This design comes from an exercise in tuning for small area on the open sky130 flow, not from production work. At most, simulation tests tie the RTL to the original design; equivalence was not proved. The series may have gaps, and a smaller design here may also do less where the tests do not look. The RTL of run 2 was laid out without a check of its function. The clock cells of runs 16 to 18 come from the design's own scripts or RTL, not from TritonCTS. No driver is modelled on the clock port, so clock power and skew are understated where the tree is cut down; a real chip needs a root buffer or a tree.

--- design/flow/config.mk ---
export PLATFORM = sky130hd
export DESIGN_NAME = attitude_estimation
export DESIGN_NICKNAME = attitude_estimation
export VERILOG_FILES = /design/flow/design.v
export SDC_FILE = /design/flow/constraint.sdc
export NUM_CORES = 4
export LEC_CHECK = 0
export CAP_MARGIN = 20
export CORE_MARGIN = 2
export CORE_UTILIZATION = 40
export SLEW_MARGIN = 20
--- design/flow/constraint.sdc ---
create_clock -name core_clock -period 16.0 [get_ports {clk}]
set_input_delay 3.2000 -clock core_clock [delete_from_list [all_inputs] [get_ports {clk}]]
set_output_delay 3.2000 -clock core_clock [all_outputs]
set_load 0.01 [all_outputs]
--- design/flow/design.v ---
`timescale 1ns / 1ps
module spi_controller(
    input clk,
    input reset,
    output reg sensor_select,
    output reg write_start,
    output reg [7:0] write_data,
    output reg [2:0] write_count_bytes,
    input write_ready
    );
    parameter GYRO = 0;
    parameter ACCL = 1;
    parameter state_init = 0;
    parameter state_idle = 1;
    parameter state_gyro_x = 2;
    parameter state_idle_1 = 3;
    parameter state_gyro_y = 4;
    parameter state_idle_2 = 5;
    parameter state_accl_x = 6;
    parameter state_idle_3 = 7;
    parameter state_accl_y = 8;
    parameter state_idle_4 = 9;
    parameter state_accl_z = 10;
    parameter state_idle_5 = 11;
    reg [3:0] current_state;
    reg [3:0] next_state;
    always @ (posedge clk) begin
        if (reset)
            current_state <= state_init;
        else
            current_state <= next_state;
        end
    always @ (*) begin
        next_state = current_state;
        case (current_state)
            state_init: begin
                next_state = state_idle;
                end
            state_idle: begin
                if (write_ready)
                    next_state = state_gyro_x;
                end
            state_gyro_x: begin
                next_state = state_idle_1;
                end
            state_idle_1: begin
                if (write_ready)
                    next_state = state_gyro_y;
                end
            state_gyro_y: begin
                next_state = state_idle_2;
                end
            state_idle_2: begin
                if (write_ready)
                    next_state = state_accl_x;
                end
            state_accl_x: begin
                next_state = state_idle_3;
                end
            state_idle_3: begin
                if (write_ready)
                    next_state = state_accl_y;
                end
            state_accl_y: begin
                next_state = state_idle_4;
                end
            state_idle_4: begin
                if (write_ready)
                    next_state = state_accl_z;
                end
            state_accl_z: begin
                next_state = state_idle_5;
                end
            state_idle_5: begin
                if (write_ready)
                    next_state = state_gyro_x;
                end
            endcase
        end
    always @ (*) begin
        case (current_state)
            state_init: begin
                sensor_select = 1'b0;
                write_start = 1'b0;
                write_data = 8'd0;
                write_count_bytes = 3'b0;
                end
            state_idle: begin
                sensor_select = 1'b0;
                write_start = 1'b0;
                write_data = 8'd0;
                write_count_bytes = 3'b0;
                end
            state_gyro_x: begin
                sensor_select = GYRO;
                write_start = 1'b1;
                write_data = 8'h02;
                write_count_bytes = 3'd3;
                end
            state_idle_1: begin
                sensor_select = GYRO;
                write_start = 1'b0;
                write_data = 8'h02;
                write_count_bytes = 3'd3;
                end
            state_gyro_y: begin
                sensor_select = GYRO;
                write_start = 1'b1;
                write_data = 8'h04;
                write_count_bytes = 3'd3;
                end
            state_idle_2: begin
                sensor_select = GYRO;
                write_start = 1'b0;
                write_data = 8'h04;
                write_count_bytes = 3'd3;
                end
            state_accl_x: begin
                sensor_select = ACCL;
                write_start = 1'b1;
                write_data = 8'h12;
                write_count_bytes = 3'd4;
                end
            state_idle_3: begin
                sensor_select = ACCL;
                write_start = 1'b0;
                write_data = 8'h12;
                write_count_bytes = 3'd4;
                end
            state_accl_y: begin
                sensor_select = ACCL;
                write_start = 1'b1;
                write_data = 8'h14;
                write_count_bytes = 3'd4;
                end
            state_idle_4: begin
                sensor_select = ACCL;
                write_start = 1'b0;
                write_data = 8'h14;
                write_count_bytes = 3'd4;
                end
            state_accl_z: begin
                sensor_select = ACCL;
                write_start = 1'b1;
                write_data = 8'h16;
                write_count_bytes = 3'd4;
                end
            state_idle_5: begin
                sensor_select = ACCL;
                write_start = 1'b0;
                write_data = 8'h16;
                write_count_bytes = 3'd4;
                end
            default: begin
                sensor_select = 1'b0;
                write_start = 1'b0;
                write_data = 8'd0;
                write_count_bytes = 3'b0;
                end
            endcase
        end
endmodule
`timescale 1ns / 1ps
module spi_interface(
    input div_clk,
    input reset,
    input sensor_select,
    input write_start,
    input [7:0] write_data,
    input [2:0] write_count_bytes,
    output reg write_ready,
    output wire read_ready,
    output wire [7:0] read_data,
    output wire SCLK,
    output wire MOSI,
    input  wire MISO_G,
    output wire SS_G,
    input  wire MISO_A,
    output wire SS_A
    );
    parameter GYRO = 0;
    parameter ACCL = 1;
    parameter state_init = 0;
    parameter state_idle = 1;
    parameter state_write_init = 2;
    parameter state_write_set_ss = 3;
    parameter state_write_hi = 4;
    parameter state_write_lo = 5;
    parameter state_write_done = 6;
    reg [3:0] current_state;
    reg [3:0] next_state;
    reg [7:0] shift_reg_tx;
    reg tx_reset;
    reg tx_parallel_load_enable;
    reg tx_shift_right_enable;
    reg [7:0] shift_reg_rx;
    reg rx_reset;
    reg rx_shift_left_enable;
    reg slave_select_gyro;
    reg slave_select_accl;
    reg shared_clk;
    reg [3:0] count;
    reg [2:0] count_bytes;
    reg count_reset;
    reg count_load;
    reg count_enable;
    reg count_done;
    reg count_bytes_done;
    always @ (posedge div_clk) begin
        if (reset)
            current_state <= state_init;
        else
            current_state <= next_state;
        end
    always @ (*) begin
        next_state = current_state;
        case (current_state)
            state_init: begin
                next_state = state_idle;
                end
            state_idle: begin
                if (write_start)
                    next_state = state_write_init;
                end
            state_write_init: begin
                next_state = state_write_set_ss;
                end
            state_write_set_ss: begin
                next_state = state_write_hi;
                end
            state_write_hi: begin
                if (count_bytes_done)
                    next_state = state_write_done;
                else
                    next_state = state_write_lo;
                end
            state_write_lo: begin
                next_state = state_write_hi;
                end
            state_write_done: begin
                next_state = state_idle;
                end
            default: begin
                next_state = state_init;
                end
            endcase
        end
    always @ (posedge div_clk) begin
        if (tx_reset)
            shift_reg_tx <= 8'd0;
        else if (tx_parallel_load_enable)
            shift_reg_tx <= write_data;
        else if (tx_shift_right_enable)
            shift_reg_tx <= {shift_reg_tx[6:0], 1'b0};
        if (rx_reset)
            shift_reg_rx <= 8'd0;
        else if (rx_shift_left_enable && (sensor_select == GYRO))
            shift_reg_rx <= {shift_reg_rx[6:0], MISO_G};
        else if (rx_shift_left_enable && (sensor_select == ACCL))
            shift_reg_rx <= {shift_reg_rx[6:0], MISO_A};
        if (count_reset) begin
            count <= 4'd0;
            count_bytes <= 3'd0;
            count_done <= 1'b0;
            count_bytes_done <= 1'b0;
            end
        else if (count_load) begin
            count <= 4'd15;
            count_bytes <= write_count_bytes;
            end
        else if (count_enable) begin
            count <= count - 1;
            count_done <= 1'b0;
            if (count == 4'd1 && (write_count_bytes != count_bytes))
                count_done <= 1'b1;
            if (count == 4'd0) begin
                count_bytes <= count_bytes - 1;
                end
            if (count_bytes == 3'd1 && count == 4'd2)
                count_bytes_done <= 1'b1;
            end
        end
    always @ (*) begin
            write_ready = 1'b0;
            tx_reset = 1'b0;
            tx_parallel_load_enable = 1'b0;
            tx_shift_right_enable = 1'b0;
            rx_reset = 1'b0;
            rx_shift_left_enable = 1'b0;
            slave_select_gyro = 1'b1;
            slave_select_accl = 1'b1;
            shared_clk = 1'b0;
            count_reset = 1'b0;
            count_load = 1'b0;
            count_enable = 1'b0;
            case (current_state)
                state_init: begin
                    tx_reset = 1'b1;
                    rx_reset = 1'b1;
                    count_reset = 1'b1;
                    end
                state_idle: begin
                    write_ready = 1'b1;
                    count_reset = 1'b1;
                    end
                state_write_init: begin
                    count_load = 1'b1;
                    tx_parallel_load_enable = 1'b1;
                    end
                state_write_set_ss: begin
                    rx_shift_left_enable = 1'b1;
                    if (sensor_select == GYRO)
                        slave_select_gyro = 1'b0;
                    else
                        slave_select_accl = 1'b0;
                    end
                state_write_hi: begin
                    shared_clk = 1'b1;
                    tx_shift_right_enable = 1'b1;
                    count_enable = 1'b1;
                    if (sensor_select == GYRO)
                        slave_select_gyro = 1'b0;
                    else
                        slave_select_accl = 1'b0;
                    end
                state_write_lo: begin
                    shared_clk = 1'b0;
                    rx_shift_left_enable = 1'b1;
                    count_enable = 1'b1;
                    if (sensor_select == GYRO)
                        slave_select_gyro = 1'b0;
                    else
                        slave_select_accl = 1'b0;
                    end
                state_write_done: begin
                    shared_clk = 1'b0;
                    count_enable = 1'b1;
                    if (sensor_select == GYRO)
                        slave_select_gyro = 1'b0;
                    else
                        slave_select_accl = 1'b0;
                    end
                endcase
            end
        assign MOSI = shift_reg_tx[7];
        assign SS_G = slave_select_gyro;
        assign SS_A = slave_select_accl;
        assign SCLK = shared_clk;
        assign read_ready = count_done;
        assign read_data = shift_reg_rx;
endmodule
`timescale 1ns / 1ps
module spi_master(
    input clk,
    input reset,
    output wire read_ready,
    output wire [7:0] read_data,
    output wire SCLK,
    output wire MOSI,
    input  wire MISO_G,
    output wire SS_G,
    input  wire MISO_A,
    output wire SS_A
    );
    wire sensor_select;
    wire write_start;
    wire [7:0] write_data;
    wire [2:0] write_count_bytes;
    wire write_ready;
    spi_controller controller(.clk(clk),
                              .reset(reset),
                              .sensor_select(sensor_select),
                              .write_start(write_start),
                              .write_data(write_data),
                              .write_count_bytes(write_count_bytes),
                              .write_ready(write_ready));
    spi_interface spi_if(.div_clk(clk),
                            .reset(reset),
                            .sensor_select(sensor_select),
                            .write_start(write_start),
                            .write_data(write_data),
                            .write_count_bytes(write_count_bytes),
                            .write_ready(write_ready),
                            .read_ready(read_ready),
                            .read_data(read_data),
                            .SCLK(SCLK),
                            .MOSI(MOSI),
                            .MISO_G(MISO_G),
                            .SS_G(SS_G),
                            .MISO_A(MISO_A),
                            .SS_A(SS_A));
endmodule
`timescale 1ns / 1ps
module spi_axis_bridge(
    input clk,
    input reset,
    input read_ready,
    input [7:0] read_data,
    input TREADY,
    output reg TVALID,
    output [103:0] TDATA
    );
    reg [103:0] register_buffer;
    reg [3:0] internal_counter;
    always @ (posedge clk) begin
        if (reset)
            register_buffer <= 104'd0;
        else if (read_ready)
            register_buffer <= {register_buffer[95:0], read_data};
        end
    always @ (posedge clk) begin
        if (reset)
            internal_counter <= 4'd0;
        else if (internal_counter == 4'd13)
            internal_counter <= 4'd0;
        else if (read_ready)
            internal_counter <= internal_counter + 1'b1;
        end
    always @ (posedge clk) begin
        if (reset)
            TVALID <= 1'b0;
        else if (internal_counter == 4'd13)
            TVALID <= 1'b1;
        else if (TVALID && TREADY)
            TVALID <= 1'b0;
        end
    assign TDATA = register_buffer;
endmodule
`timescale 1 ns / 1 ns
module preprocessor
          (clk,
           reset,
           RAW_GYRO_X,
           RAW_GYRO_Y,
           RAW_ACCL_X,
           RAW_ACCL_Y,
           RAW_ACCL_Z,
           GYRO_X,
           GYRO_Y,
           ACCL_X,
           ACCL_Y,
           ACCL_Z,
           TVALID,
           TREADY);
  input   clk;
  input   reset;
  input   signed [15:0] RAW_GYRO_X;   
  input   signed [15:0] RAW_GYRO_Y;   
  input   signed [15:0] RAW_ACCL_X;   
  input   signed [15:0] RAW_ACCL_Y;   
  input   signed [15:0] RAW_ACCL_Z;   
  output  signed [15:0] GYRO_X;   
  output  signed [15:0] GYRO_Y;   
  output  signed [15:0] ACCL_X;   
  output  signed [15:0] ACCL_Y;   
  output  signed [15:0] ACCL_Z;   
  input TVALID;
  output TREADY;
  assign TREADY = 1'b1;
  wire signed [30:0] Data_Type_Conversion6_out1;   
  wire signed [61:0] Gain8_mul_temp;   
  wire signed [16:0] Gain8_out1;   
  wire signed [33:0] Gain12_mul_temp;   
  wire signed [15:0] Gain12_out1;   
  reg signed [15:0] Unit_Delay_out1;   
  wire signed [30:0] Data_Type_Conversion1_out1;   
  wire signed [61:0] Gain2_mul_temp;   
  wire signed [16:0] Gain2_out1;   
  wire signed [33:0] Gain1_mul_temp;   
  wire signed [15:0] Gain1_out1;   
  reg signed [15:0] Unit_Delay1_out1;   
  wire signed [30:0] Data_Type_Conversion_out1;   
  wire signed [61:0] Gain3_mul_temp;   
  wire signed [16:0] Gain3_out1;   
  wire signed [33:0] Gain4_mul_temp;   
  wire signed [15:0] Gain4_out1;   
  reg signed [15:0] Unit_Delay2_out1;   
  wire signed [30:0] Data_Type_Conversion2_out1;   
  wire signed [61:0] Gain5_mul_temp;   
  wire signed [16:0] Gain5_out1;   
  wire signed [33:0] Gain6_mul_temp;   
  wire signed [15:0] Gain6_out1;   
  reg signed [15:0] Unit_Delay3_out1;   
  wire signed [30:0] Data_Type_Conversion3_out1;   
  wire signed [61:0] Gain7_mul_temp;   
  wire signed [16:0] Gain7_out1;   
  wire signed [33:0] Gain9_mul_temp;   
  wire signed [15:0] Gain9_out1;   
  reg signed [15:0] Unit_Delay4_out1;   
  assign Data_Type_Conversion6_out1 = {RAW_GYRO_X, 15'b000000000000000};
  assign Gain8_mul_temp = 31'sb0100000000000000100000000000001 * Data_Type_Conversion6_out1;
  assign Gain8_out1 = Gain8_mul_temp[60:44] + $signed({1'b0, Gain8_mul_temp[43] & (( ~ Gain8_mul_temp[61]) | (|Gain8_mul_temp[42:0]))});
  assign Gain12_mul_temp = 17'sb01111101000000000 * Gain8_out1;
  assign Gain12_out1 = Gain12_mul_temp[31:16] + $signed({1'b0, Gain12_mul_temp[15] & (( ~ Gain12_mul_temp[33]) | (|Gain12_mul_temp[14:0]))});
  always @(posedge clk)
    begin : Unit_Delay_process
      if (reset == 1'b1) begin
        Unit_Delay_out1 <= 16'sb0000000000000000;
      end
      else if (TREADY && TVALID) begin
        Unit_Delay_out1 <= Gain12_out1;
      end
    end
  assign GYRO_X = Unit_Delay_out1;
  assign Data_Type_Conversion1_out1 = {RAW_GYRO_Y, 15'b000000000000000};
  assign Gain2_mul_temp = 31'sb0100000000000000100000000000001 * Data_Type_Conversion1_out1;
  assign Gain2_out1 = Gain2_mul_temp[60:44] + $signed({1'b0, Gain2_mul_temp[43] & (( ~ Gain2_mul_temp[61]) | (|Gain2_mul_temp[42:0]))});
  assign Gain1_mul_temp = 17'sb01111101000000000 * Gain2_out1;
  assign Gain1_out1 = Gain1_mul_temp[31:16] + $signed({1'b0, Gain1_mul_temp[15] & (( ~ Gain1_mul_temp[33]) | (|Gain1_mul_temp[14:0]))});
  always @(posedge clk)
    begin : Unit_Delay1_process
      if (reset == 1'b1) begin
        Unit_Delay1_out1 <= 16'sb0000000000000000;
      end
      else if (TREADY && TVALID) begin
        Unit_Delay1_out1 <= Gain1_out1;
      end
    end
  assign GYRO_Y = Unit_Delay1_out1;
  assign Data_Type_Conversion_out1 = {RAW_ACCL_X, 15'b000000000000000};
  assign Gain3_mul_temp = 31'sb0100000000000000100000000000001 * Data_Type_Conversion_out1;
  assign Gain3_out1 = Gain3_mul_temp[60:44] + $signed({1'b0, Gain3_mul_temp[43] & (( ~ Gain3_mul_temp[61]) | (|Gain3_mul_temp[42:0]))});
  assign Gain4_mul_temp = 17'sb01011101110000000 * Gain3_out1;
  assign Gain4_out1 = Gain4_mul_temp[31:16] + $signed({1'b0, Gain4_mul_temp[15] & (( ~ Gain4_mul_temp[33]) | (|Gain4_mul_temp[14:0]))});
  always @(posedge clk)
    begin : Unit_Delay2_process
      if (reset == 1'b1) begin
        Unit_Delay2_out1 <= 16'sb0000000000000000;
      end
      else if (TREADY && TVALID) begin
        Unit_Delay2_out1 <= Gain4_out1;
      end
    end
  assign ACCL_X = Unit_Delay2_out1;
  assign Data_Type_Conversion2_out1 = {RAW_ACCL_Y, 15'b000000000000000};
  assign Gain5_mul_temp = 31'sb0100000000000000100000000000001 * Data_Type_Conversion2_out1;
  assign Gain5_out1 = Gain5_mul_temp[60:44] + $signed({1'b0, Gain5_mul_temp[43] & (( ~ Gain5_mul_temp[61]) | (|Gain5_mul_temp[42:0]))});
  assign Gain6_mul_temp = 17'sb01011101110000000 * Gain5_out1;
  assign Gain6_out1 = Gain6_mul_temp[31:16] + $signed({1'b0, Gain6_mul_temp[15] & (( ~ Gain6_mul_temp[33]) | (|Gain6_mul_temp[14:0]))});
  always @(posedge clk)
    begin : Unit_Delay3_process
      if (reset == 1'b1) begin
        Unit_Delay3_out1 <= 16'sb0000000000000000;
      end
      else if (TREADY && TVALID) begin
        Unit_Delay3_out1 <= Gain6_out1;
      end
    end
  assign ACCL_Y = Unit_Delay3_out1;
  assign Data_Type_Conversion3_out1 = {RAW_ACCL_Z, 15'b000000000000000};
  assign Gain7_mul_temp = 31'sb0100000000000000100000000000001 * Data_Type_Conversion3_out1;
  assign Gain7_out1 = Gain7_mul_temp[60:44] + $signed({1'b0, Gain7_mul_temp[43] & (( ~ Gain7_mul_temp[61]) | (|Gain7_mul_temp[42:0]))});
  assign Gain9_mul_temp = 17'sb01011101110000000 * Gain7_out1;
  assign Gain9_out1 = Gain9_mul_temp[31:16] + $signed({1'b0, Gain9_mul_temp[15] & (( ~ Gain9_mul_temp[33]) | (|Gain9_mul_temp[14:0]))});
  always @(posedge clk)
    begin : Unit_Delay4_process
      if (reset == 1'b1) begin
        Unit_Delay4_out1 <= 16'sb0000000000000000;
      end
      else if (TREADY && TVALID) begin
        Unit_Delay4_out1 <= Gain9_out1;
      end
    end
  assign ACCL_Z = Unit_Delay4_out1;
endmodule
`timescale 1ns / 1ps
module attitude_estimation(
    input clk,
    input reset,
    output SCLK,
    output MOSI,
    input  MISO_G,
    output SS_G,
    input  MISO_A,
    output SS_A,
    output [15:0] gyro_x,
    output [15:0] gyro_y,
    output [15:0] accl_x,
    output [15:0] accl_y,
    output [15:0] accl_z
    );
    wire read_ready;
    wire [7:0] read_data;
    wire TREADY;
    wire TVALID;
    wire [103:0] TDATA;
    spi_master master (.clk(clk),
                       .reset(reset),
                       .read_ready(read_ready),
                       .read_data(read_data),
                       .SCLK(SCLK),
                       .MOSI(MOSI),
                       .MISO_G(MISO_G),
                       .SS_G(SS_G),
                       .MISO_A(MISO_A),
                       .SS_A(SS_A));
    spi_axis_bridge bridge (.clk(clk),
                            .reset(reset),
                            .read_ready(read_ready),
                            .read_data(read_data),
                            .TREADY(TREADY),
                            .TVALID(TVALID),
                            .TDATA(TDATA));
    preprocessor preprocessor (.clk(clk),
                               .reset(reset),
                               .RAW_GYRO_X({TDATA[95:88], TDATA[103:96]}),
                               .RAW_GYRO_Y({TDATA[79:72], TDATA[87:80]}),
                               .RAW_ACCL_X({TDATA[55:48], TDATA[63:56]}),
                               .RAW_ACCL_Y({TDATA[31:24], TDATA[39:32]}),
                               .RAW_ACCL_Z({TDATA[7:0], TDATA[15:8]}),
                               .GYRO_X(gyro_x),
                               .GYRO_Y(gyro_y),
                               .ACCL_X(accl_x),
                               .ACCL_Y(accl_y),
                               .ACCL_Z(accl_z),
                               .TREADY(TREADY),
                               .TVALID(TVALID));
endmodule
--- design/flow/run.sh ---
#!/bin/bash
# synth_recipe.tcl (not shown) runs the flow's synth.tcl, then flattens the netlist and writes it again
# the make line also repeats each setting of config.mk as NAME=value (left out here)
make -C /OpenROAD-flow-scripts/flow DESIGN_CONFIG=/design/flow/config.mk WORK_HOME=/design/flow/orfs CLKGATE_MAP_FILE= SYNTH_SCRIPT=/design/flow/synth_recipe.tcl finish
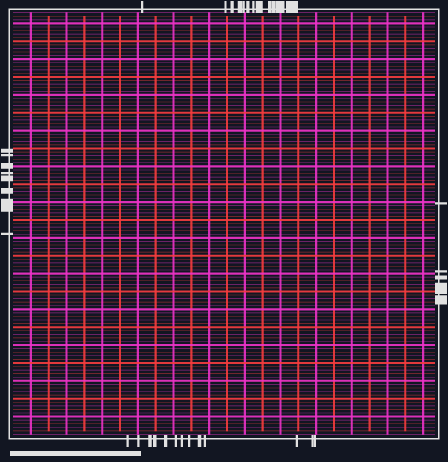
*PDN straps and rails, run 1*
Scale bar: 100 um. Pins as bars on the die edge.
Magenta marks VSS. Red marks VDD.
23 straps on met5. 119 met1 rails follow the rows. 23 straps on met4. 88 signal pins sit on the boundary. The core has 118 rows.

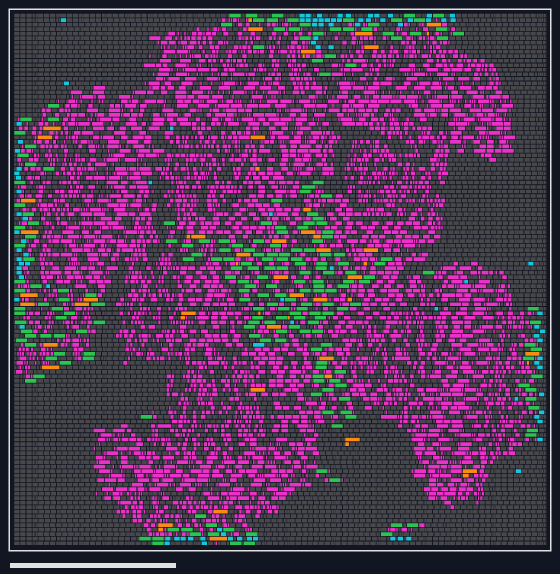
*Placement by cell class, run 1*
Scale bar: 100 um. Fill, decap, tap and diode cells in gray.
Green marks flip-flops, cells 225, share of their area 11%. Cyan marks other buffers and delay cells, cells 98, share of their area 2.3%. Orange marks clock drivers and dummy loads, cells 54, share of their area 2.5%. Magenta marks all other logic, cells 4,424, share of their area 85%.
proportion of cell area occupied by registers: 0.101
Rows: 118
total core area: 103,000 um2

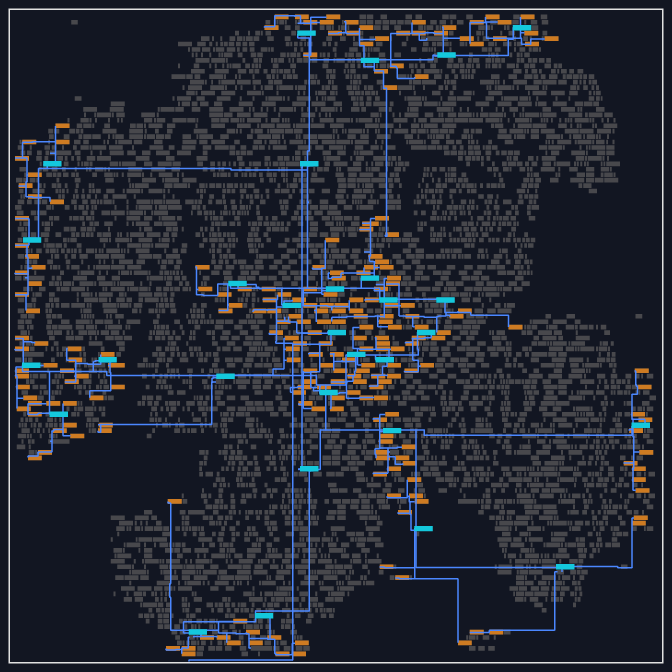
*Clock wires, drivers and flops, run 1*
Blue marks clock wires, length 4,290 um. Cyan marks cells driving clock nets, count 29. Orange marks flip-flops, count 225.
Position of the flops: spread over the die. There are 30 routed clock nets.
Skew-Pair Late Insertion Delay: 0.64 ns
clock skew: 0.0482 ns

==> summary.txt, run 1 <==
status complete, no violations; Final setup violation count 0; Critical Path AT 14.41 ns; gr busiest metal met2; Max-cap violations 0; top layer in use met5; Commonest cells post-synth inv_1 (761), ha_1 (740), fa_1 (381); first-pass GRT wire length 167 mm; Setup WS pre-CTS 2.01 ns; WP buf/inv 7; Non-Clock Buffer Count 98; share of cells above drive strength 1 0.0287; Critical Path RT 16.42 ns; buffering overhead 0.0217; M1 wire length 47.8 mm; maximum clock insertion buffer count 3; met1 Use GR 0.262; fraction of area in multi-input gates 0.750; Max Fclk 0.0715 GHz; Ports 88; post-synthesis mux area share 0.0332; final instance count without filler cells 6,181; antenna violations before repair 1; Overflow after GRT 0; relative slew slack 0.289; commonest non-fill, non-tap cell in the layout inv_1; Largest Register bridge.register_buffer; worst hold stages 1; adder-cell share of the synthesized area 0.408; Die H 326 um; DP Area 43,500 um2; initial detailed-routing violation count 1,879; setup TNS 0 ns; clk sinks 225; xor/xnor share of the synthesized area 0.0774
==> run 2: a larger rewrite; changed files in full <==
==> design/flow/design.v <==
module rca #(parameter W = 8) (input [W-1:0] a, input [W-1:0] b, input ci, output [W-1:0] s);
  wire [W:0] c;
  assign c[0] = ci;
  genvar i;
  generate for (i = 0; i < W; i = i + 1) begin : g
    assign s[i] = a[i] ^ b[i] ^ c[i];
    assign c[i+1] = (a[i] & b[i]) | (c[i] & (a[i] ^ b[i]));
  end endgenerate
endmodule
module preprocessor(input [15:0] x, input acc, output [15:0] r);
  wire s = x[15];
  wire pos = ~x[15] & x[14];
  wire neg = x[15] & (~x[14] | ~|x[13:0]);
  wire [16:0] y;
  rca #(17) ay (.a({x[15], x}), .b({{16{neg}}, pos|neg}), .ci(1'b0), .s(y));
  wire [19:0] y20 = {{3{y[16]}}, y};
  wire [18:0] A;
  rca #(18) aa (.a(y20[18:1]), .b(y20[17:0]), .ci(1'b1), .s(A[18:1]));
  assign A[0] = y[0];
  wire [18:0] Pm = acc ? A : {y20[16:0], 2'b10};
  wire [19:0] Q;
  rca #(20) aq (.a({y20[16:0], 3'b0}), .b(acc ? y20 : {y20[17:0], s, s}), .ci(1'b0), .s(Q));
  wire [25:0] m;
  rca #(26) am (.a({Pm, 7'b0}), .b(~{{6{Q[19]}}, Q}), .ci(~s), .s(m));
  assign r = m[24:9];
endmodule
`timescale 1ns / 1ps
module attitude_estimation(
    input clk,
    input reset,
    output SCLK,
    output MOSI,
    input  MISO_G,
    output SS_G,
    input  MISO_A,
    output SS_A,
    output [15:0] gyro_x,
    output [15:0] gyro_y,
    output [15:0] accl_x,
    output [15:0] accl_y,
    output [15:0] accl_z
    );
    reg [8:0] t;
    always @(posedge clk)
        if (reset)        t <= 9'd0;
        else if (t == 310) t <= 9'd3;
        else              t <= t + 9'd1;
    wire ssg = (t >= 4 && t <= 104 && !(t >= 53 && t <= 55));
    wire ssa = (t >= 108 && t <= 308 && !(t >= 173 && t <= 175) && !(t >= 241 && t <= 243));
    assign SS_G = ~ssg;
    assign SS_A = ~ssa;
    assign SCLK = t[0] & (ssg | ssa);
    reg mosi;
    always @* case (t[8:1])
        8, 33, 57, 60, 91, 93, 125, 127, 128: mosi = 1'b1;
        default: mosi = 1'b0;
    endcase
    assign MOSI = mosi;
    wire sample = ~t[0] & ((t >= 20 && t <= 50) || (t >= 72 && t <= 102) || (t >= 140 && t <= 170) ||
                           (t >= 208 && t <= 238) || (t >= 276 && t <= 306));
    wire wb = (t == 54) || (t == 106) || (t == 174) || (t == 242);
    wire acc = t[8] | (t > 107);
    reg [16:0] rw;
    always @(posedge clk)
        rw <= {rw[15:0], sample ? ((t < 105) ? MISO_G : MISO_A) : rw[16]};
    wire [15:0] x = {rw[0], rw[15], rw[13], rw[11], rw[9], rw[7], rw[5], rw[3],
                     rw[16], rw[14], rw[12], rw[10], rw[8], rw[6], rw[4], rw[2]};
    wire [15:0] r;
    preprocessor pp (.x(x), .acc(acc), .r(r));
    reg [63:0] rp;
    wire [63:0] rot = {rp[62:0], rp[63]};
    integer i;
    reg [63:0] rpn;
    always @* begin
        rpn = rot;
        if (wb)
            for (i = 0; i < 16; i = i + 1)
                rpn[16*(i/4) + i%4] = r[i];
    end
    always @(posedge clk) rp <= rpn;
    function [15:0] pick(input [63:0] v, input integer T);
        integer b;
        begin
            for (b = 0; b < 16; b = b + 1)
                pick[b] = v[(16*(b/4) + b%4 + 309 - T) % 64];
        end
    endfunction
    reg [79:0] O;
    always @(posedge clk)
        if (reset)         O <= 80'd0;
        else if (t == 310) O <= {pick(rp, 54), pick(rp, 106), pick(rp, 174), pick(rp, 242), r};
    assign {gyro_x, gyro_y, accl_x, accl_y, accl_z} = O;
endmodule
==> design/flow/config.mk <==
export PLATFORM = sky130hd
export DESIGN_NAME = attitude_estimation
export DESIGN_NICKNAME = attitude_estimation
export VERILOG_FILES = /design/flow/design.v
export SDC_FILE = /design/flow/constraint.sdc
export NUM_CORES = 4
export LEC_CHECK = 0
export CAP_MARGIN = 20
export CORE_MARGIN = 2
export CORE_UTILIZATION = 70
export CTS_BUF_LIST = sky130_fd_sc_hd__clkbuf_8
export PLACE_DENSITY = 0.8
export SLEW_MARGIN = 20
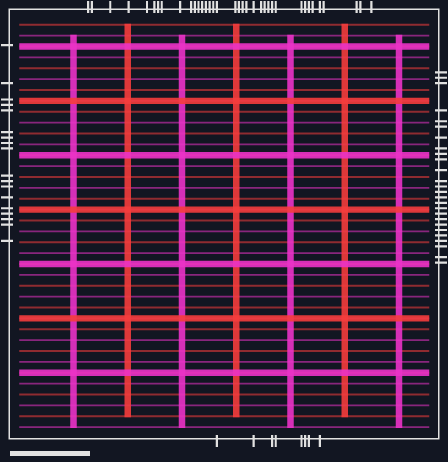
*PDN straps and rails, run 2*
Scale bar: 20 um. Pins as bars on the die edge.
Magenta marks VSS. Red marks VDD.
The core has 37 rows. 38 met1 rails follow the rows. 7 straps on met4.
die extent in x: 107 um
total core area: 10,300 um2
Die H: 107 um

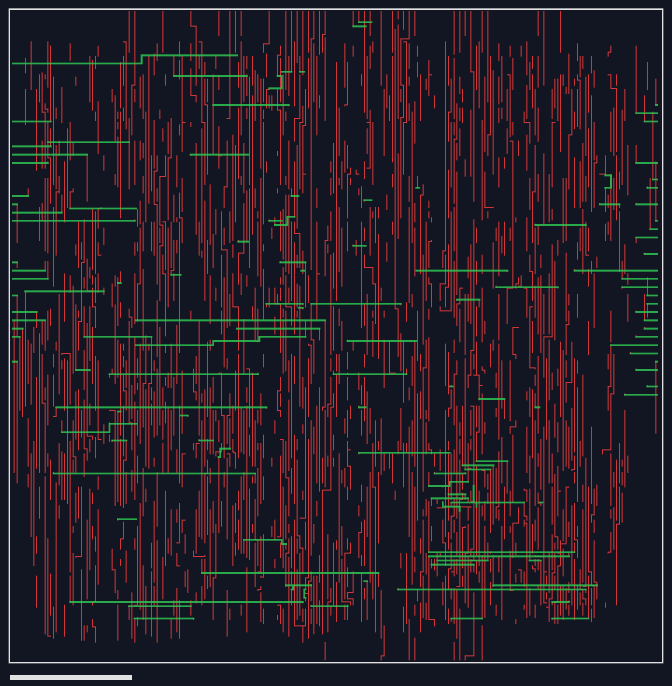
*Routed metal, one color a layer, run 2*
Scale bar: 20 um. Two of the layers only.
Green marks met3, wire length 913 um. Red marks met2, wire length 8,480 um.

==> run 2 against run 1 <==
Flip-flop and latch count down 55. Highest routed layer is now met4. Routed wire length down 83%. Still clean on timing, DRC and antenna.
==> summary.txt, run 2 <==
status complete, no violations; gr busiest metal met2; Critical Path AT 13.01 ns; xor/xnor share of the synthesized area 0.0118; clk sinks 170; share of cells above drive strength 1 0.0677; top layer in use met4; Non-Clock Buffer Count 91; Commonest cells post-synth nand2_1 (172), dfxtp_1 (170), a21oi_1 (102); Ports 88; worst hold stages 0; Largest Register O; initial detailed-routing violation count 366; antenna violations before repair 0; adder-cell share of the synthesized area 0.176; clock skew 0.0157 ns; Critical Path RT 16.29 ns; proportion of cell area occupied by registers 0.392; Skew-Pair Late Insertion Delay 0.45 ns; Setup WS pre-CTS 3.34 ns; final instance count without filler cells 993; setup TNS 0 ns; Max Fclk 0.0786 GHz; Overflow after GRT 0; post-synthesis mux area share 0.0296; DP Area 8290 um2; relative slew slack 0.458; buffering overhead 0.103; met1 Use GR 0.396; commonest non-fill, non-tap cell in the layout nand2_1; Rows 37; Max-cap violations 0
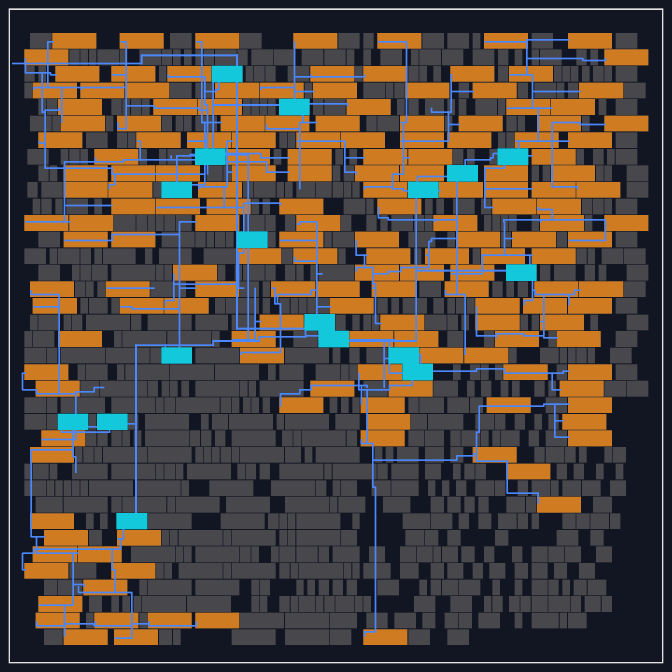
*Clock wires, drivers and flops, run 2*
Orange marks flip-flops, count 170. Blue marks clock wires, length 1,730 um. Cyan marks cells driving clock nets, count 17.
There are 18 routed clock nets.

## Run 3: what changed since run 2
--- a/design/flow/design.v
+++ b/design/flow/design.v
@@ -60,29 +60,10 @@
                            (t >= 208 && t <= 238) || (t >= 276 && t <= 306));
-    wire wb = (t == 54) || (t == 106) || (t == 174) || (t == 242);
-    wire acc = t[8] | (t > 107);
-    reg [16:0] rw;
+    wire wb = (t == 51) || (t == 103) || (t == 171) || (t == 239);
+    wire acc = t[8] | (t > 105);
+    reg [79:0] S;
+    wire [15:0] r;
+    preprocessor pp (.x({S[7:0], S[15:8]}), .acc(acc), .r(r));
     always @(posedge clk)
-        rw <= {rw[15:0], sample ? ((t < 105) ? MISO_G : MISO_A) : rw[16]};
-    wire [15:0] x = {rw[0], rw[15], rw[13], rw[11], rw[9], rw[7], rw[5], rw[3],
-                     rw[16], rw[14], rw[12], rw[10], rw[8], rw[6], rw[4], rw[2]};
-    wire [15:0] r;
-    preprocessor pp (.x(x), .acc(acc), .r(r));
-    reg [63:0] rp;
-    wire [63:0] rot = {rp[62:0], rp[63]};
-    integer i;
-    reg [63:0] rpn;
-    always @* begin
-        rpn = rot;
-        if (wb)
-            for (i = 0; i < 16; i = i + 1)
-                rpn[16*(i/4) + i%4] = r[i];
-    end
-    always @(posedge clk) rp <= rpn;
-    function [15:0] pick(input [63:0] v, input integer T);
-        integer b;
-        begin
-            for (b = 0; b < 16; b = b + 1)
-                pick[b] = v[(16*(b/4) + b%4 + 309 - T) % 64];
-        end
-    endfunction
+        if (sample)  S <= {S[78:0], (t < 105) ? MISO_G : MISO_A};
+        else if (wb) S[15:0] <= r;
     reg [79:0] O;
@@ -90,3 +71,3 @@
         if (reset)         O <= 80'd0;
-        else if (t == 310) O <= {pick(rp, 54), pick(rp, 106), pick(rp, 174), pick(rp, 242), r};
+        else if (t == 310) O <= {S[79:16], r};
     assign {gyro_x, gyro_y, accl_x, accl_y, accl_z} = O;
--- a/design/flow/config.mk
+++ b/design/flow/config.mk
@@ -9,5 +9,3 @@
 export CORE_MARGIN = 2
-export CORE_UTILIZATION = 70
-export CTS_BUF_LIST = sky130_fd_sc_hd__clkbuf_8
-export PLACE_DENSITY = 0.8
+export CORE_UTILIZATION = 40
 export SLEW_MARGIN = 20
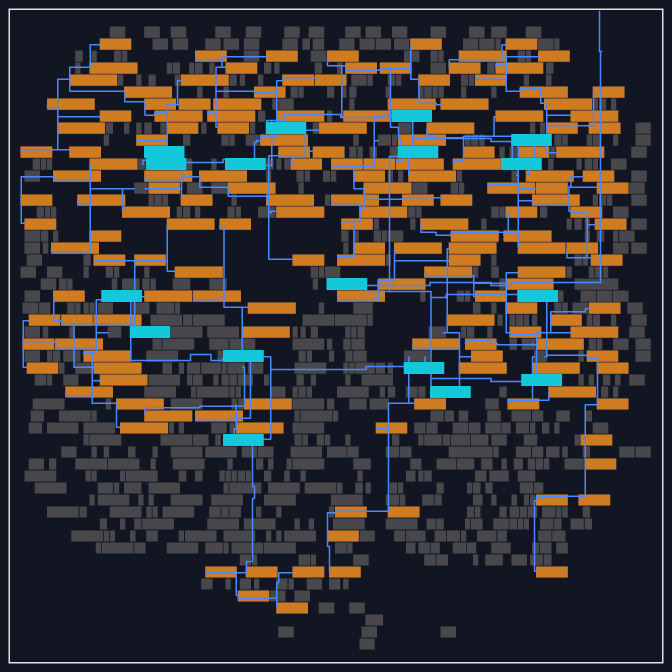
*Clock wires, drivers and flops, run 3*
Blue marks clock wires, length 2,100 um. Orange marks flip-flops, count 169. Cyan marks cells driving clock nets, count 17.
There are 18 routed clock nets.
clock skew: 0.00985 ns
Skew-Pair Late Insertion Delay: 0.43 ns

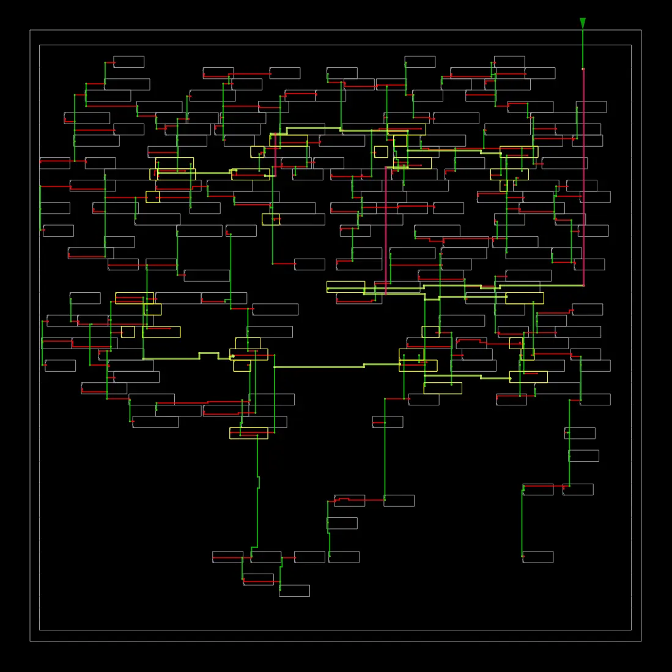
*Clock routing, run 3*
clkbuf count: 17
seq_cells: 169
CTS Buf Count: 17

==> run 3 against run 2 <==
Final cell count grew 13%. Area after synthesis increased by 11%. Highest routed layer unchanged.
==> summary.txt, run 3 <==
status complete, no violations; footprint of the multi-input gates 3650 um2; gr busiest metal met2; biggest regs O x80, S x80, t x9; DP Area 9280 um2; relative slew slack 0.342; buffering overhead 0.0938; setup TNS 0 ns; Overflow after GRT 0; Die H 148 um; Max Fclk 0.0817 GHz; antenna violations before repair 0; Clock-cell share 0.0581; Ports 88; clk sinks 169; GR Util met3 0.0404; initial detailed-routing violation count 415; Setup WS pre-CTS 3.68 ns; CP Launch Point S[1]$_DFFE_PP_; Rows 52; worst hold stages 0; maximum clock insertion buffer count 2; die extent in x 148 um; Final setup violation count 0; WL met3 742 um; total core area 20,200 um2; M1 wire length 8.26 mm; Max-cap violations 0; worst reg2reg path startpoint S[1]$_DFFE_PP_; CP Class reg2reg; met1 Use GR 0.229; commonest non-fill, non-tap cell in the layout nand2_1; xor/xnor share of the synthesized area 0.0106; proportion of cell area occupied by registers 0.423; DRT Pass-1 Iters 5; Slew Limit Fails 0; vias in the first global route 5,422; first-pass GRT wire length 29.0 mm; fraction of area in multi-input gates 0.370; WP buf/inv 6; Critical Path AT 12.39 ns; top layer in use met4; post-synthesis mux area share 0.0321; adder-cell share of the synthesized area 0.158; Critical Path RT 16.16 ns; final instance count without filler cells 1,118
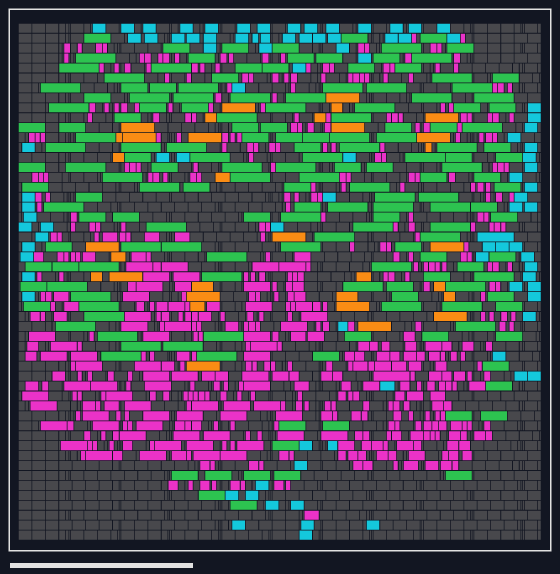
*Placement by cell class, run 3*
Scale bar: 50 um. Fill, decap, tap and diode cells in gray.
Cyan marks other buffers and delay cells, cells 92, share of their area 9.7%. Magenta marks all other logic, cells 555, share of their area 40%. Orange marks clock drivers and dummy loads, cells 32, share of their area 6.0%. Green marks flip-flops, cells 169, share of their area 44%.

## Run 4: what changed since run 3
--- a/design/flow/design.v
+++ b/design/flow/design.v
@@ -42,28 +42,56 @@
     );
-    reg [8:0] t;
+    reg [3:0] c; reg [2:0] j; reg [2:0] k;
+    wire gyro = ~k[2] & ~k[1];
+    wire accl = (k == 2) | (k == 3) | (k == 4);
+    wire ovh = j[2];
+    wire c15 = &c;
     always @(posedge clk)
-        if (reset)        t <= 9'd0;
-        else if (t == 310) t <= 9'd3;
-        else              t <= t + 9'd1;
-    wire ssg = (t >= 4 && t <= 104 && !(t >= 53 && t <= 55));
-    wire ssa = (t >= 108 && t <= 308 && !(t >= 173 && t <= 175) && !(t >= 241 && t <= 243));
-    assign SS_G = ~ssg;
-    assign SS_A = ~ssa;
-    assign SCLK = t[0] & (ssg | ssa);
-    reg mosi;
-    always @* case (t[8:1])
-        8, 33, 57, 60, 91, 93, 125, 127, 128: mosi = 1'b1;
-        default: mosi = 1'b0;
-    endcase
-    assign MOSI = mosi;
-    wire sample = ~t[0] & ((t >= 20 && t <= 50) || (t >= 72 && t <= 102) || (t >= 140 && t <= 170) ||
-                           (t >= 208 && t <= 238) || (t >= 276 && t <= 306));
-    wire wb = (t == 51) || (t == 103) || (t == 171) || (t == 239);
-    wire acc = t[8] | (t > 105);
-    reg [79:0] S;
+        if (reset) begin c <= 4'd12; j <= 3'd4; k <= 3'd7; end
+        else begin
+            c <= (c15 & (j == 3)) ? 4'd12 : c + 4'd1;
+            if (c15) begin
+                case (j)
+                  0: j <= gyro ? 3'd2 : 3'd1;
+                  1: j <= 3'd2;
+                  2: j <= 3'd3;
+                  3: j <= 3'd4;
+                  default: j <= 3'd0;
+                endcase
+                if (ovh) k <= (k == 4 || k == 7) ? 3'd0 : k + 3'd1;
+            end
+        end
+    wire act = ~ovh | (c == 12);
+    assign SS_G = ~(gyro & act);
+    assign SS_A = ~(accl & act);
+    assign SCLK = c[0] & ~ovh;
+    wire [2:0] bi = c[3:1];
+    assign MOSI = (j == 0) & ((bi == 6 & (k == 0 | k == 2 | k == 4)) | (bi == 5 & (k == 1 | k == 3 | k == 4)) | (bi == 3 & ~gyro));
+    wire sample = ~ovh & j[1] & ~c[0];
+    wire wb = (c == 14) & ovh;
+    wire upd = wb & (k == 4);
+    wire acc = ~gyro;
+    reg [16:0] rw;
+    always @(posedge clk)
+        rw <= {rw[15:0], sample ? (gyro ? MISO_G : MISO_A) : rw[16]};
+    wire [15:0] x = {rw[0], rw[15], rw[13], rw[11], rw[9], rw[7], rw[5], rw[3],
+                     rw[16], rw[14], rw[12], rw[10], rw[8], rw[6], rw[4], rw[2]};
     wire [15:0] r;
-    preprocessor pp (.x({S[7:0], S[15:8]}), .acc(acc), .r(r));
-    always @(posedge clk)
-        if (sample)  S <= {S[78:0], (t < 105) ? MISO_G : MISO_A};
-        else if (wb) S[15:0] <= r;
+    preprocessor pp (.x(x), .acc(acc), .r(r));
+    reg [63:0] rp;
+    wire [63:0] rpn;
+    genvar g;
+    generate for (g = 0; g < 64; g = g + 1) begin : ring
+        if ((g % 16) < 4)
+            assign rpn[g] = wb ? r[4*(g/16) + g%16] : rp[(g + 63) % 64];
+        else
+            assign rpn[g] = rp[(g + 63) % 64];
+    end endgenerate
+    always @(posedge clk) rp <= rpn;
+    wire [15:0] p0, p1, p2, p3;
+    generate for (g = 0; g < 16; g = g + 1) begin : pk
+        assign p0[g] = rp[(16*(g/4) + g%4 + 255) % 64];
+        assign p1[g] = rp[(16*(g/4) + g%4 + 203) % 64];
+        assign p2[g] = rp[(16*(g/4) + g%4 + 135) % 64];
+        assign p3[g] = rp[(16*(g/4) + g%4 + 67) % 64];
+    end endgenerate
     reg [79:0] O;
@@ -71,3 +99,3 @@
         if (reset)         O <= 80'd0;
-        else if (t == 310) O <= {S[79:16], r};
+        else if (upd) O <= {p0, p1, p2, p3, r};
     assign {gyro_x, gyro_y, accl_x, accl_y, accl_z} = O;
--- a/design/flow/config.mk
+++ b/design/flow/config.mk
@@ -7,5 +7,8 @@
 export LEC_CHECK = 0
+export ABC_AREA = 1
 export CAP_MARGIN = 20
 export CORE_MARGIN = 2
-export CORE_UTILIZATION = 40
+export CORE_UTILIZATION = 85
+export CTS_BUF_LIST = sky130_fd_sc_hd__clkbuf_8
+export PLACE_DENSITY = 0.92
 export SLEW_MARGIN = 20
==> run 4 against run 3 <==
The run now fails in global placement. Area after synthesis shrank 14%. Synthesized cell count shrank 0.65%.
==> summary.txt, run 4 <==
Mapped Area 7080 um2; Synth area leader dfxtp_1; die extent in x 95.3 um; tool error [ERROR GPL-0301] Utilization 100.748 % exceeds 100%.; Ys Warns 1; Commonest cells post-synth nor2_1 (193), dfxtp_1 (171), nand2_1 (78); Synth Register Bits 171; Initial Util 0.871; largest family of logic cells by synthesized area adder cells; Compound-Gate Fraction of Synth Area 0.0981; ranking of synthesized cells by area dfxtp_1 (48%), fa_1 (17%), nor2_1 (10%), o21ai_1 (4.6%), nand2_1 (4.1%); register area share after synthesis 0.483; post-synth top area share 0.483; post-synthesis mux area share 0; most frequent cell after synthesis nor2_1; Simple-Gate Fraction of Synth Area 0.155; Rows 33; Post-synth EDFFs 0; asr flop ratio synth 0; Syn Inst Count 767; post-synth net total 845; Failed at global placement; status stopped before the end; Ports 88; top_reg_cell synth dfxtp_1; Port-buffer cells 87; Yosys cell types 28; Die H 95.3 um; adder-cell share of the synthesized area 0.193; xor/xnor share of the synthesized area 0.00495; synthesized area per cell 9.23 um2
## Run 5: what changed since run 4
--- a/design/flow/config.mk
+++ b/design/flow/config.mk
@@ -10,5 +10,5 @@
 export CORE_MARGIN = 2
-export CORE_UTILIZATION = 85
+export CORE_UTILIZATION = 70
 export CTS_BUF_LIST = sky130_fd_sc_hd__clkbuf_8
-export PLACE_DENSITY = 0.92
+export PLACE_DENSITY = 0.8
 export SLEW_MARGIN = 20
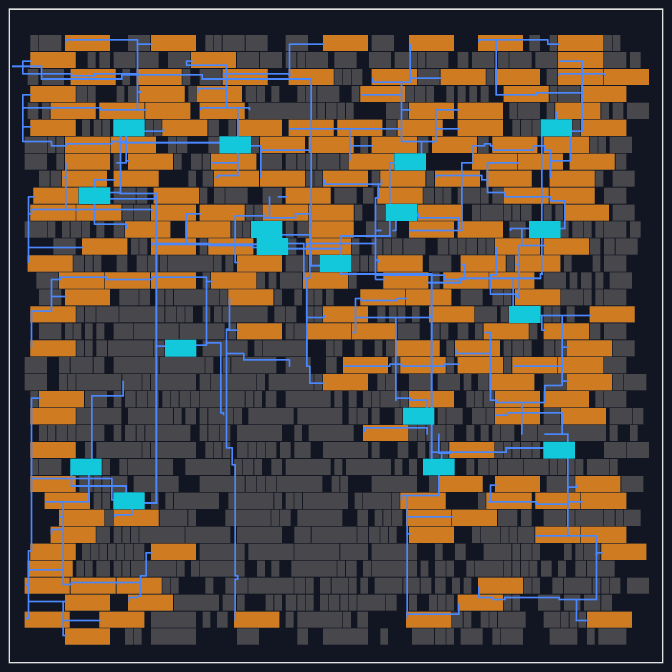
*Clock wires, drivers and flops, run 5*
Orange marks flip-flops, count 171. Cyan marks cells driving clock nets, count 17. Blue marks clock wires, length 1,720 um.
Position of the flops: spread over the die. There are 18 routed clock nets.
Skew-Pair Late Insertion Delay: 0.45 ns

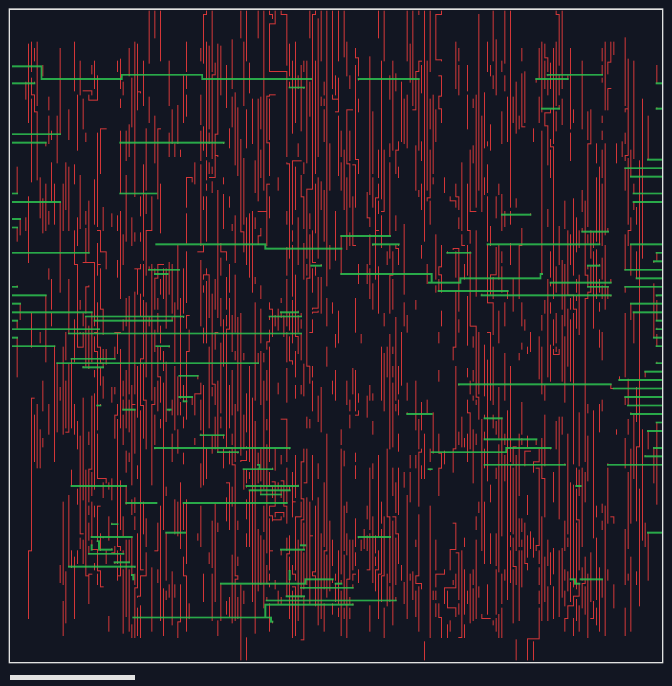
*Routed metal, one color a layer, run 5*
Scale bar: 20 um. Two of the layers only.
Red marks met2, wire length 7,560 um. Green marks met3, wire length 874 um.
GRT Util Overall: 0.293
drt total wl: 15.3 mm
vias: 5,303
Routed wire per std cell: 15.5 um

==> run 5 against run 4 <==
Now clean on timing, DRC and antenna. Area after synthesis stayed put. Synthesized cell count stayed put.
==> summary.txt, run 5 <==
status complete, no violations; Synth area leader dfxtp_1; Final setup violation count 0; gr busiest metal met2; commonest non-fill, non-tap cell in the layout nor2_1; Mapped Area 7080 um2; post-synth top area share 0.483; Critical Path AT 12.77 ns; Max Fclk 0.0802 GHz; top layer in use met4; WL met3 873 um; Largest Register O; CP Launch Point rw[12]$_DFF_P_; CTS Buf Count 17; vias in the first global route 5,395; most frequent cell after synthesis nor2_1; Slew Limit Fails 0; Non-Clock Buffer Count 91; die extent in x 105 um; Simple-Gate Fraction of Synth Area 0.155; Max-cap violations 0; WP buf/inv 8; first-pass GRT wire length 25.6 mm; maximum clock insertion buffer count 2; Syn Inst Count 767; xor/xnor share of the synthesized area 0.00495; initial detailed-routing violation count 358; adder-cell share of the synthesized area 0.193; Overflow after GRT 0; Critical Path RT 16.31 ns; Commonest cells post-synth nor2_1 (193), dfxtp_1 (171), nand2_1 (78); setup TNS 0 ns; antenna violations before repair 0; post-synth net total 845; worst hold stages 0; Initial Util 0.721; Clock-cell share 0.0479; M1 wire length 6.66 mm
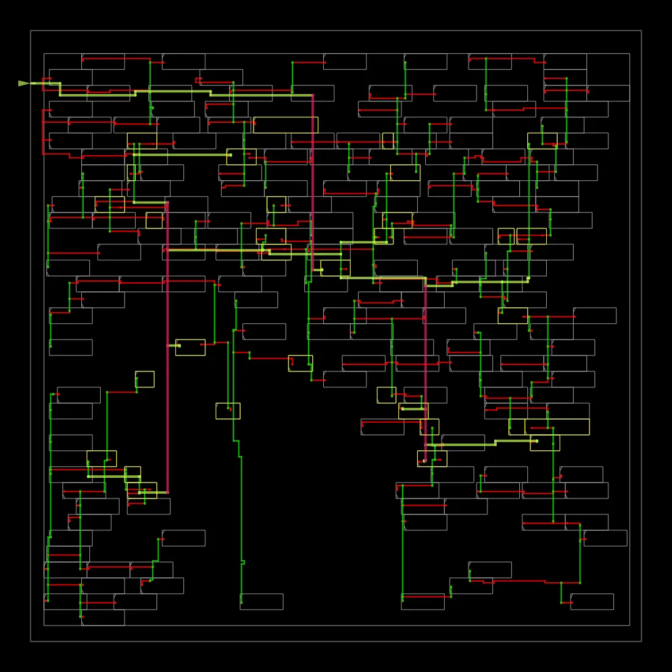
*Clock routing, run 5*
seq_cells: 171
clock skew: 0.00985 ns
clk sinks: 171

## Run 6: what changed since run 5
--- a/design/flow/design.v
+++ b/design/flow/design.v
@@ -1,25 +1,43 @@
-module rca #(parameter W = 8) (input [W-1:0] a, input [W-1:0] b, input ci, output [W-1:0] s);
-  wire [W:0] c;
-  assign c[0] = ci;
-  genvar i;
-  generate for (i = 0; i < W; i = i + 1) begin : g
-    assign s[i] = a[i] ^ b[i] ^ c[i];
-    assign c[i+1] = (a[i] & b[i]) | (c[i] & (a[i] ^ b[i]));
-  end endgenerate
-endmodule
 module preprocessor(input [15:0] x, input acc, output [15:0] r);
-  wire s = x[15];
-  wire pos = ~x[15] & x[14];
-  wire neg = x[15] & (~x[14] | ~|x[13:0]);
-  wire [16:0] y;
-  rca #(17) ay (.a({x[15], x}), .b({{16{neg}}, pos|neg}), .ci(1'b0), .s(y));
-  wire [19:0] y20 = {{3{y[16]}}, y};
-  wire [18:0] A;
-  rca #(18) aa (.a(y20[18:1]), .b(y20[17:0]), .ci(1'b1), .s(A[18:1]));
-  assign A[0] = y[0];
-  wire [18:0] Pm = acc ? A : {y20[16:0], 2'b10};
-  wire [19:0] Q;
-  rca #(20) aq (.a({y20[16:0], 3'b0}), .b(acc ? y20 : {y20[17:0], s, s}), .ci(1'b0), .s(Q));
-  wire [25:0] m;
-  rca #(26) am (.a({Pm, 7'b0}), .b(~{{6{Q[19]}}, Q}), .ci(~s), .s(m));
+  reg [16:0] y, ea, eb;
+  reg [18:0] A, aa, ab, Pm;
+  reg [19:0] Q, qa, qb;
+  reg [25:0] m, ma, mb;
+  reg s, pos, neg, c;
+  integer i;
+  always @* begin
+    s = x[15];
+    pos = ~x[15] & x[14];
+    neg = x[15] & (~x[14] | ~|x[13:0]);
+    ea = {x[15], x};
+    eb = {{16{neg}}, pos | neg};
+    c = 1'b0;
+    for (i = 0; i < 17; i = i + 1) begin
+      y[i] = ea[i] ^ eb[i] ^ c;
+      c = (ea[i] & eb[i]) | (c & (ea[i] ^ eb[i]));
+    end
+    aa = {{2{y[16]}}, y};
+    ab = {y[16], y, 1'b0};
+    A[0] = y[0];
+    c = 1'b1;
+    for (i = 1; i < 19; i = i + 1) begin
+      A[i] = aa[i] ^ ab[i] ^ c;
+      c = (aa[i] & ab[i]) | (c & (aa[i] ^ ab[i]));
+    end
+    Pm = acc ? A : {y[16], y, 1'b1, 1'b0};
+    qa = {y[16], y[16], y, 3'b000};
+    qb = acc ? {{3{y[16]}}, y} : {y[16], y, s, s};
+    c = 1'b0;
+    for (i = 0; i < 20; i = i + 1) begin
+      Q[i] = qa[i] ^ qb[i] ^ c;
+      c = (qa[i] & qb[i]) | (c & (qa[i] ^ qb[i]));
+    end
+    ma = {Pm, 7'b0};
+    mb = ~{{6{Q[19]}}, Q};
+    c = ~s;
+    for (i = 0; i < 26; i = i + 1) begin
+      m[i] = ma[i] ^ mb[i] ^ c;
+      c = (ma[i] & mb[i]) | (c & (ma[i] ^ mb[i]));
+    end
+  end
   assign r = m[24:9];
@@ -96,6 +114,7 @@
     end endgenerate
+    wire ld = upd & ~reset;
+    wire hd = ~upd & ~reset;
     reg [79:0] O;
     always @(posedge clk)
-        if (reset)         O <= 80'd0;
-        else if (upd) O <= {p0, p1, p2, p3, r};
+        O <= ({p0, p1, p2, p3, r} & {80{ld}}) | (O & {80{hd}});
     assign {gyro_x, gyro_y, accl_x, accl_y, accl_z} = O;
--- a/design/flow/config.mk
+++ b/design/flow/config.mk
@@ -7,3 +7,2 @@
 export LEC_CHECK = 0
-export ABC_AREA = 1
 export CAP_MARGIN = 20
@@ -12,2 +11,4 @@
 export CTS_BUF_LIST = sky130_fd_sc_hd__clkbuf_8
+export CTS_CLUSTER_DIAMETER = 150
+export CTS_CLUSTER_SIZE = 40
 export PLACE_DENSITY = 0.8
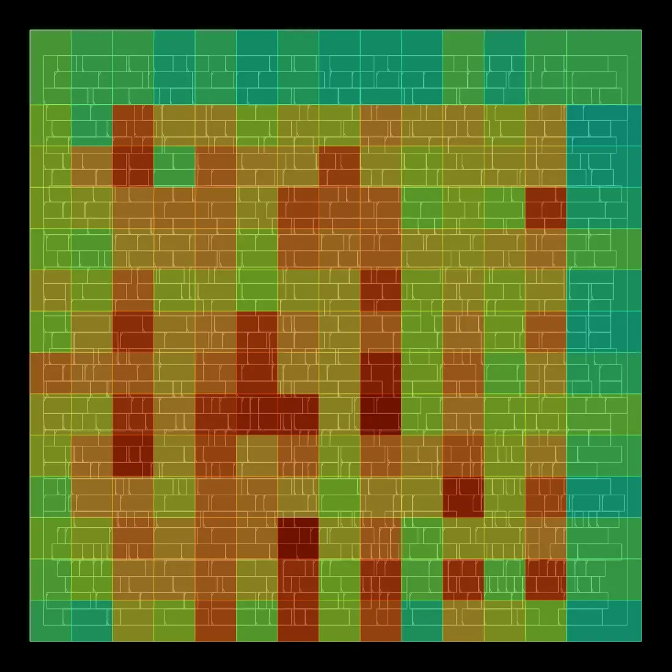
*Routing congestion, run 6*
utilization after layout: 0.867
Routed wire per std cell: 18.9 um

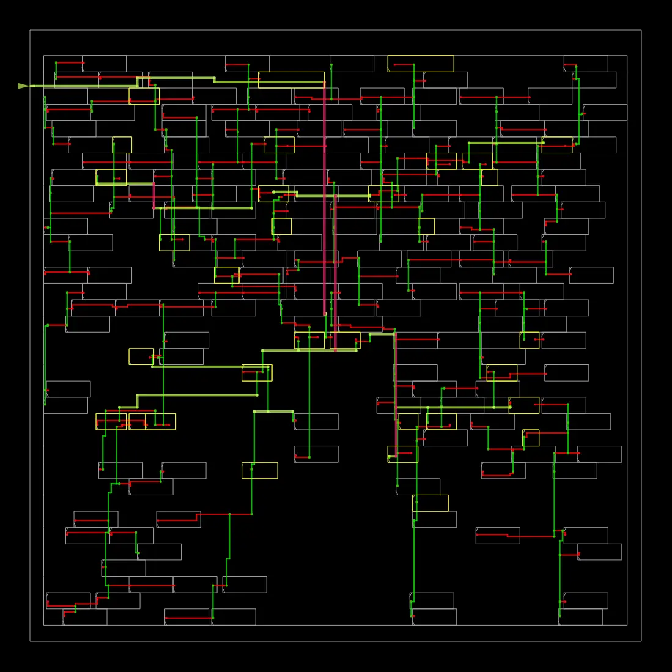
*Clock routing, run 6*
clock skew: 0.0140 ns
clkbuf count: 18
Skew-Pair Late Insertion Delay: 0.44 ns

==> run 6 against run 5 <==
Global-route usage grew 0.52 points. Critical endpoint is now rp[51]$_DFF_P_. Core utilization grew 1.8 points. Highest routed layer unchanged. Via count shrank 18%. Routed wire length shrank 6.4%. Die area shrank 4.5%. Register-to-register slack lost 0.25 ns. Worst hold slack lost 0.0053 ns.
==> summary.txt, run 6 <==
status complete, no violations; relative slew slack 0.449; Largest Register O; Critical Path AT 13.05 ns; ranking of synthesized cells by area dfxtp_1 (51%), fa_1 (18%), a22o_1 (10%), ha_1 (2.8%), mux2_2 (2.2%); largest family of logic cells by synthesized area adder cells; GR Util met3 0.0759; Overflow after GRT 0; Non-Clock Buffer Count 90; buffering overhead 0.111; clk sinks 171; Mapped Area 6750 um2; seq_cells 171; Post-synth EDFFs 0; synthesized area per cell 12.6 um2; antenna violations before repair 0; Ports 88; Critical Path RT 16.34 ns; vias 4,355; gr busiest metal met2; Rows 35; initial detailed-routing violation count 237; most frequent cell after synthesis dfxtp_1; Setup WS pre-CTS 3.43 ns; Clock-cell share 0.0532; Slew Limit Fails 0; CP Class reg2reg; Synth Register Bits 171; proportion of cell area occupied by registers 0.425; GRT Util Overall 0.298; DRT Pass-1 Iters 5; Compound-Gate Fraction of Synth Area 0.146; setup TNS 0 ns; Initial Util 0.727; Ys Warns 2; top layer in use met4; Die H 102 um; CTS Buf Count 17
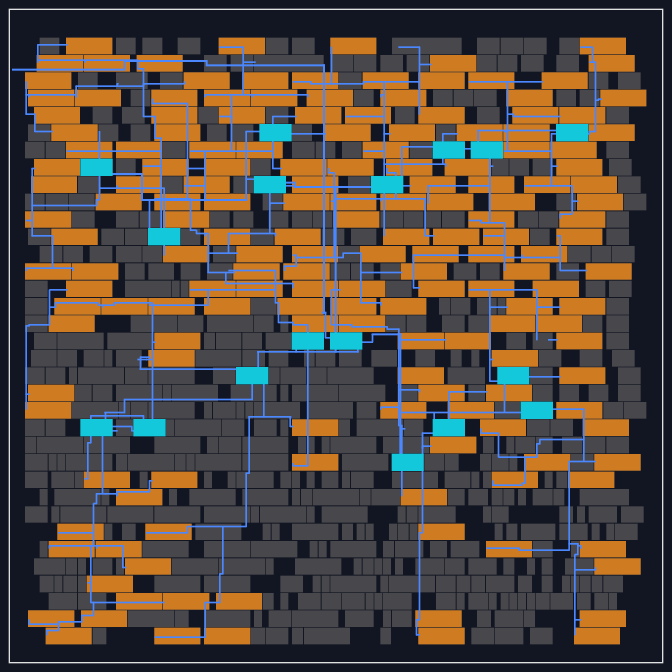
*Clock wires, drivers and flops, run 6*
Orange marks flip-flops, count 171. Cyan marks cells driving clock nets, count 17. Blue marks clock wires, length 1,690 um.
There are 18 routed clock nets. Position of the flops: spread over the die.

## Run 7: what changed since run 6
--- a/design/flow/config.mk
+++ b/design/flow/config.mk
@@ -11,4 +11,2 @@
 export CTS_BUF_LIST = sky130_fd_sc_hd__clkbuf_8
-export CTS_CLUSTER_DIAMETER = 150
-export CTS_CLUSTER_SIZE = 40
 export PLACE_DENSITY = 0.8
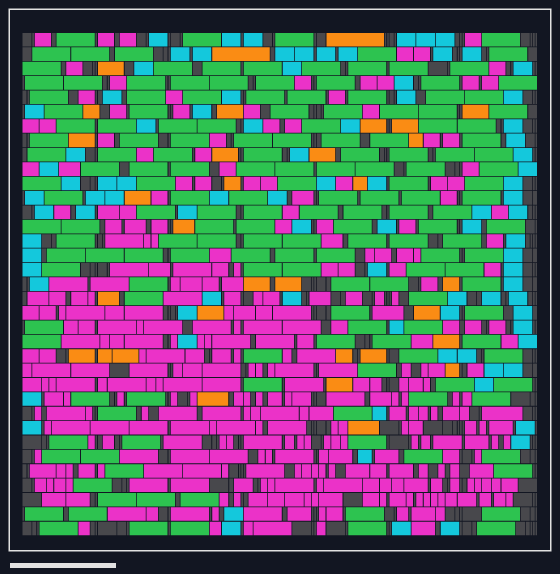
*Placement by cell class, run 7*
Scale bar: 20 um. Fill, decap, tap and diode cells in gray.
Cyan marks other buffers and delay cells, cells 90, share of their area 11%. Green marks flip-flops, cells 171, share of their area 43%. Orange marks clock drivers and dummy loads, cells 32, share of their area 5.4%. Magenta marks all other logic, cells 336, share of their area 40%.
Rows: 35
post-route cell area: 8050 um2
total core area: 9280 um2
proportion of cell area occupied by registers: 0.425

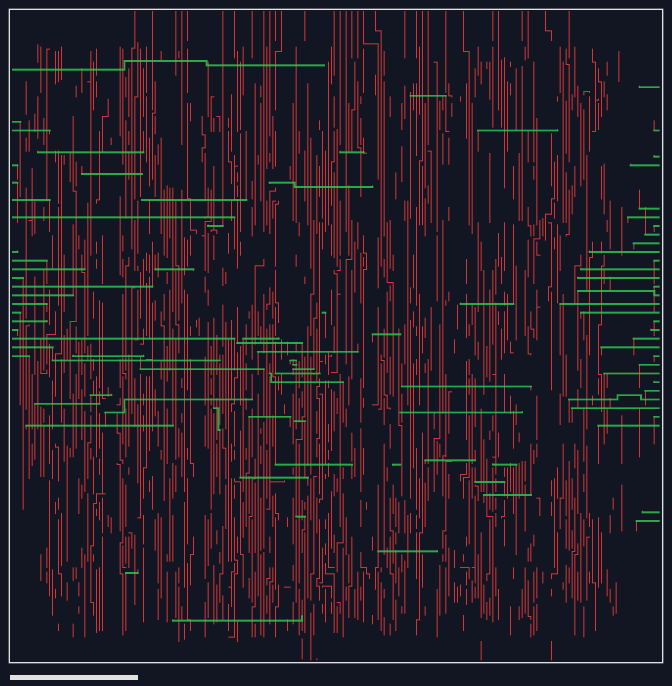
*Routed metal, one color a layer, run 7*
Scale bar: 20 um. Two of the layers only.
Green marks met3, wire length 789 um. Red marks met2, wire length 7,400 um.

==> run 7 against run 6 <==
Final cell count unchanged. Clock-buffer cell count unchanged. Worst hold slack unchanged. Global-route usage unchanged. Largest cell class unchanged.
==> summary.txt, run 7 <==
Commonest cells post-synth dfxtp_1 (171), a22o_1 (77), fa_1 (59); GRT Util Overall 0.298; clkbuf count 18; Setup WS pre-CTS 3.43 ns; drt total wl 14.3 mm; worst hold stages 0; Skew-Pair Late Insertion Delay 0.44 ns; status complete, no violations; utilization after layout 0.867; Port-buffer cells 87; top_reg_cell synth dfxtp_1; maximum clock insertion buffer count 2; relative slew slack 0.449; seq_cells 171; CP Class reg2reg; Post-synth EDFFs 0; Max-cap violations 0; Simple-Gate Fraction of Synth Area 0.0523; post-synth net total 613; DRT Pass-1 Iters 5; Compound-Gate Fraction of Synth Area 0.146; share of cells above drive strength 1 0.0874; top layer in use met4; clock skew 0.0140 ns; adder-cell share of the synthesized area 0.203; DP Area 7620 um2; asr flop ratio synth 0; largest family of logic cells by synthesized area adder cells; initial detailed-routing violation count 237; M1 wire length 6.04 mm; Overflow after GRT 0; Max Fclk 0.0787 GHz; met1 Use GR 0.389; WP buf/inv 3; fraction of area in multi-input gates 0.373; CTS Buf Count 17; post-synth top area share 0.507; xor/xnor share of the synthesized area 0.00519; worst reg2reg path startpoint rw[10]$_DFF_P_
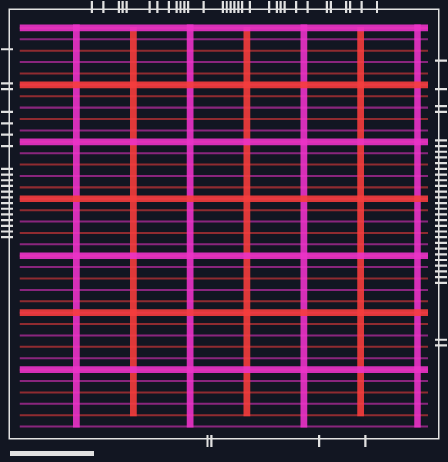
*PDN straps and rails, run 7*
Scale bar: 20 um. Pins as bars on the die edge.
Magenta marks VSS. Red marks VDD.
7 straps on met4. The core has 35 rows. 88 signal pins sit on the boundary.
Die H: 102 um

## Run 8: what changed since run 7
--- a/design/flow/design.v
+++ b/design/flow/design.v
@@ -60,5 +60,4 @@
     );
-    reg [3:0] c; reg [2:0] j; reg [2:0] k;
-    wire gyro = ~k[2] & ~k[1];
-    wire accl = (k == 2) | (k == 3) | (k == 4);
+    reg [3:0] c; reg [2:0] j; reg a, b1, b2;
+    wire gyro = ~a & (b1 | b2);
     wire ovh = j[2];
@@ -66,3 +65,3 @@
     always @(posedge clk)
-        if (reset) begin c <= 4'd12; j <= 3'd4; k <= 3'd7; end
+        if (reset) begin c <= 4'd12; j <= 3'd4; {a, b1, b2} <= 3'b000; end
         else begin
@@ -77,3 +76,9 @@
                 endcase
-                if (ovh) k <= (k == 4 || k == 7) ? 3'd0 : k + 3'd1;
+                if (ovh) case ({a, b1, b2})
+                  3'b010: {a, b1, b2} <= 3'b001;
+                  3'b001: {a, b1, b2} <= 3'b110;
+                  3'b110: {a, b1, b2} <= 3'b101;
+                  3'b101: {a, b1, b2} <= 3'b111;
+                  default: {a, b1, b2} <= 3'b010;
+                endcase
             end
@@ -82,13 +87,13 @@
     assign SS_G = ~(gyro & act);
-    assign SS_A = ~(accl & act);
+    assign SS_A = ~(a & act);
     assign SCLK = c[0] & ~ovh;
     wire [2:0] bi = c[3:1];
-    assign MOSI = (j == 0) & ((bi == 6 & (k == 0 | k == 2 | k == 4)) | (bi == 5 & (k == 1 | k == 3 | k == 4)) | (bi == 3 & ~gyro));
+    assign MOSI = (j == 0) & ((bi == 6 & b1) | (bi == 5 & b2) | (bi == 3 & a));
     wire sample = ~ovh & j[1] & ~c[0];
     wire wb = (c == 14) & ovh;
-    wire upd = wb & (k == 4);
-    wire acc = ~gyro;
+    wire upd = wb & a & b1 & b2;
+    wire acc = a;
     reg [16:0] rw;
     always @(posedge clk)
-        rw <= {rw[15:0], sample ? (gyro ? MISO_G : MISO_A) : rw[16]};
+        rw <= {rw[15:0], sample ? (a ? MISO_A : MISO_G) : rw[16]};
     wire [15:0] x = {rw[0], rw[15], rw[13], rw[11], rw[9], rw[7], rw[5], rw[3],
==> design/flow/flow/run.sh (new file) <==
#!/bin/bash
# Standard layout, except: port buffers use the smallest buffer cell, and
# clock tree synthesis inserts no dummy loads.
set -euo pipefail
export BUFFER_PORTS_ARGS="-buffer_cell sky130_fd_sc_hd__buf_1"
export CTS_ARGS="-sink_clustering_enable -repair_clock_nets -dont_use_dummy_load -buf_list sky130_fd_sc_hd__clkbuf_8 -sink_clustering_size 30 -sink_clustering_max_diameter 80"
bash standard.sh finish > standard_finish.log 2>&1
==> design/flow/standard.sh (new file) <==
#!/bin/bash
# synth_recipe.tcl (not shown) runs the flow's synth.tcl, then flattens the netlist and writes it again
# the make line also repeats each setting of config.mk as NAME=value (left out here)
make -C /OpenROAD-flow-scripts/flow DESIGN_CONFIG=/design/flow/config.mk WORK_HOME=/design/flow/orfs CLKGATE_MAP_FILE= SYNTH_SCRIPT=/design/flow/synth_recipe.tcl "${@:-finish}"
removed: design/flow/run.sh
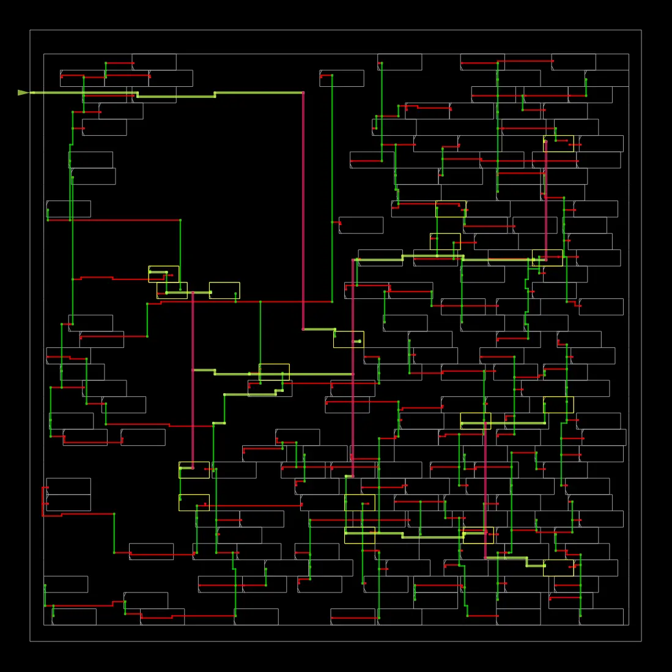
*Clock routing, run 8*
clock skew: 0.0343 ns
clkbuf count: 17

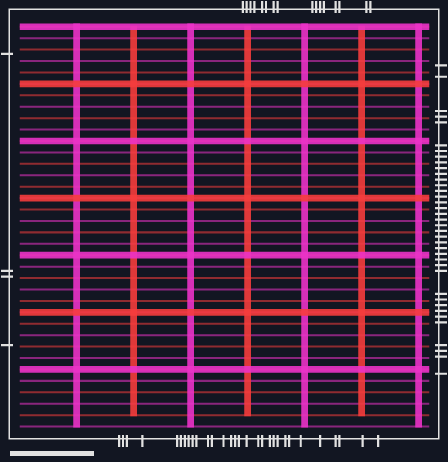
*PDN straps and rails, run 8*
Scale bar: 20 um. Pins as bars on the die edge.
Red marks VDD. Magenta marks VSS.
36 met1 rails follow the rows. 88 signal pins sit on the boundary. The core has 35 rows. 7 straps on met4. 7 straps on met5.
die extent in x: 102 um
Die H: 102 um

==> run 8 against run 7 <==
Critical path depth decreased by 2. Fmax up 2.4%. Non-clock buffer count grew 1. Synthesized cell count up 1.9%. Area after synthesis decreased by 0.57%. Flip-flop and latch count is the same. Routed wire length down 10%. Cell area decreased by 9.7%. Core utilization down 8.4 points. Critical path type unchanged. Highest routed layer unchanged.
==> summary.txt, run 8 <==
Compound-Gate Fraction of Synth Area 0.145; Overflow after GRT 0; status complete, no violations; Ys Warns 2; Rows 35; Skew-Pair Late Insertion Delay 0.44 ns; final instance count without filler cells 753; Initial Util 0.723; maximum clock insertion buffer count 2; utilization after layout 0.783; WL met3 522 um; biggest regs O x80, rp x64, rw x17; relative slew slack 0.414; Yosys cell types 46; CP Class reg2reg; top layer in use met4; register area share after synthesis 0.510; post-synth top area share 0.510; post-route cell area 7270 um2; Commonest cells post-synth dfxtp_1 (171), a22o_1 (77), fa_1 (59); post-synthesis mux area share 0.0287; Port-buffer cells 87; buffering overhead 0.0490; adder-cell share of the synthesized area 0.193; CP Launch Point rw[0]$_DFF_P_; worst hold stages 0; first-pass GRT wire length 20.5 mm; Clock-cell share 0.0322; met1 Use GR 0.328; Synth Register Bits 171; M1 wire length 5.59 mm; largest family of logic cells by synthesized area adder cells; commonest non-fill, non-tap cell in the layout dfxtp_1
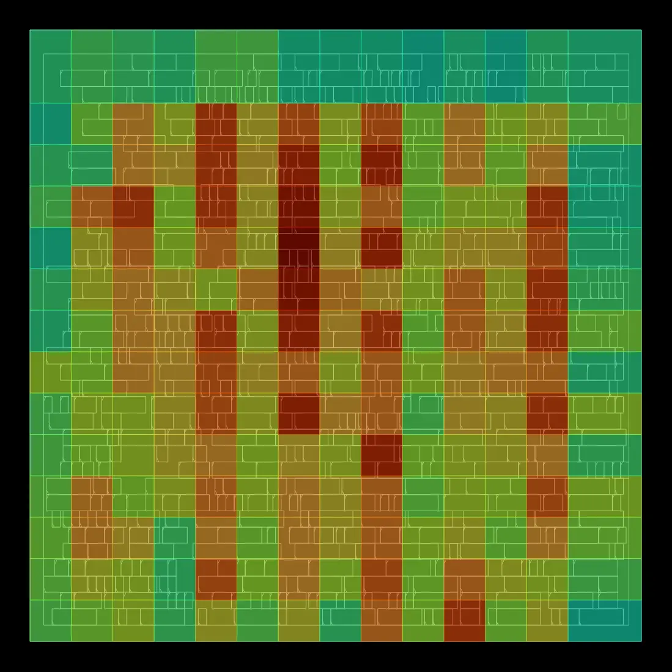
*Routing congestion, run 8*
GRT met2 Usage: 0.434
GRT Util Overall: 0.259
GR Util met3: 0.0616
Routed wire per std cell: 17.1 um

## Run 9: what changed since run 8
==> design/flow/flow/run.sh (replaced) <==
#!/bin/bash
# Standard layout, except: port buffers use the smallest buffer cell, and
# clock tree synthesis inserts no dummy loads.
set -euo pipefail
export BUFFER_PORTS_ARGS="-buffer_cell sky130_fd_sc_hd__buf_1"
export CTS_ARGS="-sink_clustering_enable -repair_clock_nets -dont_use_dummy_load -buf_list \"sky130_fd_sc_hd__clkbuf_4 sky130_fd_sc_hd__clkbuf_8\""
bash standard.sh finish > standard_finish.log 2>&1
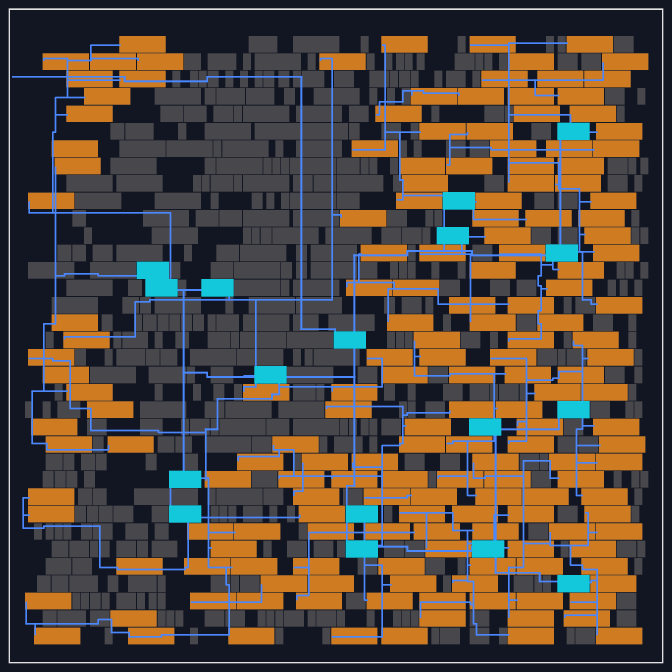
*Clock wires, drivers and flops, run 9*
Blue marks clock wires, length 1,690 um. Cyan marks cells driving clock nets, count 17. Orange marks flip-flops, count 171.
There are 18 routed clock nets.

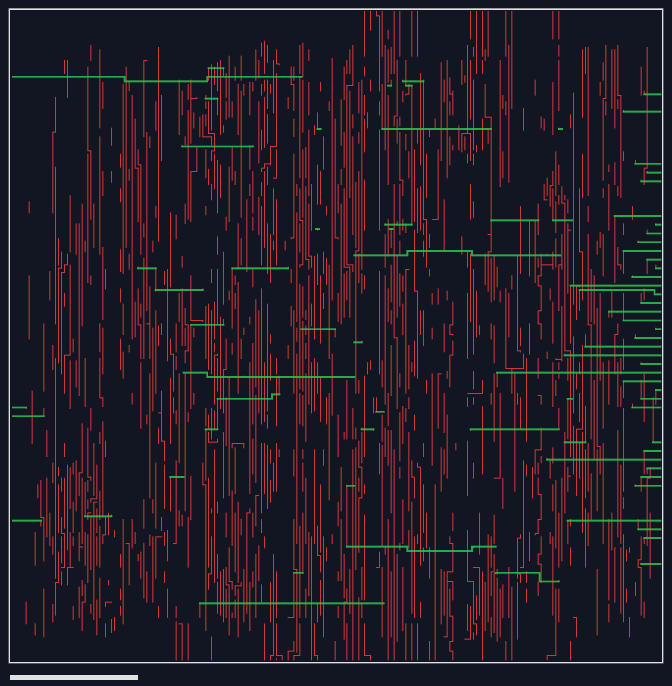
*Routed metal, one color a layer, run 9*
Scale bar: 20 um. Two of the layers only.
Green marks met3, wire length 522 um. Red marks met2, wire length 6,520 um.
vias: 4,314
drt total wl: 12.9 mm

==> run 9 against run 8 <==
Area after synthesis unchanged. Die area unchanged. Worst setup slack unchanged. Final cell count unchanged. Clock-buffer cell count unchanged. Register-to-register slack about the same. Worst hold slack unchanged. Sequential share of layout area unchanged. Critical path type unchanged. Highest routed layer unchanged.
==> summary.txt, run 9 <==
status complete, no violations; CP Class reg2reg; first-pass GRT wire length 20.5 mm; Initial Util 0.723; post-synthesis mux area share 0.0287; M1 wire length 5.59 mm; Syn Inst Count 545; Die H 102 um; CP Launch Point rw[0]$_DFF_P_; final instance count without filler cells 753; setup TNS 0 ns; footprint of the multi-input gates 2960 um2; synthesized area per cell 12.3 um2; GRT Util Overall 0.259; Largest Register O; vias in the first global route 4,157; clk sinks 171; asr flop ratio synth 0; Simple-Gate Fraction of Synth Area 0.0671; post-synth top area share 0.510; buffering overhead 0.0490; ranking of synthesized cells by area dfxtp_1 (51%), fa_1 (18%), a22o_1 (10%), nand2_1 (2.9%), mux2i_1 (2.5%); worst reg2reg path startpoint rw[0]$_DFF_P_; Clock-cell share 0.0322; total core area 9280 um2; Routed wire per std cell 17.1 um; Skew-Pair Late Insertion Delay 0.44 ns; clkbuf count 17; largest family of logic cells by synthesized area adder cells; xor/xnor share of the synthesized area 0.00522; Max Fclk 0.0806 GHz; Critical Path AT 12.71 ns; DP Area 7040 um2; Critical Path RT 16.30 ns; Slew Limit Fails 0; adder-cell share of the synthesized area 0.193; Ports 88; fraction of area in multi-input gates 0.407; register area share after synthesis 0.510; Setup WS pre-CTS 3.55 ns; Compound-Gate Fraction of Synth Area 0.145; GRT met2 Usage 0.434; DRT Pass-1 Iters 4; top_reg_cell synth dfxtp_1; initial detailed-routing violation count 181; top layer in use met4; WP buf/inv 3; Mapped Area 6710 um2; Ys Warns 2; relative slew slack 0.414; commonest non-fill, non-tap cell in the layout dfxtp_1; Non-Clock Buffer Count 91; met1 Use GR 0.328
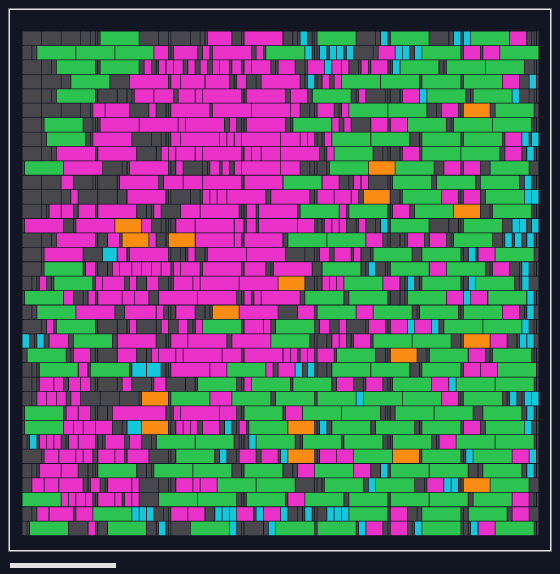
*Placement by cell class, run 9*
Scale bar: 20 um. Fill, decap, tap and diode cells in gray.
Cyan marks other buffers and delay cells, cells 91, share of their area 5.0%. Green marks flip-flops, cells 171, share of their area 48%. Orange marks cells driving clock nets, cells 17, share of their area 3.3%. Magenta marks all other logic, cells 345, share of their area 44%.
post-route cell area: 7270 um2
utilization after layout: 0.783
proportion of cell area occupied by registers: 0.471

## Run 10: what changed since run 9
==> design/flow/flow/run.sh (replaced) <==
#!/bin/bash
# Standard layout, except: port buffers use the smallest buffer cell, and
# clock tree synthesis inserts no dummy loads.
set -euo pipefail
export BUFFER_PORTS_ARGS="-buffer_cell sky130_fd_sc_hd__buf_1"
export CTS_ARGS="-sink_clustering_enable -repair_clock_nets -dont_use_dummy_load -buf_list sky130_fd_sc_hd__clkbuf_16 -sink_buffer_max_cap_derate 1.0"
bash standard.sh finish > standard_finish.log 2>&1
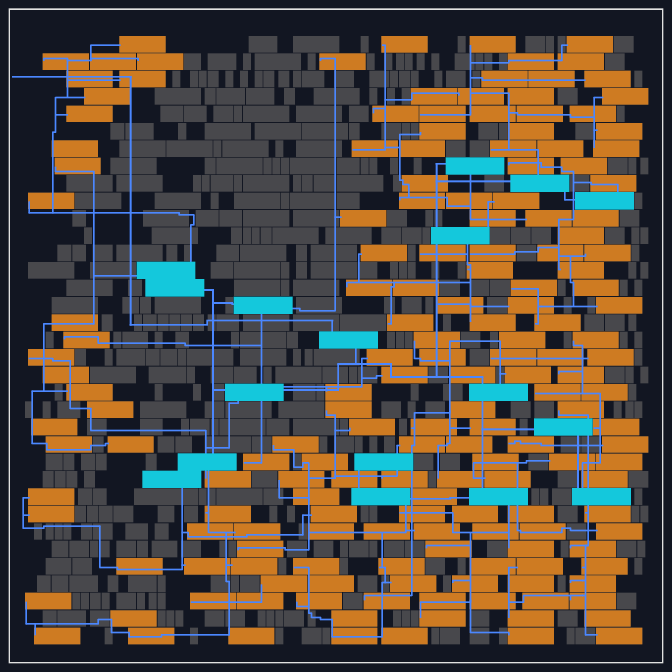
*Clock wires, drivers and flops, run 10*
Cyan marks cells driving clock nets, count 17. Orange marks flip-flops, count 171. Blue marks clock wires, length 1,750 um.
Position of the flops: spread over the die. There are 18 routed clock nets.
Skew-Pair Late Insertion Delay: 0.41 ns
clock skew: 0.0220 ns

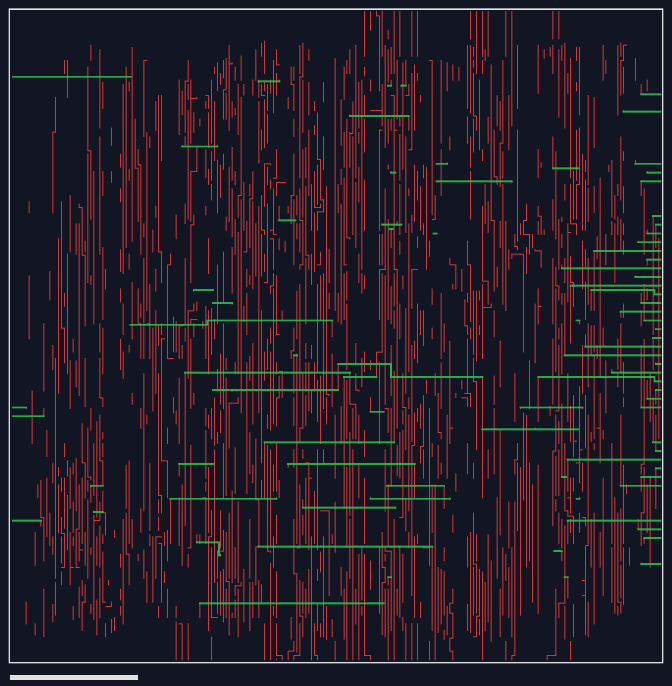
*Routed metal, one color a layer, run 10*
Scale bar: 20 um. Two of the layers only.
Red marks met2, wire length 7,020 um. Green marks met3, wire length 583 um.

==> run 10 against run 9 <==
Clock skew shrank 0.012 ns. First-iteration DRC count shrank 5.5%. Critical path depth is the same. Fmax is essentially flat. Sequential share of layout area shrank 1.2 points.
==> summary.txt, run 10 <==
status complete, no violations; relative slew slack 0.386; Critical Path AT 12.70 ns; clk sinks 171; Non-Clock Buffer Count 91; Rows 35; WP buf/inv 3; first-pass GRT wire length 21.7 mm; xor/xnor share of the synthesized area 0.00522; maximum clock insertion buffer count 2; proportion of cell area occupied by registers 0.459; Initial Util 0.723; setup TNS 0 ns; Synth area leader dfxtp_1; asr flop ratio synth 0; Max Fclk 0.0805 GHz; DP Area 7040 um2; total core area 9280 um2; Die H 102 um; antenna violations before repair 0; vias in the first global route 4,327; post-synth net total 617; Port-buffer cells 87; seq_cells 171; register area share after synthesis 0.510; post-synthesis mux area share 0.0287; share of cells above drive strength 1 0.0497; Yosys cell types 46; post-synth top area share 0.510; Ys Warns 2; drt total wl 13.6 mm; commonest non-fill, non-tap cell in the layout dfxtp_1; top_reg_cell synth dfxtp_1; Routed wire per std cell 18.0 um; Max-cap violations 0; DRT Pass-1 Iters 4; Overflow after GRT 0; Ports 88; WL met3 583 um; GRT Util Overall 0.274; most frequent cell after synthesis dfxtp_1; ranking of synthesized cells by area dfxtp_1 (51%), fa_1 (18%), a22o_1 (10%), nand2_1 (2.9%), mux2i_1 (2.5%); synthesized area per cell 12.3 um2; clkbuf count 17; fraction of area in multi-input gates 0.396; final instance count without filler cells 753; Simple-Gate Fraction of Synth Area 0.0671; worst reg2reg path startpoint rw[0]$_DFF_P_; Critical Path RT 16.28 ns
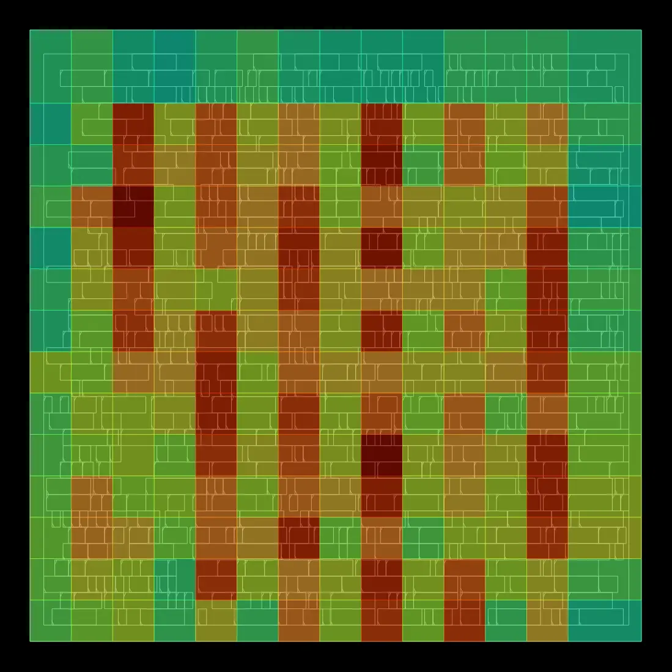
*Routing congestion, run 10*
met1 Use GR: 0.339
GR Util met3: 0.0643
gr busiest metal: met2
utilization after layout: 0.804

## Run 11: what changed since run 10
==> design/flow/flow/run.sh (replaced) <==
#!/bin/bash
# Standard layout, except: port buffers use the smallest buffer cell, and
# clock tree synthesis inserts no dummy loads.
set -euo pipefail
export BUFFER_PORTS_ARGS="-buffer_cell sky130_fd_sc_hd__buf_1"
export CTS_ARGS="-sink_clustering_enable -repair_clock_nets -dont_use_dummy_load -buf_list sky130_fd_sc_hd__clkbuf_8 -sink_buffer_max_cap_derate 1.0"
bash standard.sh finish > standard_finish.log 2>&1
==> run 11 against run 10 <==
Via count fell by 1.0%. Fmax about the same. Synthesized cell count did not move. Largest cell class unchanged. Worst hold slack got worse by 0.0047 ns. Core utilization is 2.1 points lower. Die area stayed put. Worst setup slack improved by 0.011 ns. Clock-buffer cell count unchanged.
==> summary.txt, run 11 <==
vias in the first global route 4,157; Skew-Pair Late Insertion Delay 0.44 ns; fraction of area in multi-input gates 0.407; CTS Buf Count 17; seq_cells 171; status complete, no violations; Clock-cell share 0.0322; initial detailed-routing violation count 181; proportion of cell area occupied by registers 0.471; Max-cap violations 0; final instance count without filler cells 753; Routed wire per std cell 17.1 um; most frequent cell after synthesis dfxtp_1; WP buf/inv 3; Rows 35; Commonest cells post-synth dfxtp_1 (171), a22o_1 (77), fa_1 (59); clkbuf count 17; footprint of the multi-input gates 2960 um2; Initial Util 0.723; post-synthesis mux area share 0.0287; register area share after synthesis 0.510
## Run 12: what changed since run 11
==> design/flow/flow/run.sh (replaced) <==
#!/bin/bash
# Standard layout, except: port buffers use the smallest buffer cell, and
# clock tree synthesis inserts no dummy loads.
set -euo pipefail
export BUFFER_PORTS_ARGS="-buffer_cell sky130_fd_sc_hd__buf_1"
export CTS_ARGS="-repair_clock_nets -dont_use_dummy_load -buf_list sky130_fd_sc_hd__clkbuf_8"
bash standard.sh finish > standard_finish.log 2>&1
==> run 12 against run 11 <==
Still clean on timing, DRC and antenna. Flip-flop and latch count stayed put. Worst setup slack stayed put. Sequential share of layout area stayed put. Area after synthesis stayed put. Highest routed layer unchanged.
==> summary.txt, run 12 <==
Final setup violation count 0; Compound-Gate Fraction of Synth Area 0.145; Mapped Area 6710 um2; Overflow after GRT 0; maximum clock insertion buffer count 2; buffering overhead 0.0490; Synth Register Bits 171; Rows 35; clk sinks 171; WP buf/inv 3; antenna violations before repair 0; Ports 88; Clock-cell share 0.0322; clkbuf count 17; Largest Register O; synthesized area per cell 12.3 um2; top_reg_cell synth dfxtp_1; final instance count without filler cells 753; Port-buffer cells 87; GRT Util Overall 0.259; adder-cell share of the synthesized area 0.193; setup TNS 0 ns; DRT Pass-1 Iters 4; clock skew 0.0343 ns; status complete, no violations; CP Launch Point rw[0]$_DFF_P_; Setup WS pre-CTS 3.55 ns; Commonest cells post-synth dfxtp_1 (171), a22o_1 (77), fa_1 (59); gr busiest metal met2; seq_cells 171; Die H 102 um; Skew-Pair Late Insertion Delay 0.44 ns; Non-Clock Buffer Count 91; ranking of synthesized cells by area dfxtp_1 (51%), fa_1 (18%), a22o_1 (10%), nand2_1 (2.9%), mux2i_1 (2.5%); asr flop ratio synth 0; GR Util met3 0.0616; post-synth top area share 0.510; Critical Path RT 16.30 ns; Max Fclk 0.0806 GHz; die extent in x 102 um; relative slew slack 0.414
## Run 13: what changed since run 12
==> design/flow/flow/run.sh (replaced) <==
#!/bin/bash
# Standard layout, except: port buffers use the smallest buffer cell, and
# clock tree synthesis inserts no dummy loads.
set -euo pipefail
export BUFFER_PORTS_ARGS="-buffer_cell sky130_fd_sc_hd__buf_1"
export CTS_ARGS="-sink_clustering_enable -repair_clock_nets -dont_use_dummy_load -buf_list sky130_fd_sc_hd__clkbuf_8"
bash standard.sh finish > standard_finish.log 2>&1
==> run 13 against run 12 <==
Critical endpoint unchanged. Still clean. Cell area unchanged. Sequential share of layout area unchanged. Critical path type unchanged. Critical path depth unchanged. Core utilization unchanged. Highest routed layer unchanged. Non-clock buffer count unchanged.
==> summary.txt, run 13 <==
status complete, no violations; Commonest cells post-synth dfxtp_1 (171), a22o_1 (77), fa_1 (59); post-synth top area share 0.510; CP Launch Point rw[0]$_DFF_P_; ranking of synthesized cells by area dfxtp_1 (51%), fa_1 (18%), a22o_1 (10%), nand2_1 (2.9%), mux2i_1 (2.5%); Rows 35; DP Area 7040 um2; Simple-Gate Fraction of Synth Area 0.0671; footprint of the multi-input gates 2960 um2; DRT Pass-1 Iters 4; asr flop ratio synth 0; Die H 102 um; Non-Clock Buffer Count 91; Ys Warns 2; Largest Register O; largest family of logic cells by synthesized area adder cells; post-synth net total 617; setup TNS 0 ns; Initial Util 0.723; Yosys cell types 46; seq_cells 171; GRT met2 Usage 0.434; vias in the first global route 4,157; most frequent cell after synthesis dfxtp_1; GRT Util Overall 0.259; worst reg2reg path startpoint rw[0]$_DFF_P_; post-synthesis mux area share 0.0287; drt total wl 12.9 mm; share of cells above drive strength 1 0.0497; Critical Path AT 12.71 ns; Compound-Gate Fraction of Synth Area 0.145; proportion of cell area occupied by registers 0.471; Syn Inst Count 545; Max-cap violations 0; top_reg_cell synth dfxtp_1; Synth area leader dfxtp_1; Slew Limit Fails 0; Port-buffer cells 87; top layer in use met4; Synth Register Bits 171; post-route cell area 7270 um2; vias 4,314; CP Class reg2reg; Post-synth EDFFs 0; initial detailed-routing violation count 181; GR Util met3 0.0616; adder-cell share of the synthesized area 0.193; Critical Path RT 16.30 ns; total core area 9280 um2; biggest regs O x80, rp x64, rw x17; die extent in x 102 um; Final setup violation count 0; register area share after synthesis 0.510
## Run 14: what changed since run 13
==> design/flow/flow/run.sh (replaced) <==
#!/bin/bash
# Standard layout, except: port buffers use the smallest buffer cell, and
# clock tree synthesis inserts no dummy loads.
set -euo pipefail
export BUFFER_PORTS_ARGS="-buffer_cell sky130_fd_sc_hd__buf_1"
export CTS_ARGS="-sink_clustering_enable -repair_clock_nets -dont_use_dummy_load -buf_list sky130_fd_sc_hd__clkbuf_8 -sink_clustering_size 30 -sink_clustering_max_diameter 80 -sink_clustering_levels 1"
bash standard.sh finish > standard_finish.log 2>&1
==> run 14 against run 13 <==
Worst setup slack stayed put. Worst hold slack unchanged. Register-to-register slack hardly changed. Cell area is the same. Synthesized cell count unchanged. Non-clock buffer count is the same. Final cell count unchanged. Clock skew did not move. Critical path depth did not move.
==> summary.txt, run 14 <==
Post-synth EDFFs 0; vias 4,314; GR Util met3 0.0616; top_reg_cell synth dfxtp_1; first-pass GRT wire length 20.5 mm; top layer in use met4; CP Class reg2reg; seq_cells 171; synthesized area per cell 12.3 um2; met1 Use GR 0.328; Critical Path AT 12.71 ns; Overflow after GRT 0; WL met3 522 um; footprint of the multi-input gates 2960 um2; DP Area 7040 um2; setup TNS 0 ns; maximum clock insertion buffer count 2; Compound-Gate Fraction of Synth Area 0.145; relative slew slack 0.414; total core area 9280 um2; most frequent cell after synthesis dfxtp_1; CTS Buf Count 17; Ports 88; biggest regs O x80, rp x64, rw x17; clkbuf count 17; Port-buffer cells 87; clk sinks 171; Mapped Area 6710 um2; proportion of cell area occupied by registers 0.471; CP Launch Point rw[0]$_DFF_P_; Simple-Gate Fraction of Synth Area 0.0671; Largest Register O; Rows 35; GRT met2 Usage 0.434; Initial Util 0.723; commonest non-fill, non-tap cell in the layout dfxtp_1; post-synthesis mux area share 0.0287; ranking of synthesized cells by area dfxtp_1 (51%), fa_1 (18%), a22o_1 (10%), nand2_1 (2.9%), mux2i_1 (2.5%); post-route cell area 7270 um2; status complete, no violations; worst reg2reg path startpoint rw[0]$_DFF_P_; Commonest cells post-synth dfxtp_1 (171), a22o_1 (77), fa_1 (59); die extent in x 102 um; largest family of logic cells by synthesized area adder cells; clock skew 0.0343 ns; post-synth net total 617; final instance count without filler cells 753; utilization after layout 0.783; Synth Register Bits 171; Syn Inst Count 545; Max-cap violations 0; share of cells above drive strength 1 0.0497; worst hold stages 0
## Run 15: what changed since run 14
==> design/flow/flow/run.sh (replaced) <==
#!/bin/bash
set -euo pipefail
export BUFFER_PORTS_ARGS="-buffer_cell sky130_fd_sc_hd__buf_1"
export CTS_ARGS="-sink_clustering_enable -repair_clock_nets -dont_use_dummy_load -buf_list sky130_fd_sc_hd__clkbuf_8 -sink_clustering_size 30 -sink_clustering_max_diameter 80"
export PRE_CTS_TCL="$PWD/flow/pre_cts.tcl"
bash standard.sh finish > standard_finish.log 2>&1
==> design/flow/flow/pre_cts.tcl (new file) <==
set_max_fanout 40 [current_design]
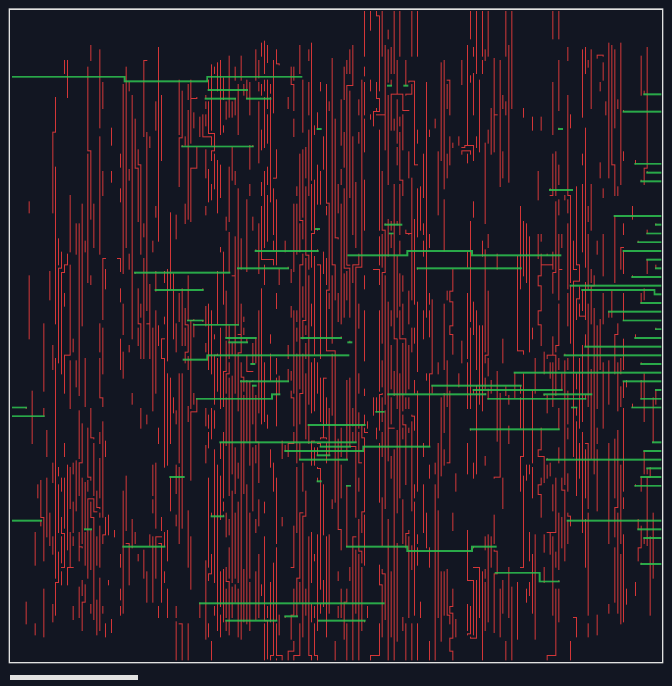
*Routed metal, one color a layer, run 15*
Scale bar: 20 um. Two of the layers only.
Green marks met3, wire length 704 um. Red marks met2, wire length 6,920 um.

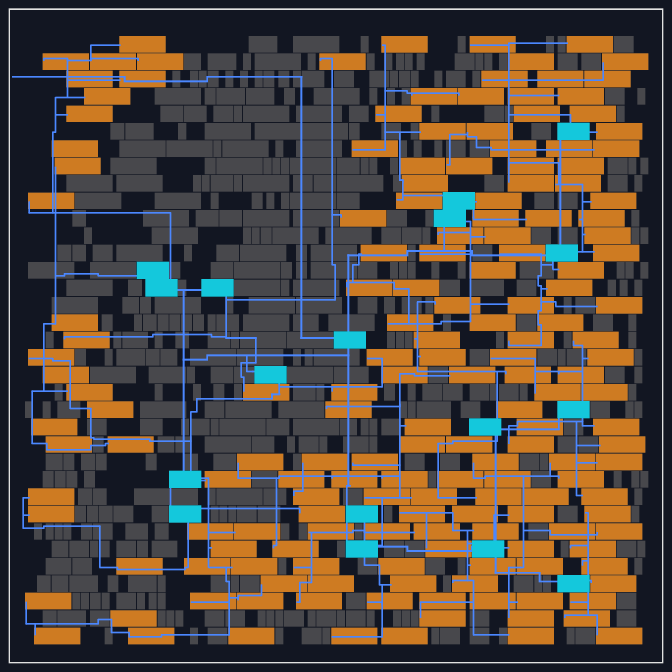
*Clock wires, drivers and flops, run 15*
Blue marks clock wires, length 1,720 um. Orange marks flip-flops, count 171. Cyan marks cells driving clock nets, count 17.
Position of the flops: spread over the die. There are 18 routed clock nets.
clock skew: 0.0344 ns
Skew-Pair Late Insertion Delay: 0.45 ns

==> run 15 against run 14 <==
Still clean on timing, DRC and antenna. Non-clock buffer count is 9 higher. Flip-flop and latch count unchanged. Worst hold slack improved by 0.0051 ns. Clock-buffer cell count is the same. Register-to-register slack worse by 0.05 ns.
==> summary.txt, run 15 <==
CP Launch Point rw[0]$_DFF_P_; utilization after layout 0.795; largest family of logic cells by synthesized area adder cells; Port-buffer cells 87; DRT Pass-1 Iters 8; post-synthesis mux area share 0.0287; Synth Register Bits 171; gr busiest metal met2; register area share after synthesis 0.510; first-pass GRT wire length 20.5 mm; final instance count without filler cells 762; seq_cells 171; status complete, no violations; vias in the first global route 4,157; clk sinks 171; asr flop ratio synth 0; worst reg2reg path startpoint rw[0]$_DFF_P_; ranking of synthesized cells by area dfxtp_1 (51%), fa_1 (18%), a22o_1 (10%), nand2_1 (2.9%), mux2i_1 (2.5%); M1 wire length 5.65 mm; fraction of area in multi-input gates 0.401; relative slew slack 0.418; GRT Util Overall 0.259; Ys Warns 2; Critical Path RT 16.31 ns; footprint of the multi-input gates 2960 um2; Max-cap violations 0; biggest regs O x80, rp x64, rw x17; Initial Util 0.723; Yosys cell types 46; commonest non-fill, non-tap cell in the layout dfxtp_1; share of cells above drive strength 1 0.0569; Die H 102 um; Post-synth EDFFs 0
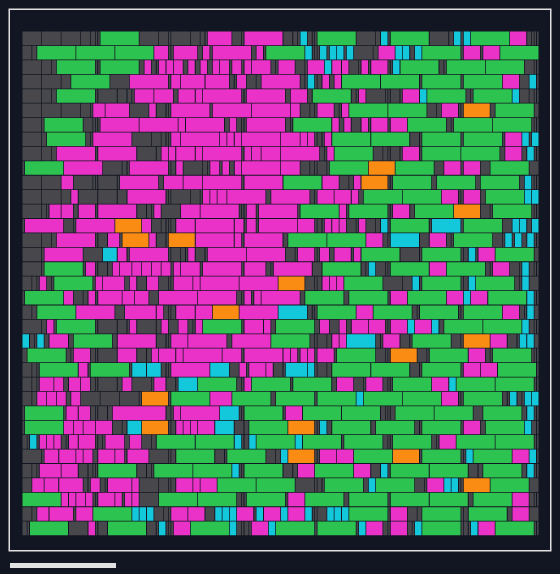
*Placement by cell class, run 15*
Scale bar: 20 um. Fill, decap, tap and diode cells in gray.
Orange marks cells driving clock nets, cells 17, share of their area 3.2%. Magenta marks all other logic, cells 345, share of their area 43%. Cyan marks other buffers and delay cells, cells 100, share of their area 6.5%. Green marks flip-flops, cells 171, share of their area 47%.
proportion of cell area occupied by registers: 0.464
post-route cell area: 7380 um2

## Run 16: what changed since run 15
==> design/flow/flow/run.sh (replaced) <==
#!/bin/bash
# Standard layout, except: port buffers use the smallest buffer cell, and
# the clock tree is a single level of leaf buffers (flow/cts_hook.tcl).
set -euo pipefail
export BUFFER_PORTS_ARGS="-buffer_cell sky130_fd_sc_hd__buf_1"
export PRE_CTS_TCL="$PWD/flow/cts_hook.tcl"
export LEAF_COUNT=10
export ROOT_CELL=sky130_fd_sc_hd__clkbuf_8
export LEAF_CELL=sky130_fd_sc_hd__clkbuf_8
bash standard.sh finish > standard_finish.log 2>&1
==> design/flow/flow/cts_hook.tcl (new file) <==
# Clock tree: instead of TritonCTS's H-tree, the clock port drives a few
# leaf clock buffers directly, each feeding one cluster of nearby
# flip-flops (recursive median bisection of the placed flip-flop positions).
set ::leaf_count [expr {[info exists ::env(LEAF_COUNT)] ? $::env(LEAF_COUNT) : 4}]
set ::leaf_cell [expr {[info exists ::env(LEAF_CELL)] ? $::env(LEAF_CELL) : "sky130_fd_sc_hd__clkbuf_8"}]
set ::root_cell [expr {[info exists ::env(ROOT_CELL)] ? $::env(ROOT_CELL) : ""}]

rename clock_tree_synthesis orfs_clock_tree_synthesis
proc clock_tree_synthesis {args} {
  set block [ord::get_db_block]
  set net [$block findNet clk]
  set its {}
  set xs {}
  set ys {}
  foreach it [$net getITerms] {
    set inst [$it getInst]
    set bb [$inst getBBox]
    lappend its $it
    lappend xs [expr {([$bb xMin] + [$bb xMax]) / 2.0}]
    lappend ys [expr {([$bb yMin] + [$bb yMax]) / 2.0}]
  }
  set n [llength $its]
  set k $::leaf_count
  # balanced clusters: split a group that is to hold kk clusters at the
  # matching quantile of the longer side of its bounding box, recursively
  set todo [list [list [lsearch -all [lrepeat $n 1] 1] $k]]
  set groups {}
  while {[llength $todo] > 0} {
    lassign [lindex $todo 0] grp kk
    set todo [lrange $todo 1 end]
    if {$kk == 1} { lappend groups $grp; continue }
    set gx [lmap i $grp {lindex $xs $i}]
    set gy [lmap i $grp {lindex $ys $i}]
    set w [expr {[tcl::mathfunc::max {*}$gx] - [tcl::mathfunc::min {*}$gx]}]
    set h [expr {[tcl::mathfunc::max {*}$gy] - [tcl::mathfunc::min {*}$gy]}]
    if {$w >= $h} { set key $gx } else { set key $gy }
    set srt [lsort -real -indices $key]
    set k1 [expr {$kk / 2}]
    set cut [expr {([llength $grp] * $k1 + $kk / 2) / $kk}]
    lappend todo [list [lmap j [lrange $srt 0 [expr {$cut - 1}]] {lindex $grp $j}] $k1]
    lappend todo [list [lmap j [lrange $srt $cut end] {lindex $grp $j}] [expr {$kk - $k1}]]
  }
  set asg [lrepeat $n 0]
  set cx {}
  set cy {}
  for {set c 0} {$c < $k} {incr c} {
    set sx 0.0; set sy 0.0
    foreach i [lindex $groups $c] {
      lset asg $i $c
      set sx [expr {$sx + [lindex $xs $i]}]
      set sy [expr {$sy + [lindex $ys $i]}]
    }
    set m [llength [lindex $groups $c]]
    lappend cx [expr {$sx / $m}]
    lappend cy [expr {$sy / $m}]
  }
  set master [[ord::get_db] findMaster $::leaf_cell]
  set src $net
  if {$::root_cell ne ""} {
    # one root buffer, at the mean of the cluster centres, between the
    # clock port and the leaf buffers
    set rb [odb::dbInst_create $block [[ord::get_db] findMaster $::root_cell] "clkroot"]
    set src [odb::dbNet_create $block "clknet_root"]
    $src setSigType CLOCK
    [$rb findITerm A] connect $net
    [$rb findITerm X] connect $src
    set sx 0.0; set sy 0.0
    for {set c 0} {$c < $k} {incr c} {
      set sx [expr {$sx + [lindex $cx $c]}]
      set sy [expr {$sy + [lindex $cy $c]}]
    }
    $rb setLocation [expr {int($sx / $k)}] [expr {int($sy / $k)}]
    $rb setPlacementStatus PLACED
  }
  for {set c 0} {$c < $k} {incr c} {
    set b [odb::dbInst_create $block $master "clkleaf_$c"]
    set ln [odb::dbNet_create $block "clknet_leaf_$c"]
    $ln setSigType CLOCK
    [$b findITerm A] connect $src
    [$b findITerm X] connect $ln
    set m 0
    for {set i 0} {$i < $n} {incr i} {
      if {[lindex $asg $i] == $c} {
        set it [lindex $its $i]
        $it disconnect
        $it connect $ln
        incr m
      }
    }
    $b setLocation [expr {int([lindex $cx $c])}] [expr {int([lindex $cy $c])}]
    $b setPlacementStatus PLACED
    puts "clock leaf $c: $m sinks at [lindex $cx $c] [lindex $cy $c]"
  }
  set_propagated_clock [all_clocks]
}
removed: design/flow/flow/pre_cts.tcl
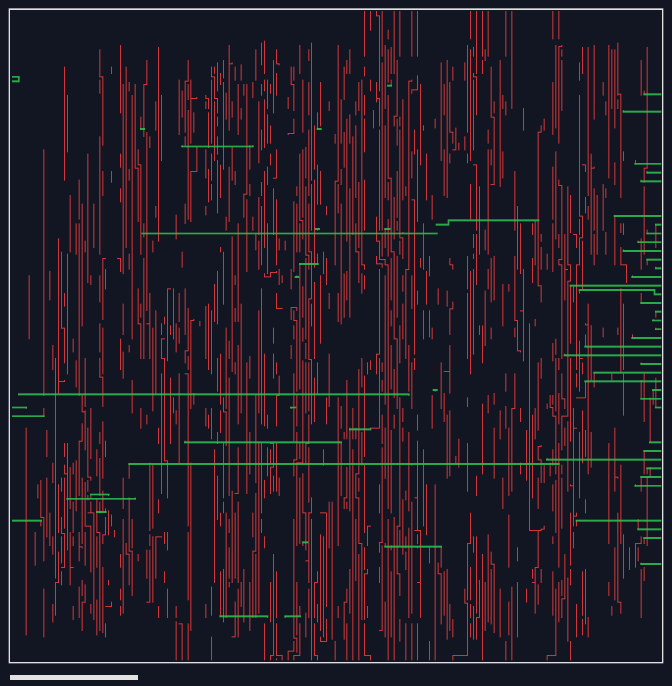
*Routed metal, one color a layer, run 16*
Scale bar: 20 um. Two of the layers only.
Red marks met2, wire length 6,460 um. Green marks met3, wire length 473 um.
drt total wl: 12.6 mm
Routed wire per std cell: 16.9 um
GRT Util Overall: 0.239
vias: 4,191

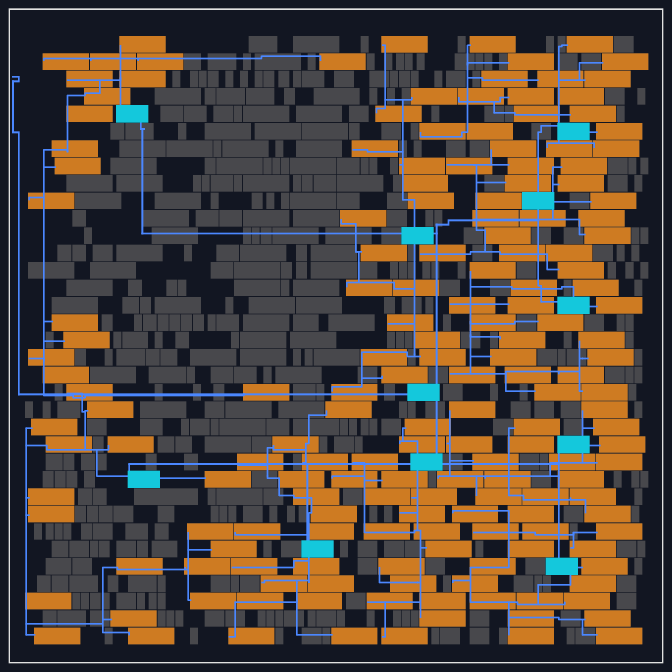
*Clock wires, drivers and flops, run 16*
Orange marks flip-flops, count 171. Blue marks clock wires, length 1,520 um. Cyan marks cells driving clock nets, count 11.
There are 12 routed clock nets.

==> run 16 against run 15 <==
Sequential share of layout area rose by 1.3 points. Flip-flop and latch count did not move. Critical path depth did not move. Cell area fell by 2.6%. Critical path type unchanged.
==> summary.txt, run 16 <==
Rows 35; Die H 102 um; Ys Warns 2; DP Area 7040 um2; ranking of synthesized cells by area dfxtp_1 (51%), fa_1 (18%), a22o_1 (10%), nand2_1 (2.9%), mux2i_1 (2.5%); asr flop ratio synth 0; relative slew slack 0.417; status complete, no violations; gr busiest metal met2; Max Fclk 0.0807 GHz; synthesized area per cell 12.3 um2; CP Launch Point rw[0]$_DFF_P_; worst reg2reg path startpoint rw[0]$_DFF_P_; WL met3 472 um; top layer in use met4; Mapped Area 6710 um2; Simple-Gate Fraction of Synth Area 0.0671; top_reg_cell synth dfxtp_1; post-synthesis mux area share 0.0287; Ports 88; WP buf/inv 3; CP Class reg2reg; Final setup violation count 0; post-synth net total 617; post-synth top area share 0.510; vias in the first global route 3,993; Yosys cell types 46
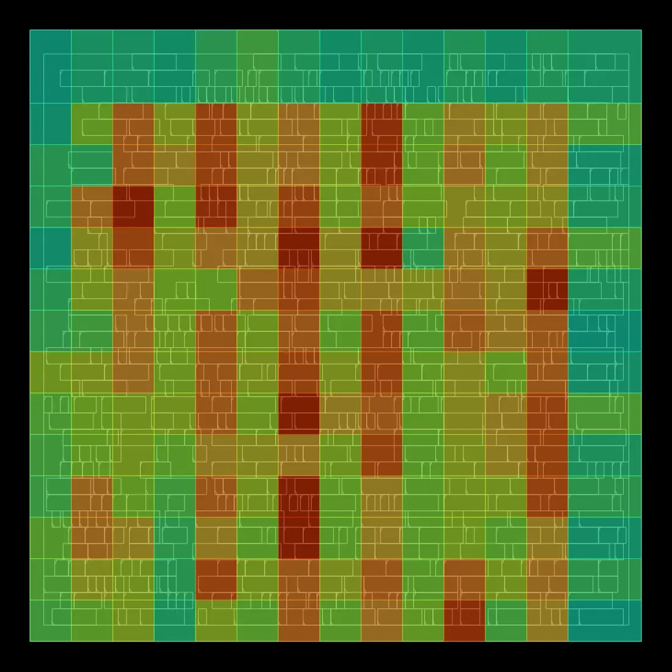
*Routing congestion, run 16*
GRT met2 Usage: 0.427
utilization after layout: 0.774
met1 Use GR: 0.327
GR Util met3: 0.0239

## Run 17: what changed since run 16
--- a/design/flow/flow/run.sh
+++ b/design/flow/flow/run.sh
@@ -6,3 +6,3 @@
 export PRE_CTS_TCL="$PWD/flow/cts_hook.tcl"
-export LEAF_COUNT=10
+export LEAF_COUNT=9
 export ROOT_CELL=sky130_fd_sc_hd__clkbuf_8
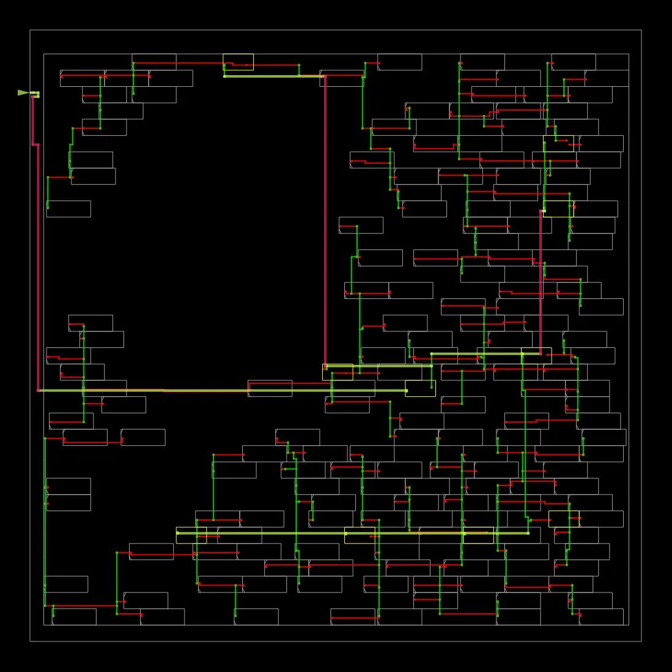
*Clock routing, run 17*
Skew-Pair Late Insertion Delay: 0.40 ns
clock skew: 0.0117 ns

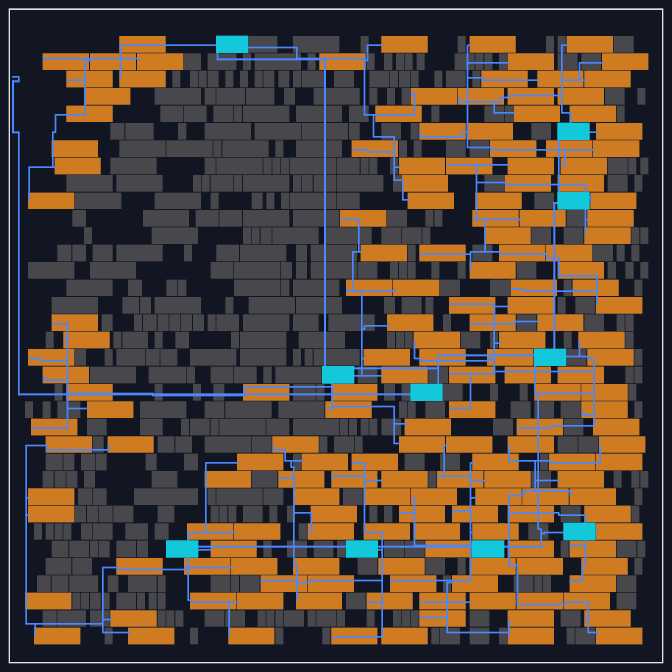
*Clock wires, drivers and flops, run 17*
Cyan marks cells driving clock nets, count 10. Orange marks flip-flops, count 171. Blue marks clock wires, length 1,480 um.
There are 11 routed clock nets. Position of the flops: spread over the die.

==> run 17 against run 16 <==
Cell area decreased by 0.19%. First-iteration DRC count grew 8.6%. Highest routed layer unchanged. Area after synthesis unchanged. Die area unchanged. Sequential share of layout area up 0.091 points.
==> summary.txt, run 17 <==
Synth Register Bits 171; seq_cells 171; Yosys cell types 46; Simple-Gate Fraction of Synth Area 0.0671; die extent in x 102 um; Synth area leader dfxtp_1; top layer in use met4; post-synthesis mux area share 0.0287; DRT Pass-1 Iters 4; Routed wire per std cell 16.7 um; setup TNS 0 ns; Overflow after GRT 0; final instance count without filler cells 746; Largest Register O; GR Util met3 0.0253; CP Class reg2reg; register area share after synthesis 0.510; M1 wire length 5.56 mm; most frequent cell after synthesis dfxtp_1; xor/xnor share of the synthesized area 0.00522; met1 Use GR 0.318; proportion of cell area occupied by registers 0.477; status complete, no violations; Initial Util 0.723; worst hold stages 0; Final setup violation count 0; Commonest cells post-synth dfxtp_1 (171), a22o_1 (77), fa_1 (59); worst reg2reg path startpoint rw[0]$_DFF_P_; gr busiest metal met2; ranking of synthesized cells by area dfxtp_1 (51%), fa_1 (18%), a22o_1 (10%), nand2_1 (2.9%), mux2i_1 (2.5%); GRT Util Overall 0.235; Die H 102 um; antenna violations before repair 0; vias in the first global route 3,978; asr flop ratio synth 0; fraction of area in multi-input gates 0.412; Ports 88; Syn Inst Count 545; share of cells above drive strength 1 0.0389; relative slew slack 0.411; Slew Limit Fails 0; post-synth top area share 0.510; first-pass GRT wire length 19.7 mm; commonest non-fill, non-tap cell in the layout dfxtp_1; utilization after layout 0.773; Compound-Gate Fraction of Synth Area 0.145; Mapped Area 6710 um2; top_reg_cell synth dfxtp_1; initial detailed-routing violation count 176; CP Launch Point rw[0]$_DFF_P_; WL met3 473 um; biggest regs O x80, rp x64, rw x17; WP buf/inv 3; post-route cell area 7170 um2
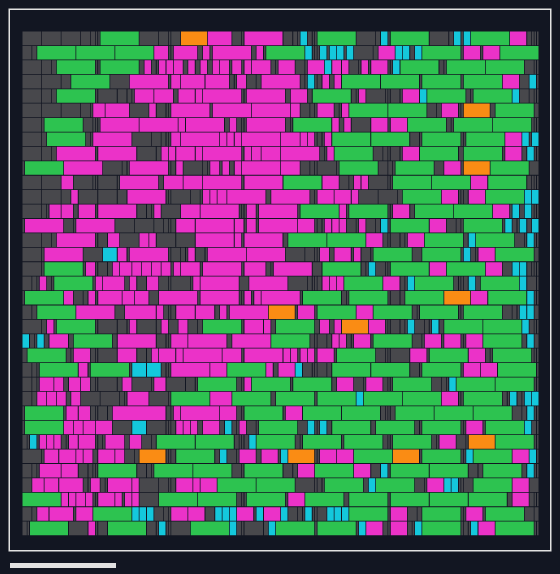
*Placement by cell class, run 17*
Scale bar: 20 um. Fill, decap, tap and diode cells in gray.
Green marks flip-flops, cells 171, share of their area 49%. Orange marks cells driving clock nets, cells 10, share of their area 2.0%. Cyan marks other buffers and delay cells, cells 91, share of their area 5.1%. Magenta marks all other logic, cells 345, share of their area 44%.

## Run 18: what changed since run 17
--- a/design/flow/flow/run.sh
+++ b/design/flow/flow/run.sh
@@ -9,2 +9,3 @@
 export LEAF_CELL=sky130_fd_sc_hd__clkbuf_8
+export POST_CTS_TCL="$PWD/flow/post_cts.tcl"
 bash standard.sh finish > standard_finish.log 2>&1
==> design/flow/flow/post_cts.tcl (new file) <==
# Area recovery: with several ns of slack, size cells down where timing allows.
repair_timing -recover_power 100
detailed_placement
check_placement -verbose
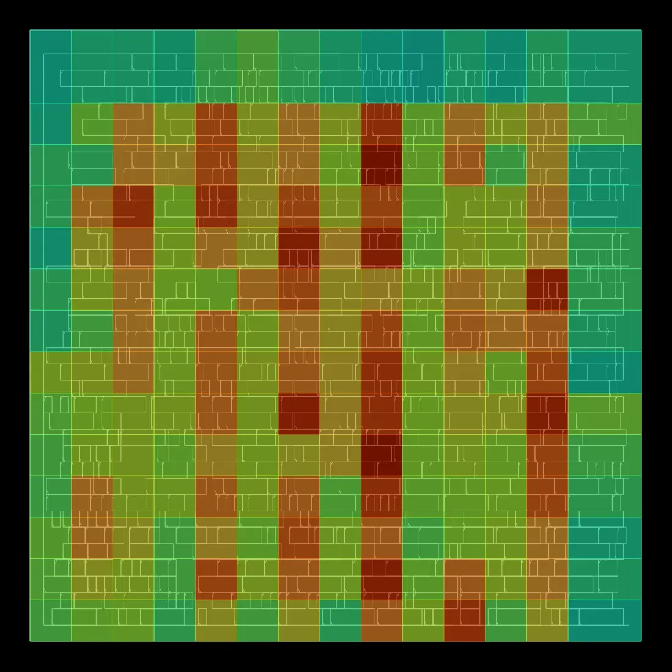
*Routing congestion, run 18*
GRT met2 Usage: 0.414
utilization after layout: 0.775
met1 Use GR: 0.318
GRT Util Overall: 0.235

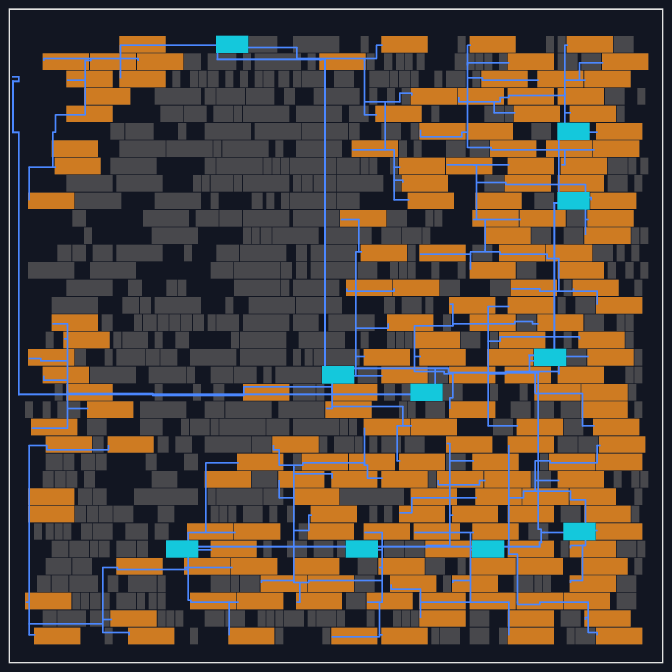
*Clock wires, drivers and flops, run 18*
Orange marks flip-flops, count 171. Blue marks clock wires, length 1,470 um. Cyan marks cells driving clock nets, count 10.
There are 11 routed clock nets.

==> run 18 against run 17 <==
Worst setup slack worse by 0.045 ns. Global-route usage unchanged. Critical endpoint unchanged. Largest cell class unchanged.
==> summary.txt, run 18 <==
post-route cell area 7200 um2; proportion of cell area occupied by registers 0.475; largest family of logic cells by synthesized area adder cells; post-synth top area share 0.510; Die H 102 um; Post-synth EDFFs 0; Rows 35; post-synth net total 617; CP Launch Point rw[0]$_DFF_P_; die extent in x 102 um; gr busiest metal met2; final instance count without filler cells 747; clock skew 0.0149 ns; Mapped Area 6710 um2; Syn Inst Count 545; commonest non-fill, non-tap cell in the layout dfxtp_1; relative slew slack 0.414; synthesized area per cell 12.3 um2; CP Class reg2reg; Simple-Gate Fraction of Synth Area 0.0671; Synth area leader dfxtp_1; first-pass GRT wire length 19.7 mm; top_reg_cell synth dfxtp_1; WP buf/inv 3; status complete, no violations; M1 wire length 5.53 mm; Skew-Pair Late Insertion Delay 0.41 ns; Overflow after GRT 0; vias in the first global route 3,978; top layer in use met4; post-synthesis mux area share 0.0287; seq_cells 171; fraction of area in multi-input gates 0.411; DRT Pass-1 Iters 4; WL met3 485 um; share of cells above drive strength 1 0.0405; initial detailed-routing violation count 135; worst hold stages 0; Max Fclk 0.0803 GHz; asr flop ratio synth 0; most frequent cell after synthesis dfxtp_1; Synth Register Bits 171; Setup WS pre-CTS 3.55 ns; Initial Util 0.723; Commonest cells post-synth dfxtp_1 (171), a22o_1 (77), fa_1 (59); biggest regs O x80, rp x64, rw x17
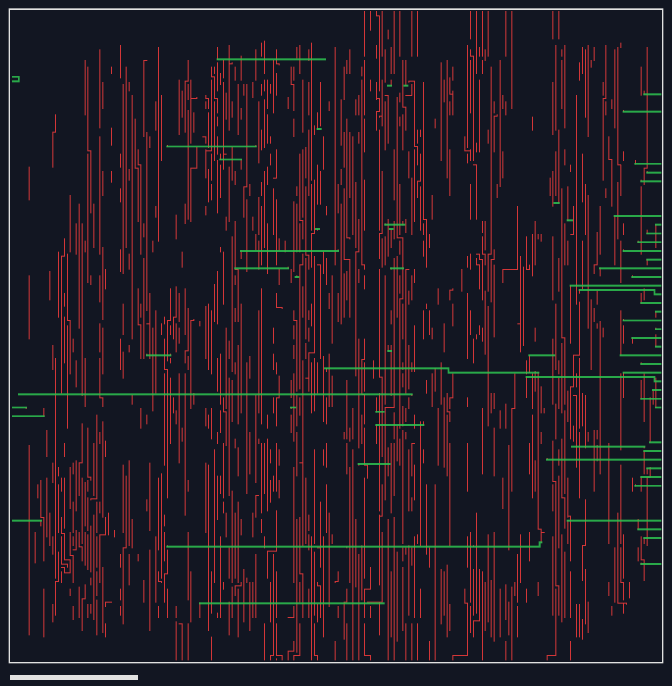
*Routed metal, one color a layer, run 18*
Scale bar: 20 um. Two of the layers only.
Red marks met2, wire length 6,270 um. Green marks met3, wire length 485 um.
vias: 4,185
drt total wl: 12.6 mm

==> port drivers added, routing unchanged <==
No port has a modelled driver above. Below, the same layouts with a new extraction and two added sets of constraints.
Step 1 (the two cells are an assumption about what drives the block):
set clk [get_ports {clk}]
set_driving_cell -lib_cell sky130_fd_sc_hd__clkbuf_16 $clk
set_driving_cell -lib_cell sky130_fd_sc_hd__buf_2 [delete_from_list [all_inputs] $clk]
Step 2 adds t to the input delays and takes it off the output delays; t is the mean of the earliest and latest rising clock arrival at the registers after step 1. Input paths then give back, and output paths get back, about the clock's delay inside the block.
Three values: no drivers, after step 1, after step 2; two values: the first two.
run | t (ns) | setup slack, ns | latest minus earliest clock arrival (ns) | worst slew at a driven data input, ns
run 1 | 0.672 | 2.011 / 2.011 / 2.011 | 0.050 / 0.051 | 0.04
run 2 | 0.476 | 3.280 / 3.280 / 3.280 | 0.016 / 0.015 | 0.03
run 3 | 0.471 | 3.765 / 3.765 / 3.765 | 0.011 / 0.011 | 0.03
run 5 | 0.476 | 3.537 / 3.537 / 3.537 | 0.010 / 0.011 | 0.03
run 6 | 0.470 | 3.290 / 3.290 / 3.290 | 0.017 / 0.017 | 0.04
run 7 | 0.470 | 3.290 / 3.290 / 3.290 | 0.017 / 0.017 | 0.04
run 8 | 0.462 | 3.590 / 3.590 / 3.590 | 0.035 / 0.035 | 0.03
run 9 | 0.462 | 3.590 / 3.590 / 3.590 | 0.035 / 0.035 | 0.03
run 10 | 0.442 | 3.578 / 3.578 / 3.578 | 0.024 / 0.023 | 0.03
run 11 | 0.462 | 3.590 / 3.590 / 3.590 | 0.035 / 0.035 | 0.03
run 12 | 0.462 | 3.590 / 3.590 / 3.590 | 0.035 / 0.035 | 0.03
run 13 | 0.462 | 3.590 / 3.590 / 3.590 | 0.035 / 0.035 | 0.03
run 14 | 0.462 | 3.590 / 3.590 / 3.590 | 0.035 / 0.035 | 0.03
run 15 | 0.464 | 3.543 / 3.543 / 3.543 | 0.035 / 0.035 | 0.03
run 16 | 0.438 | 3.607 / 3.607 / 3.607 | 0.015 / 0.015 | 0.03
run 17 | 0.432 | 3.587 / 3.587 / 3.587 | 0.012 / 0.012 | 0.03
run 18 | 0.432 | 3.542 / 3.542 / 3.542 | 0.015 / 0.015 | 0.03
After both steps setup and hold are still met in every run listed.
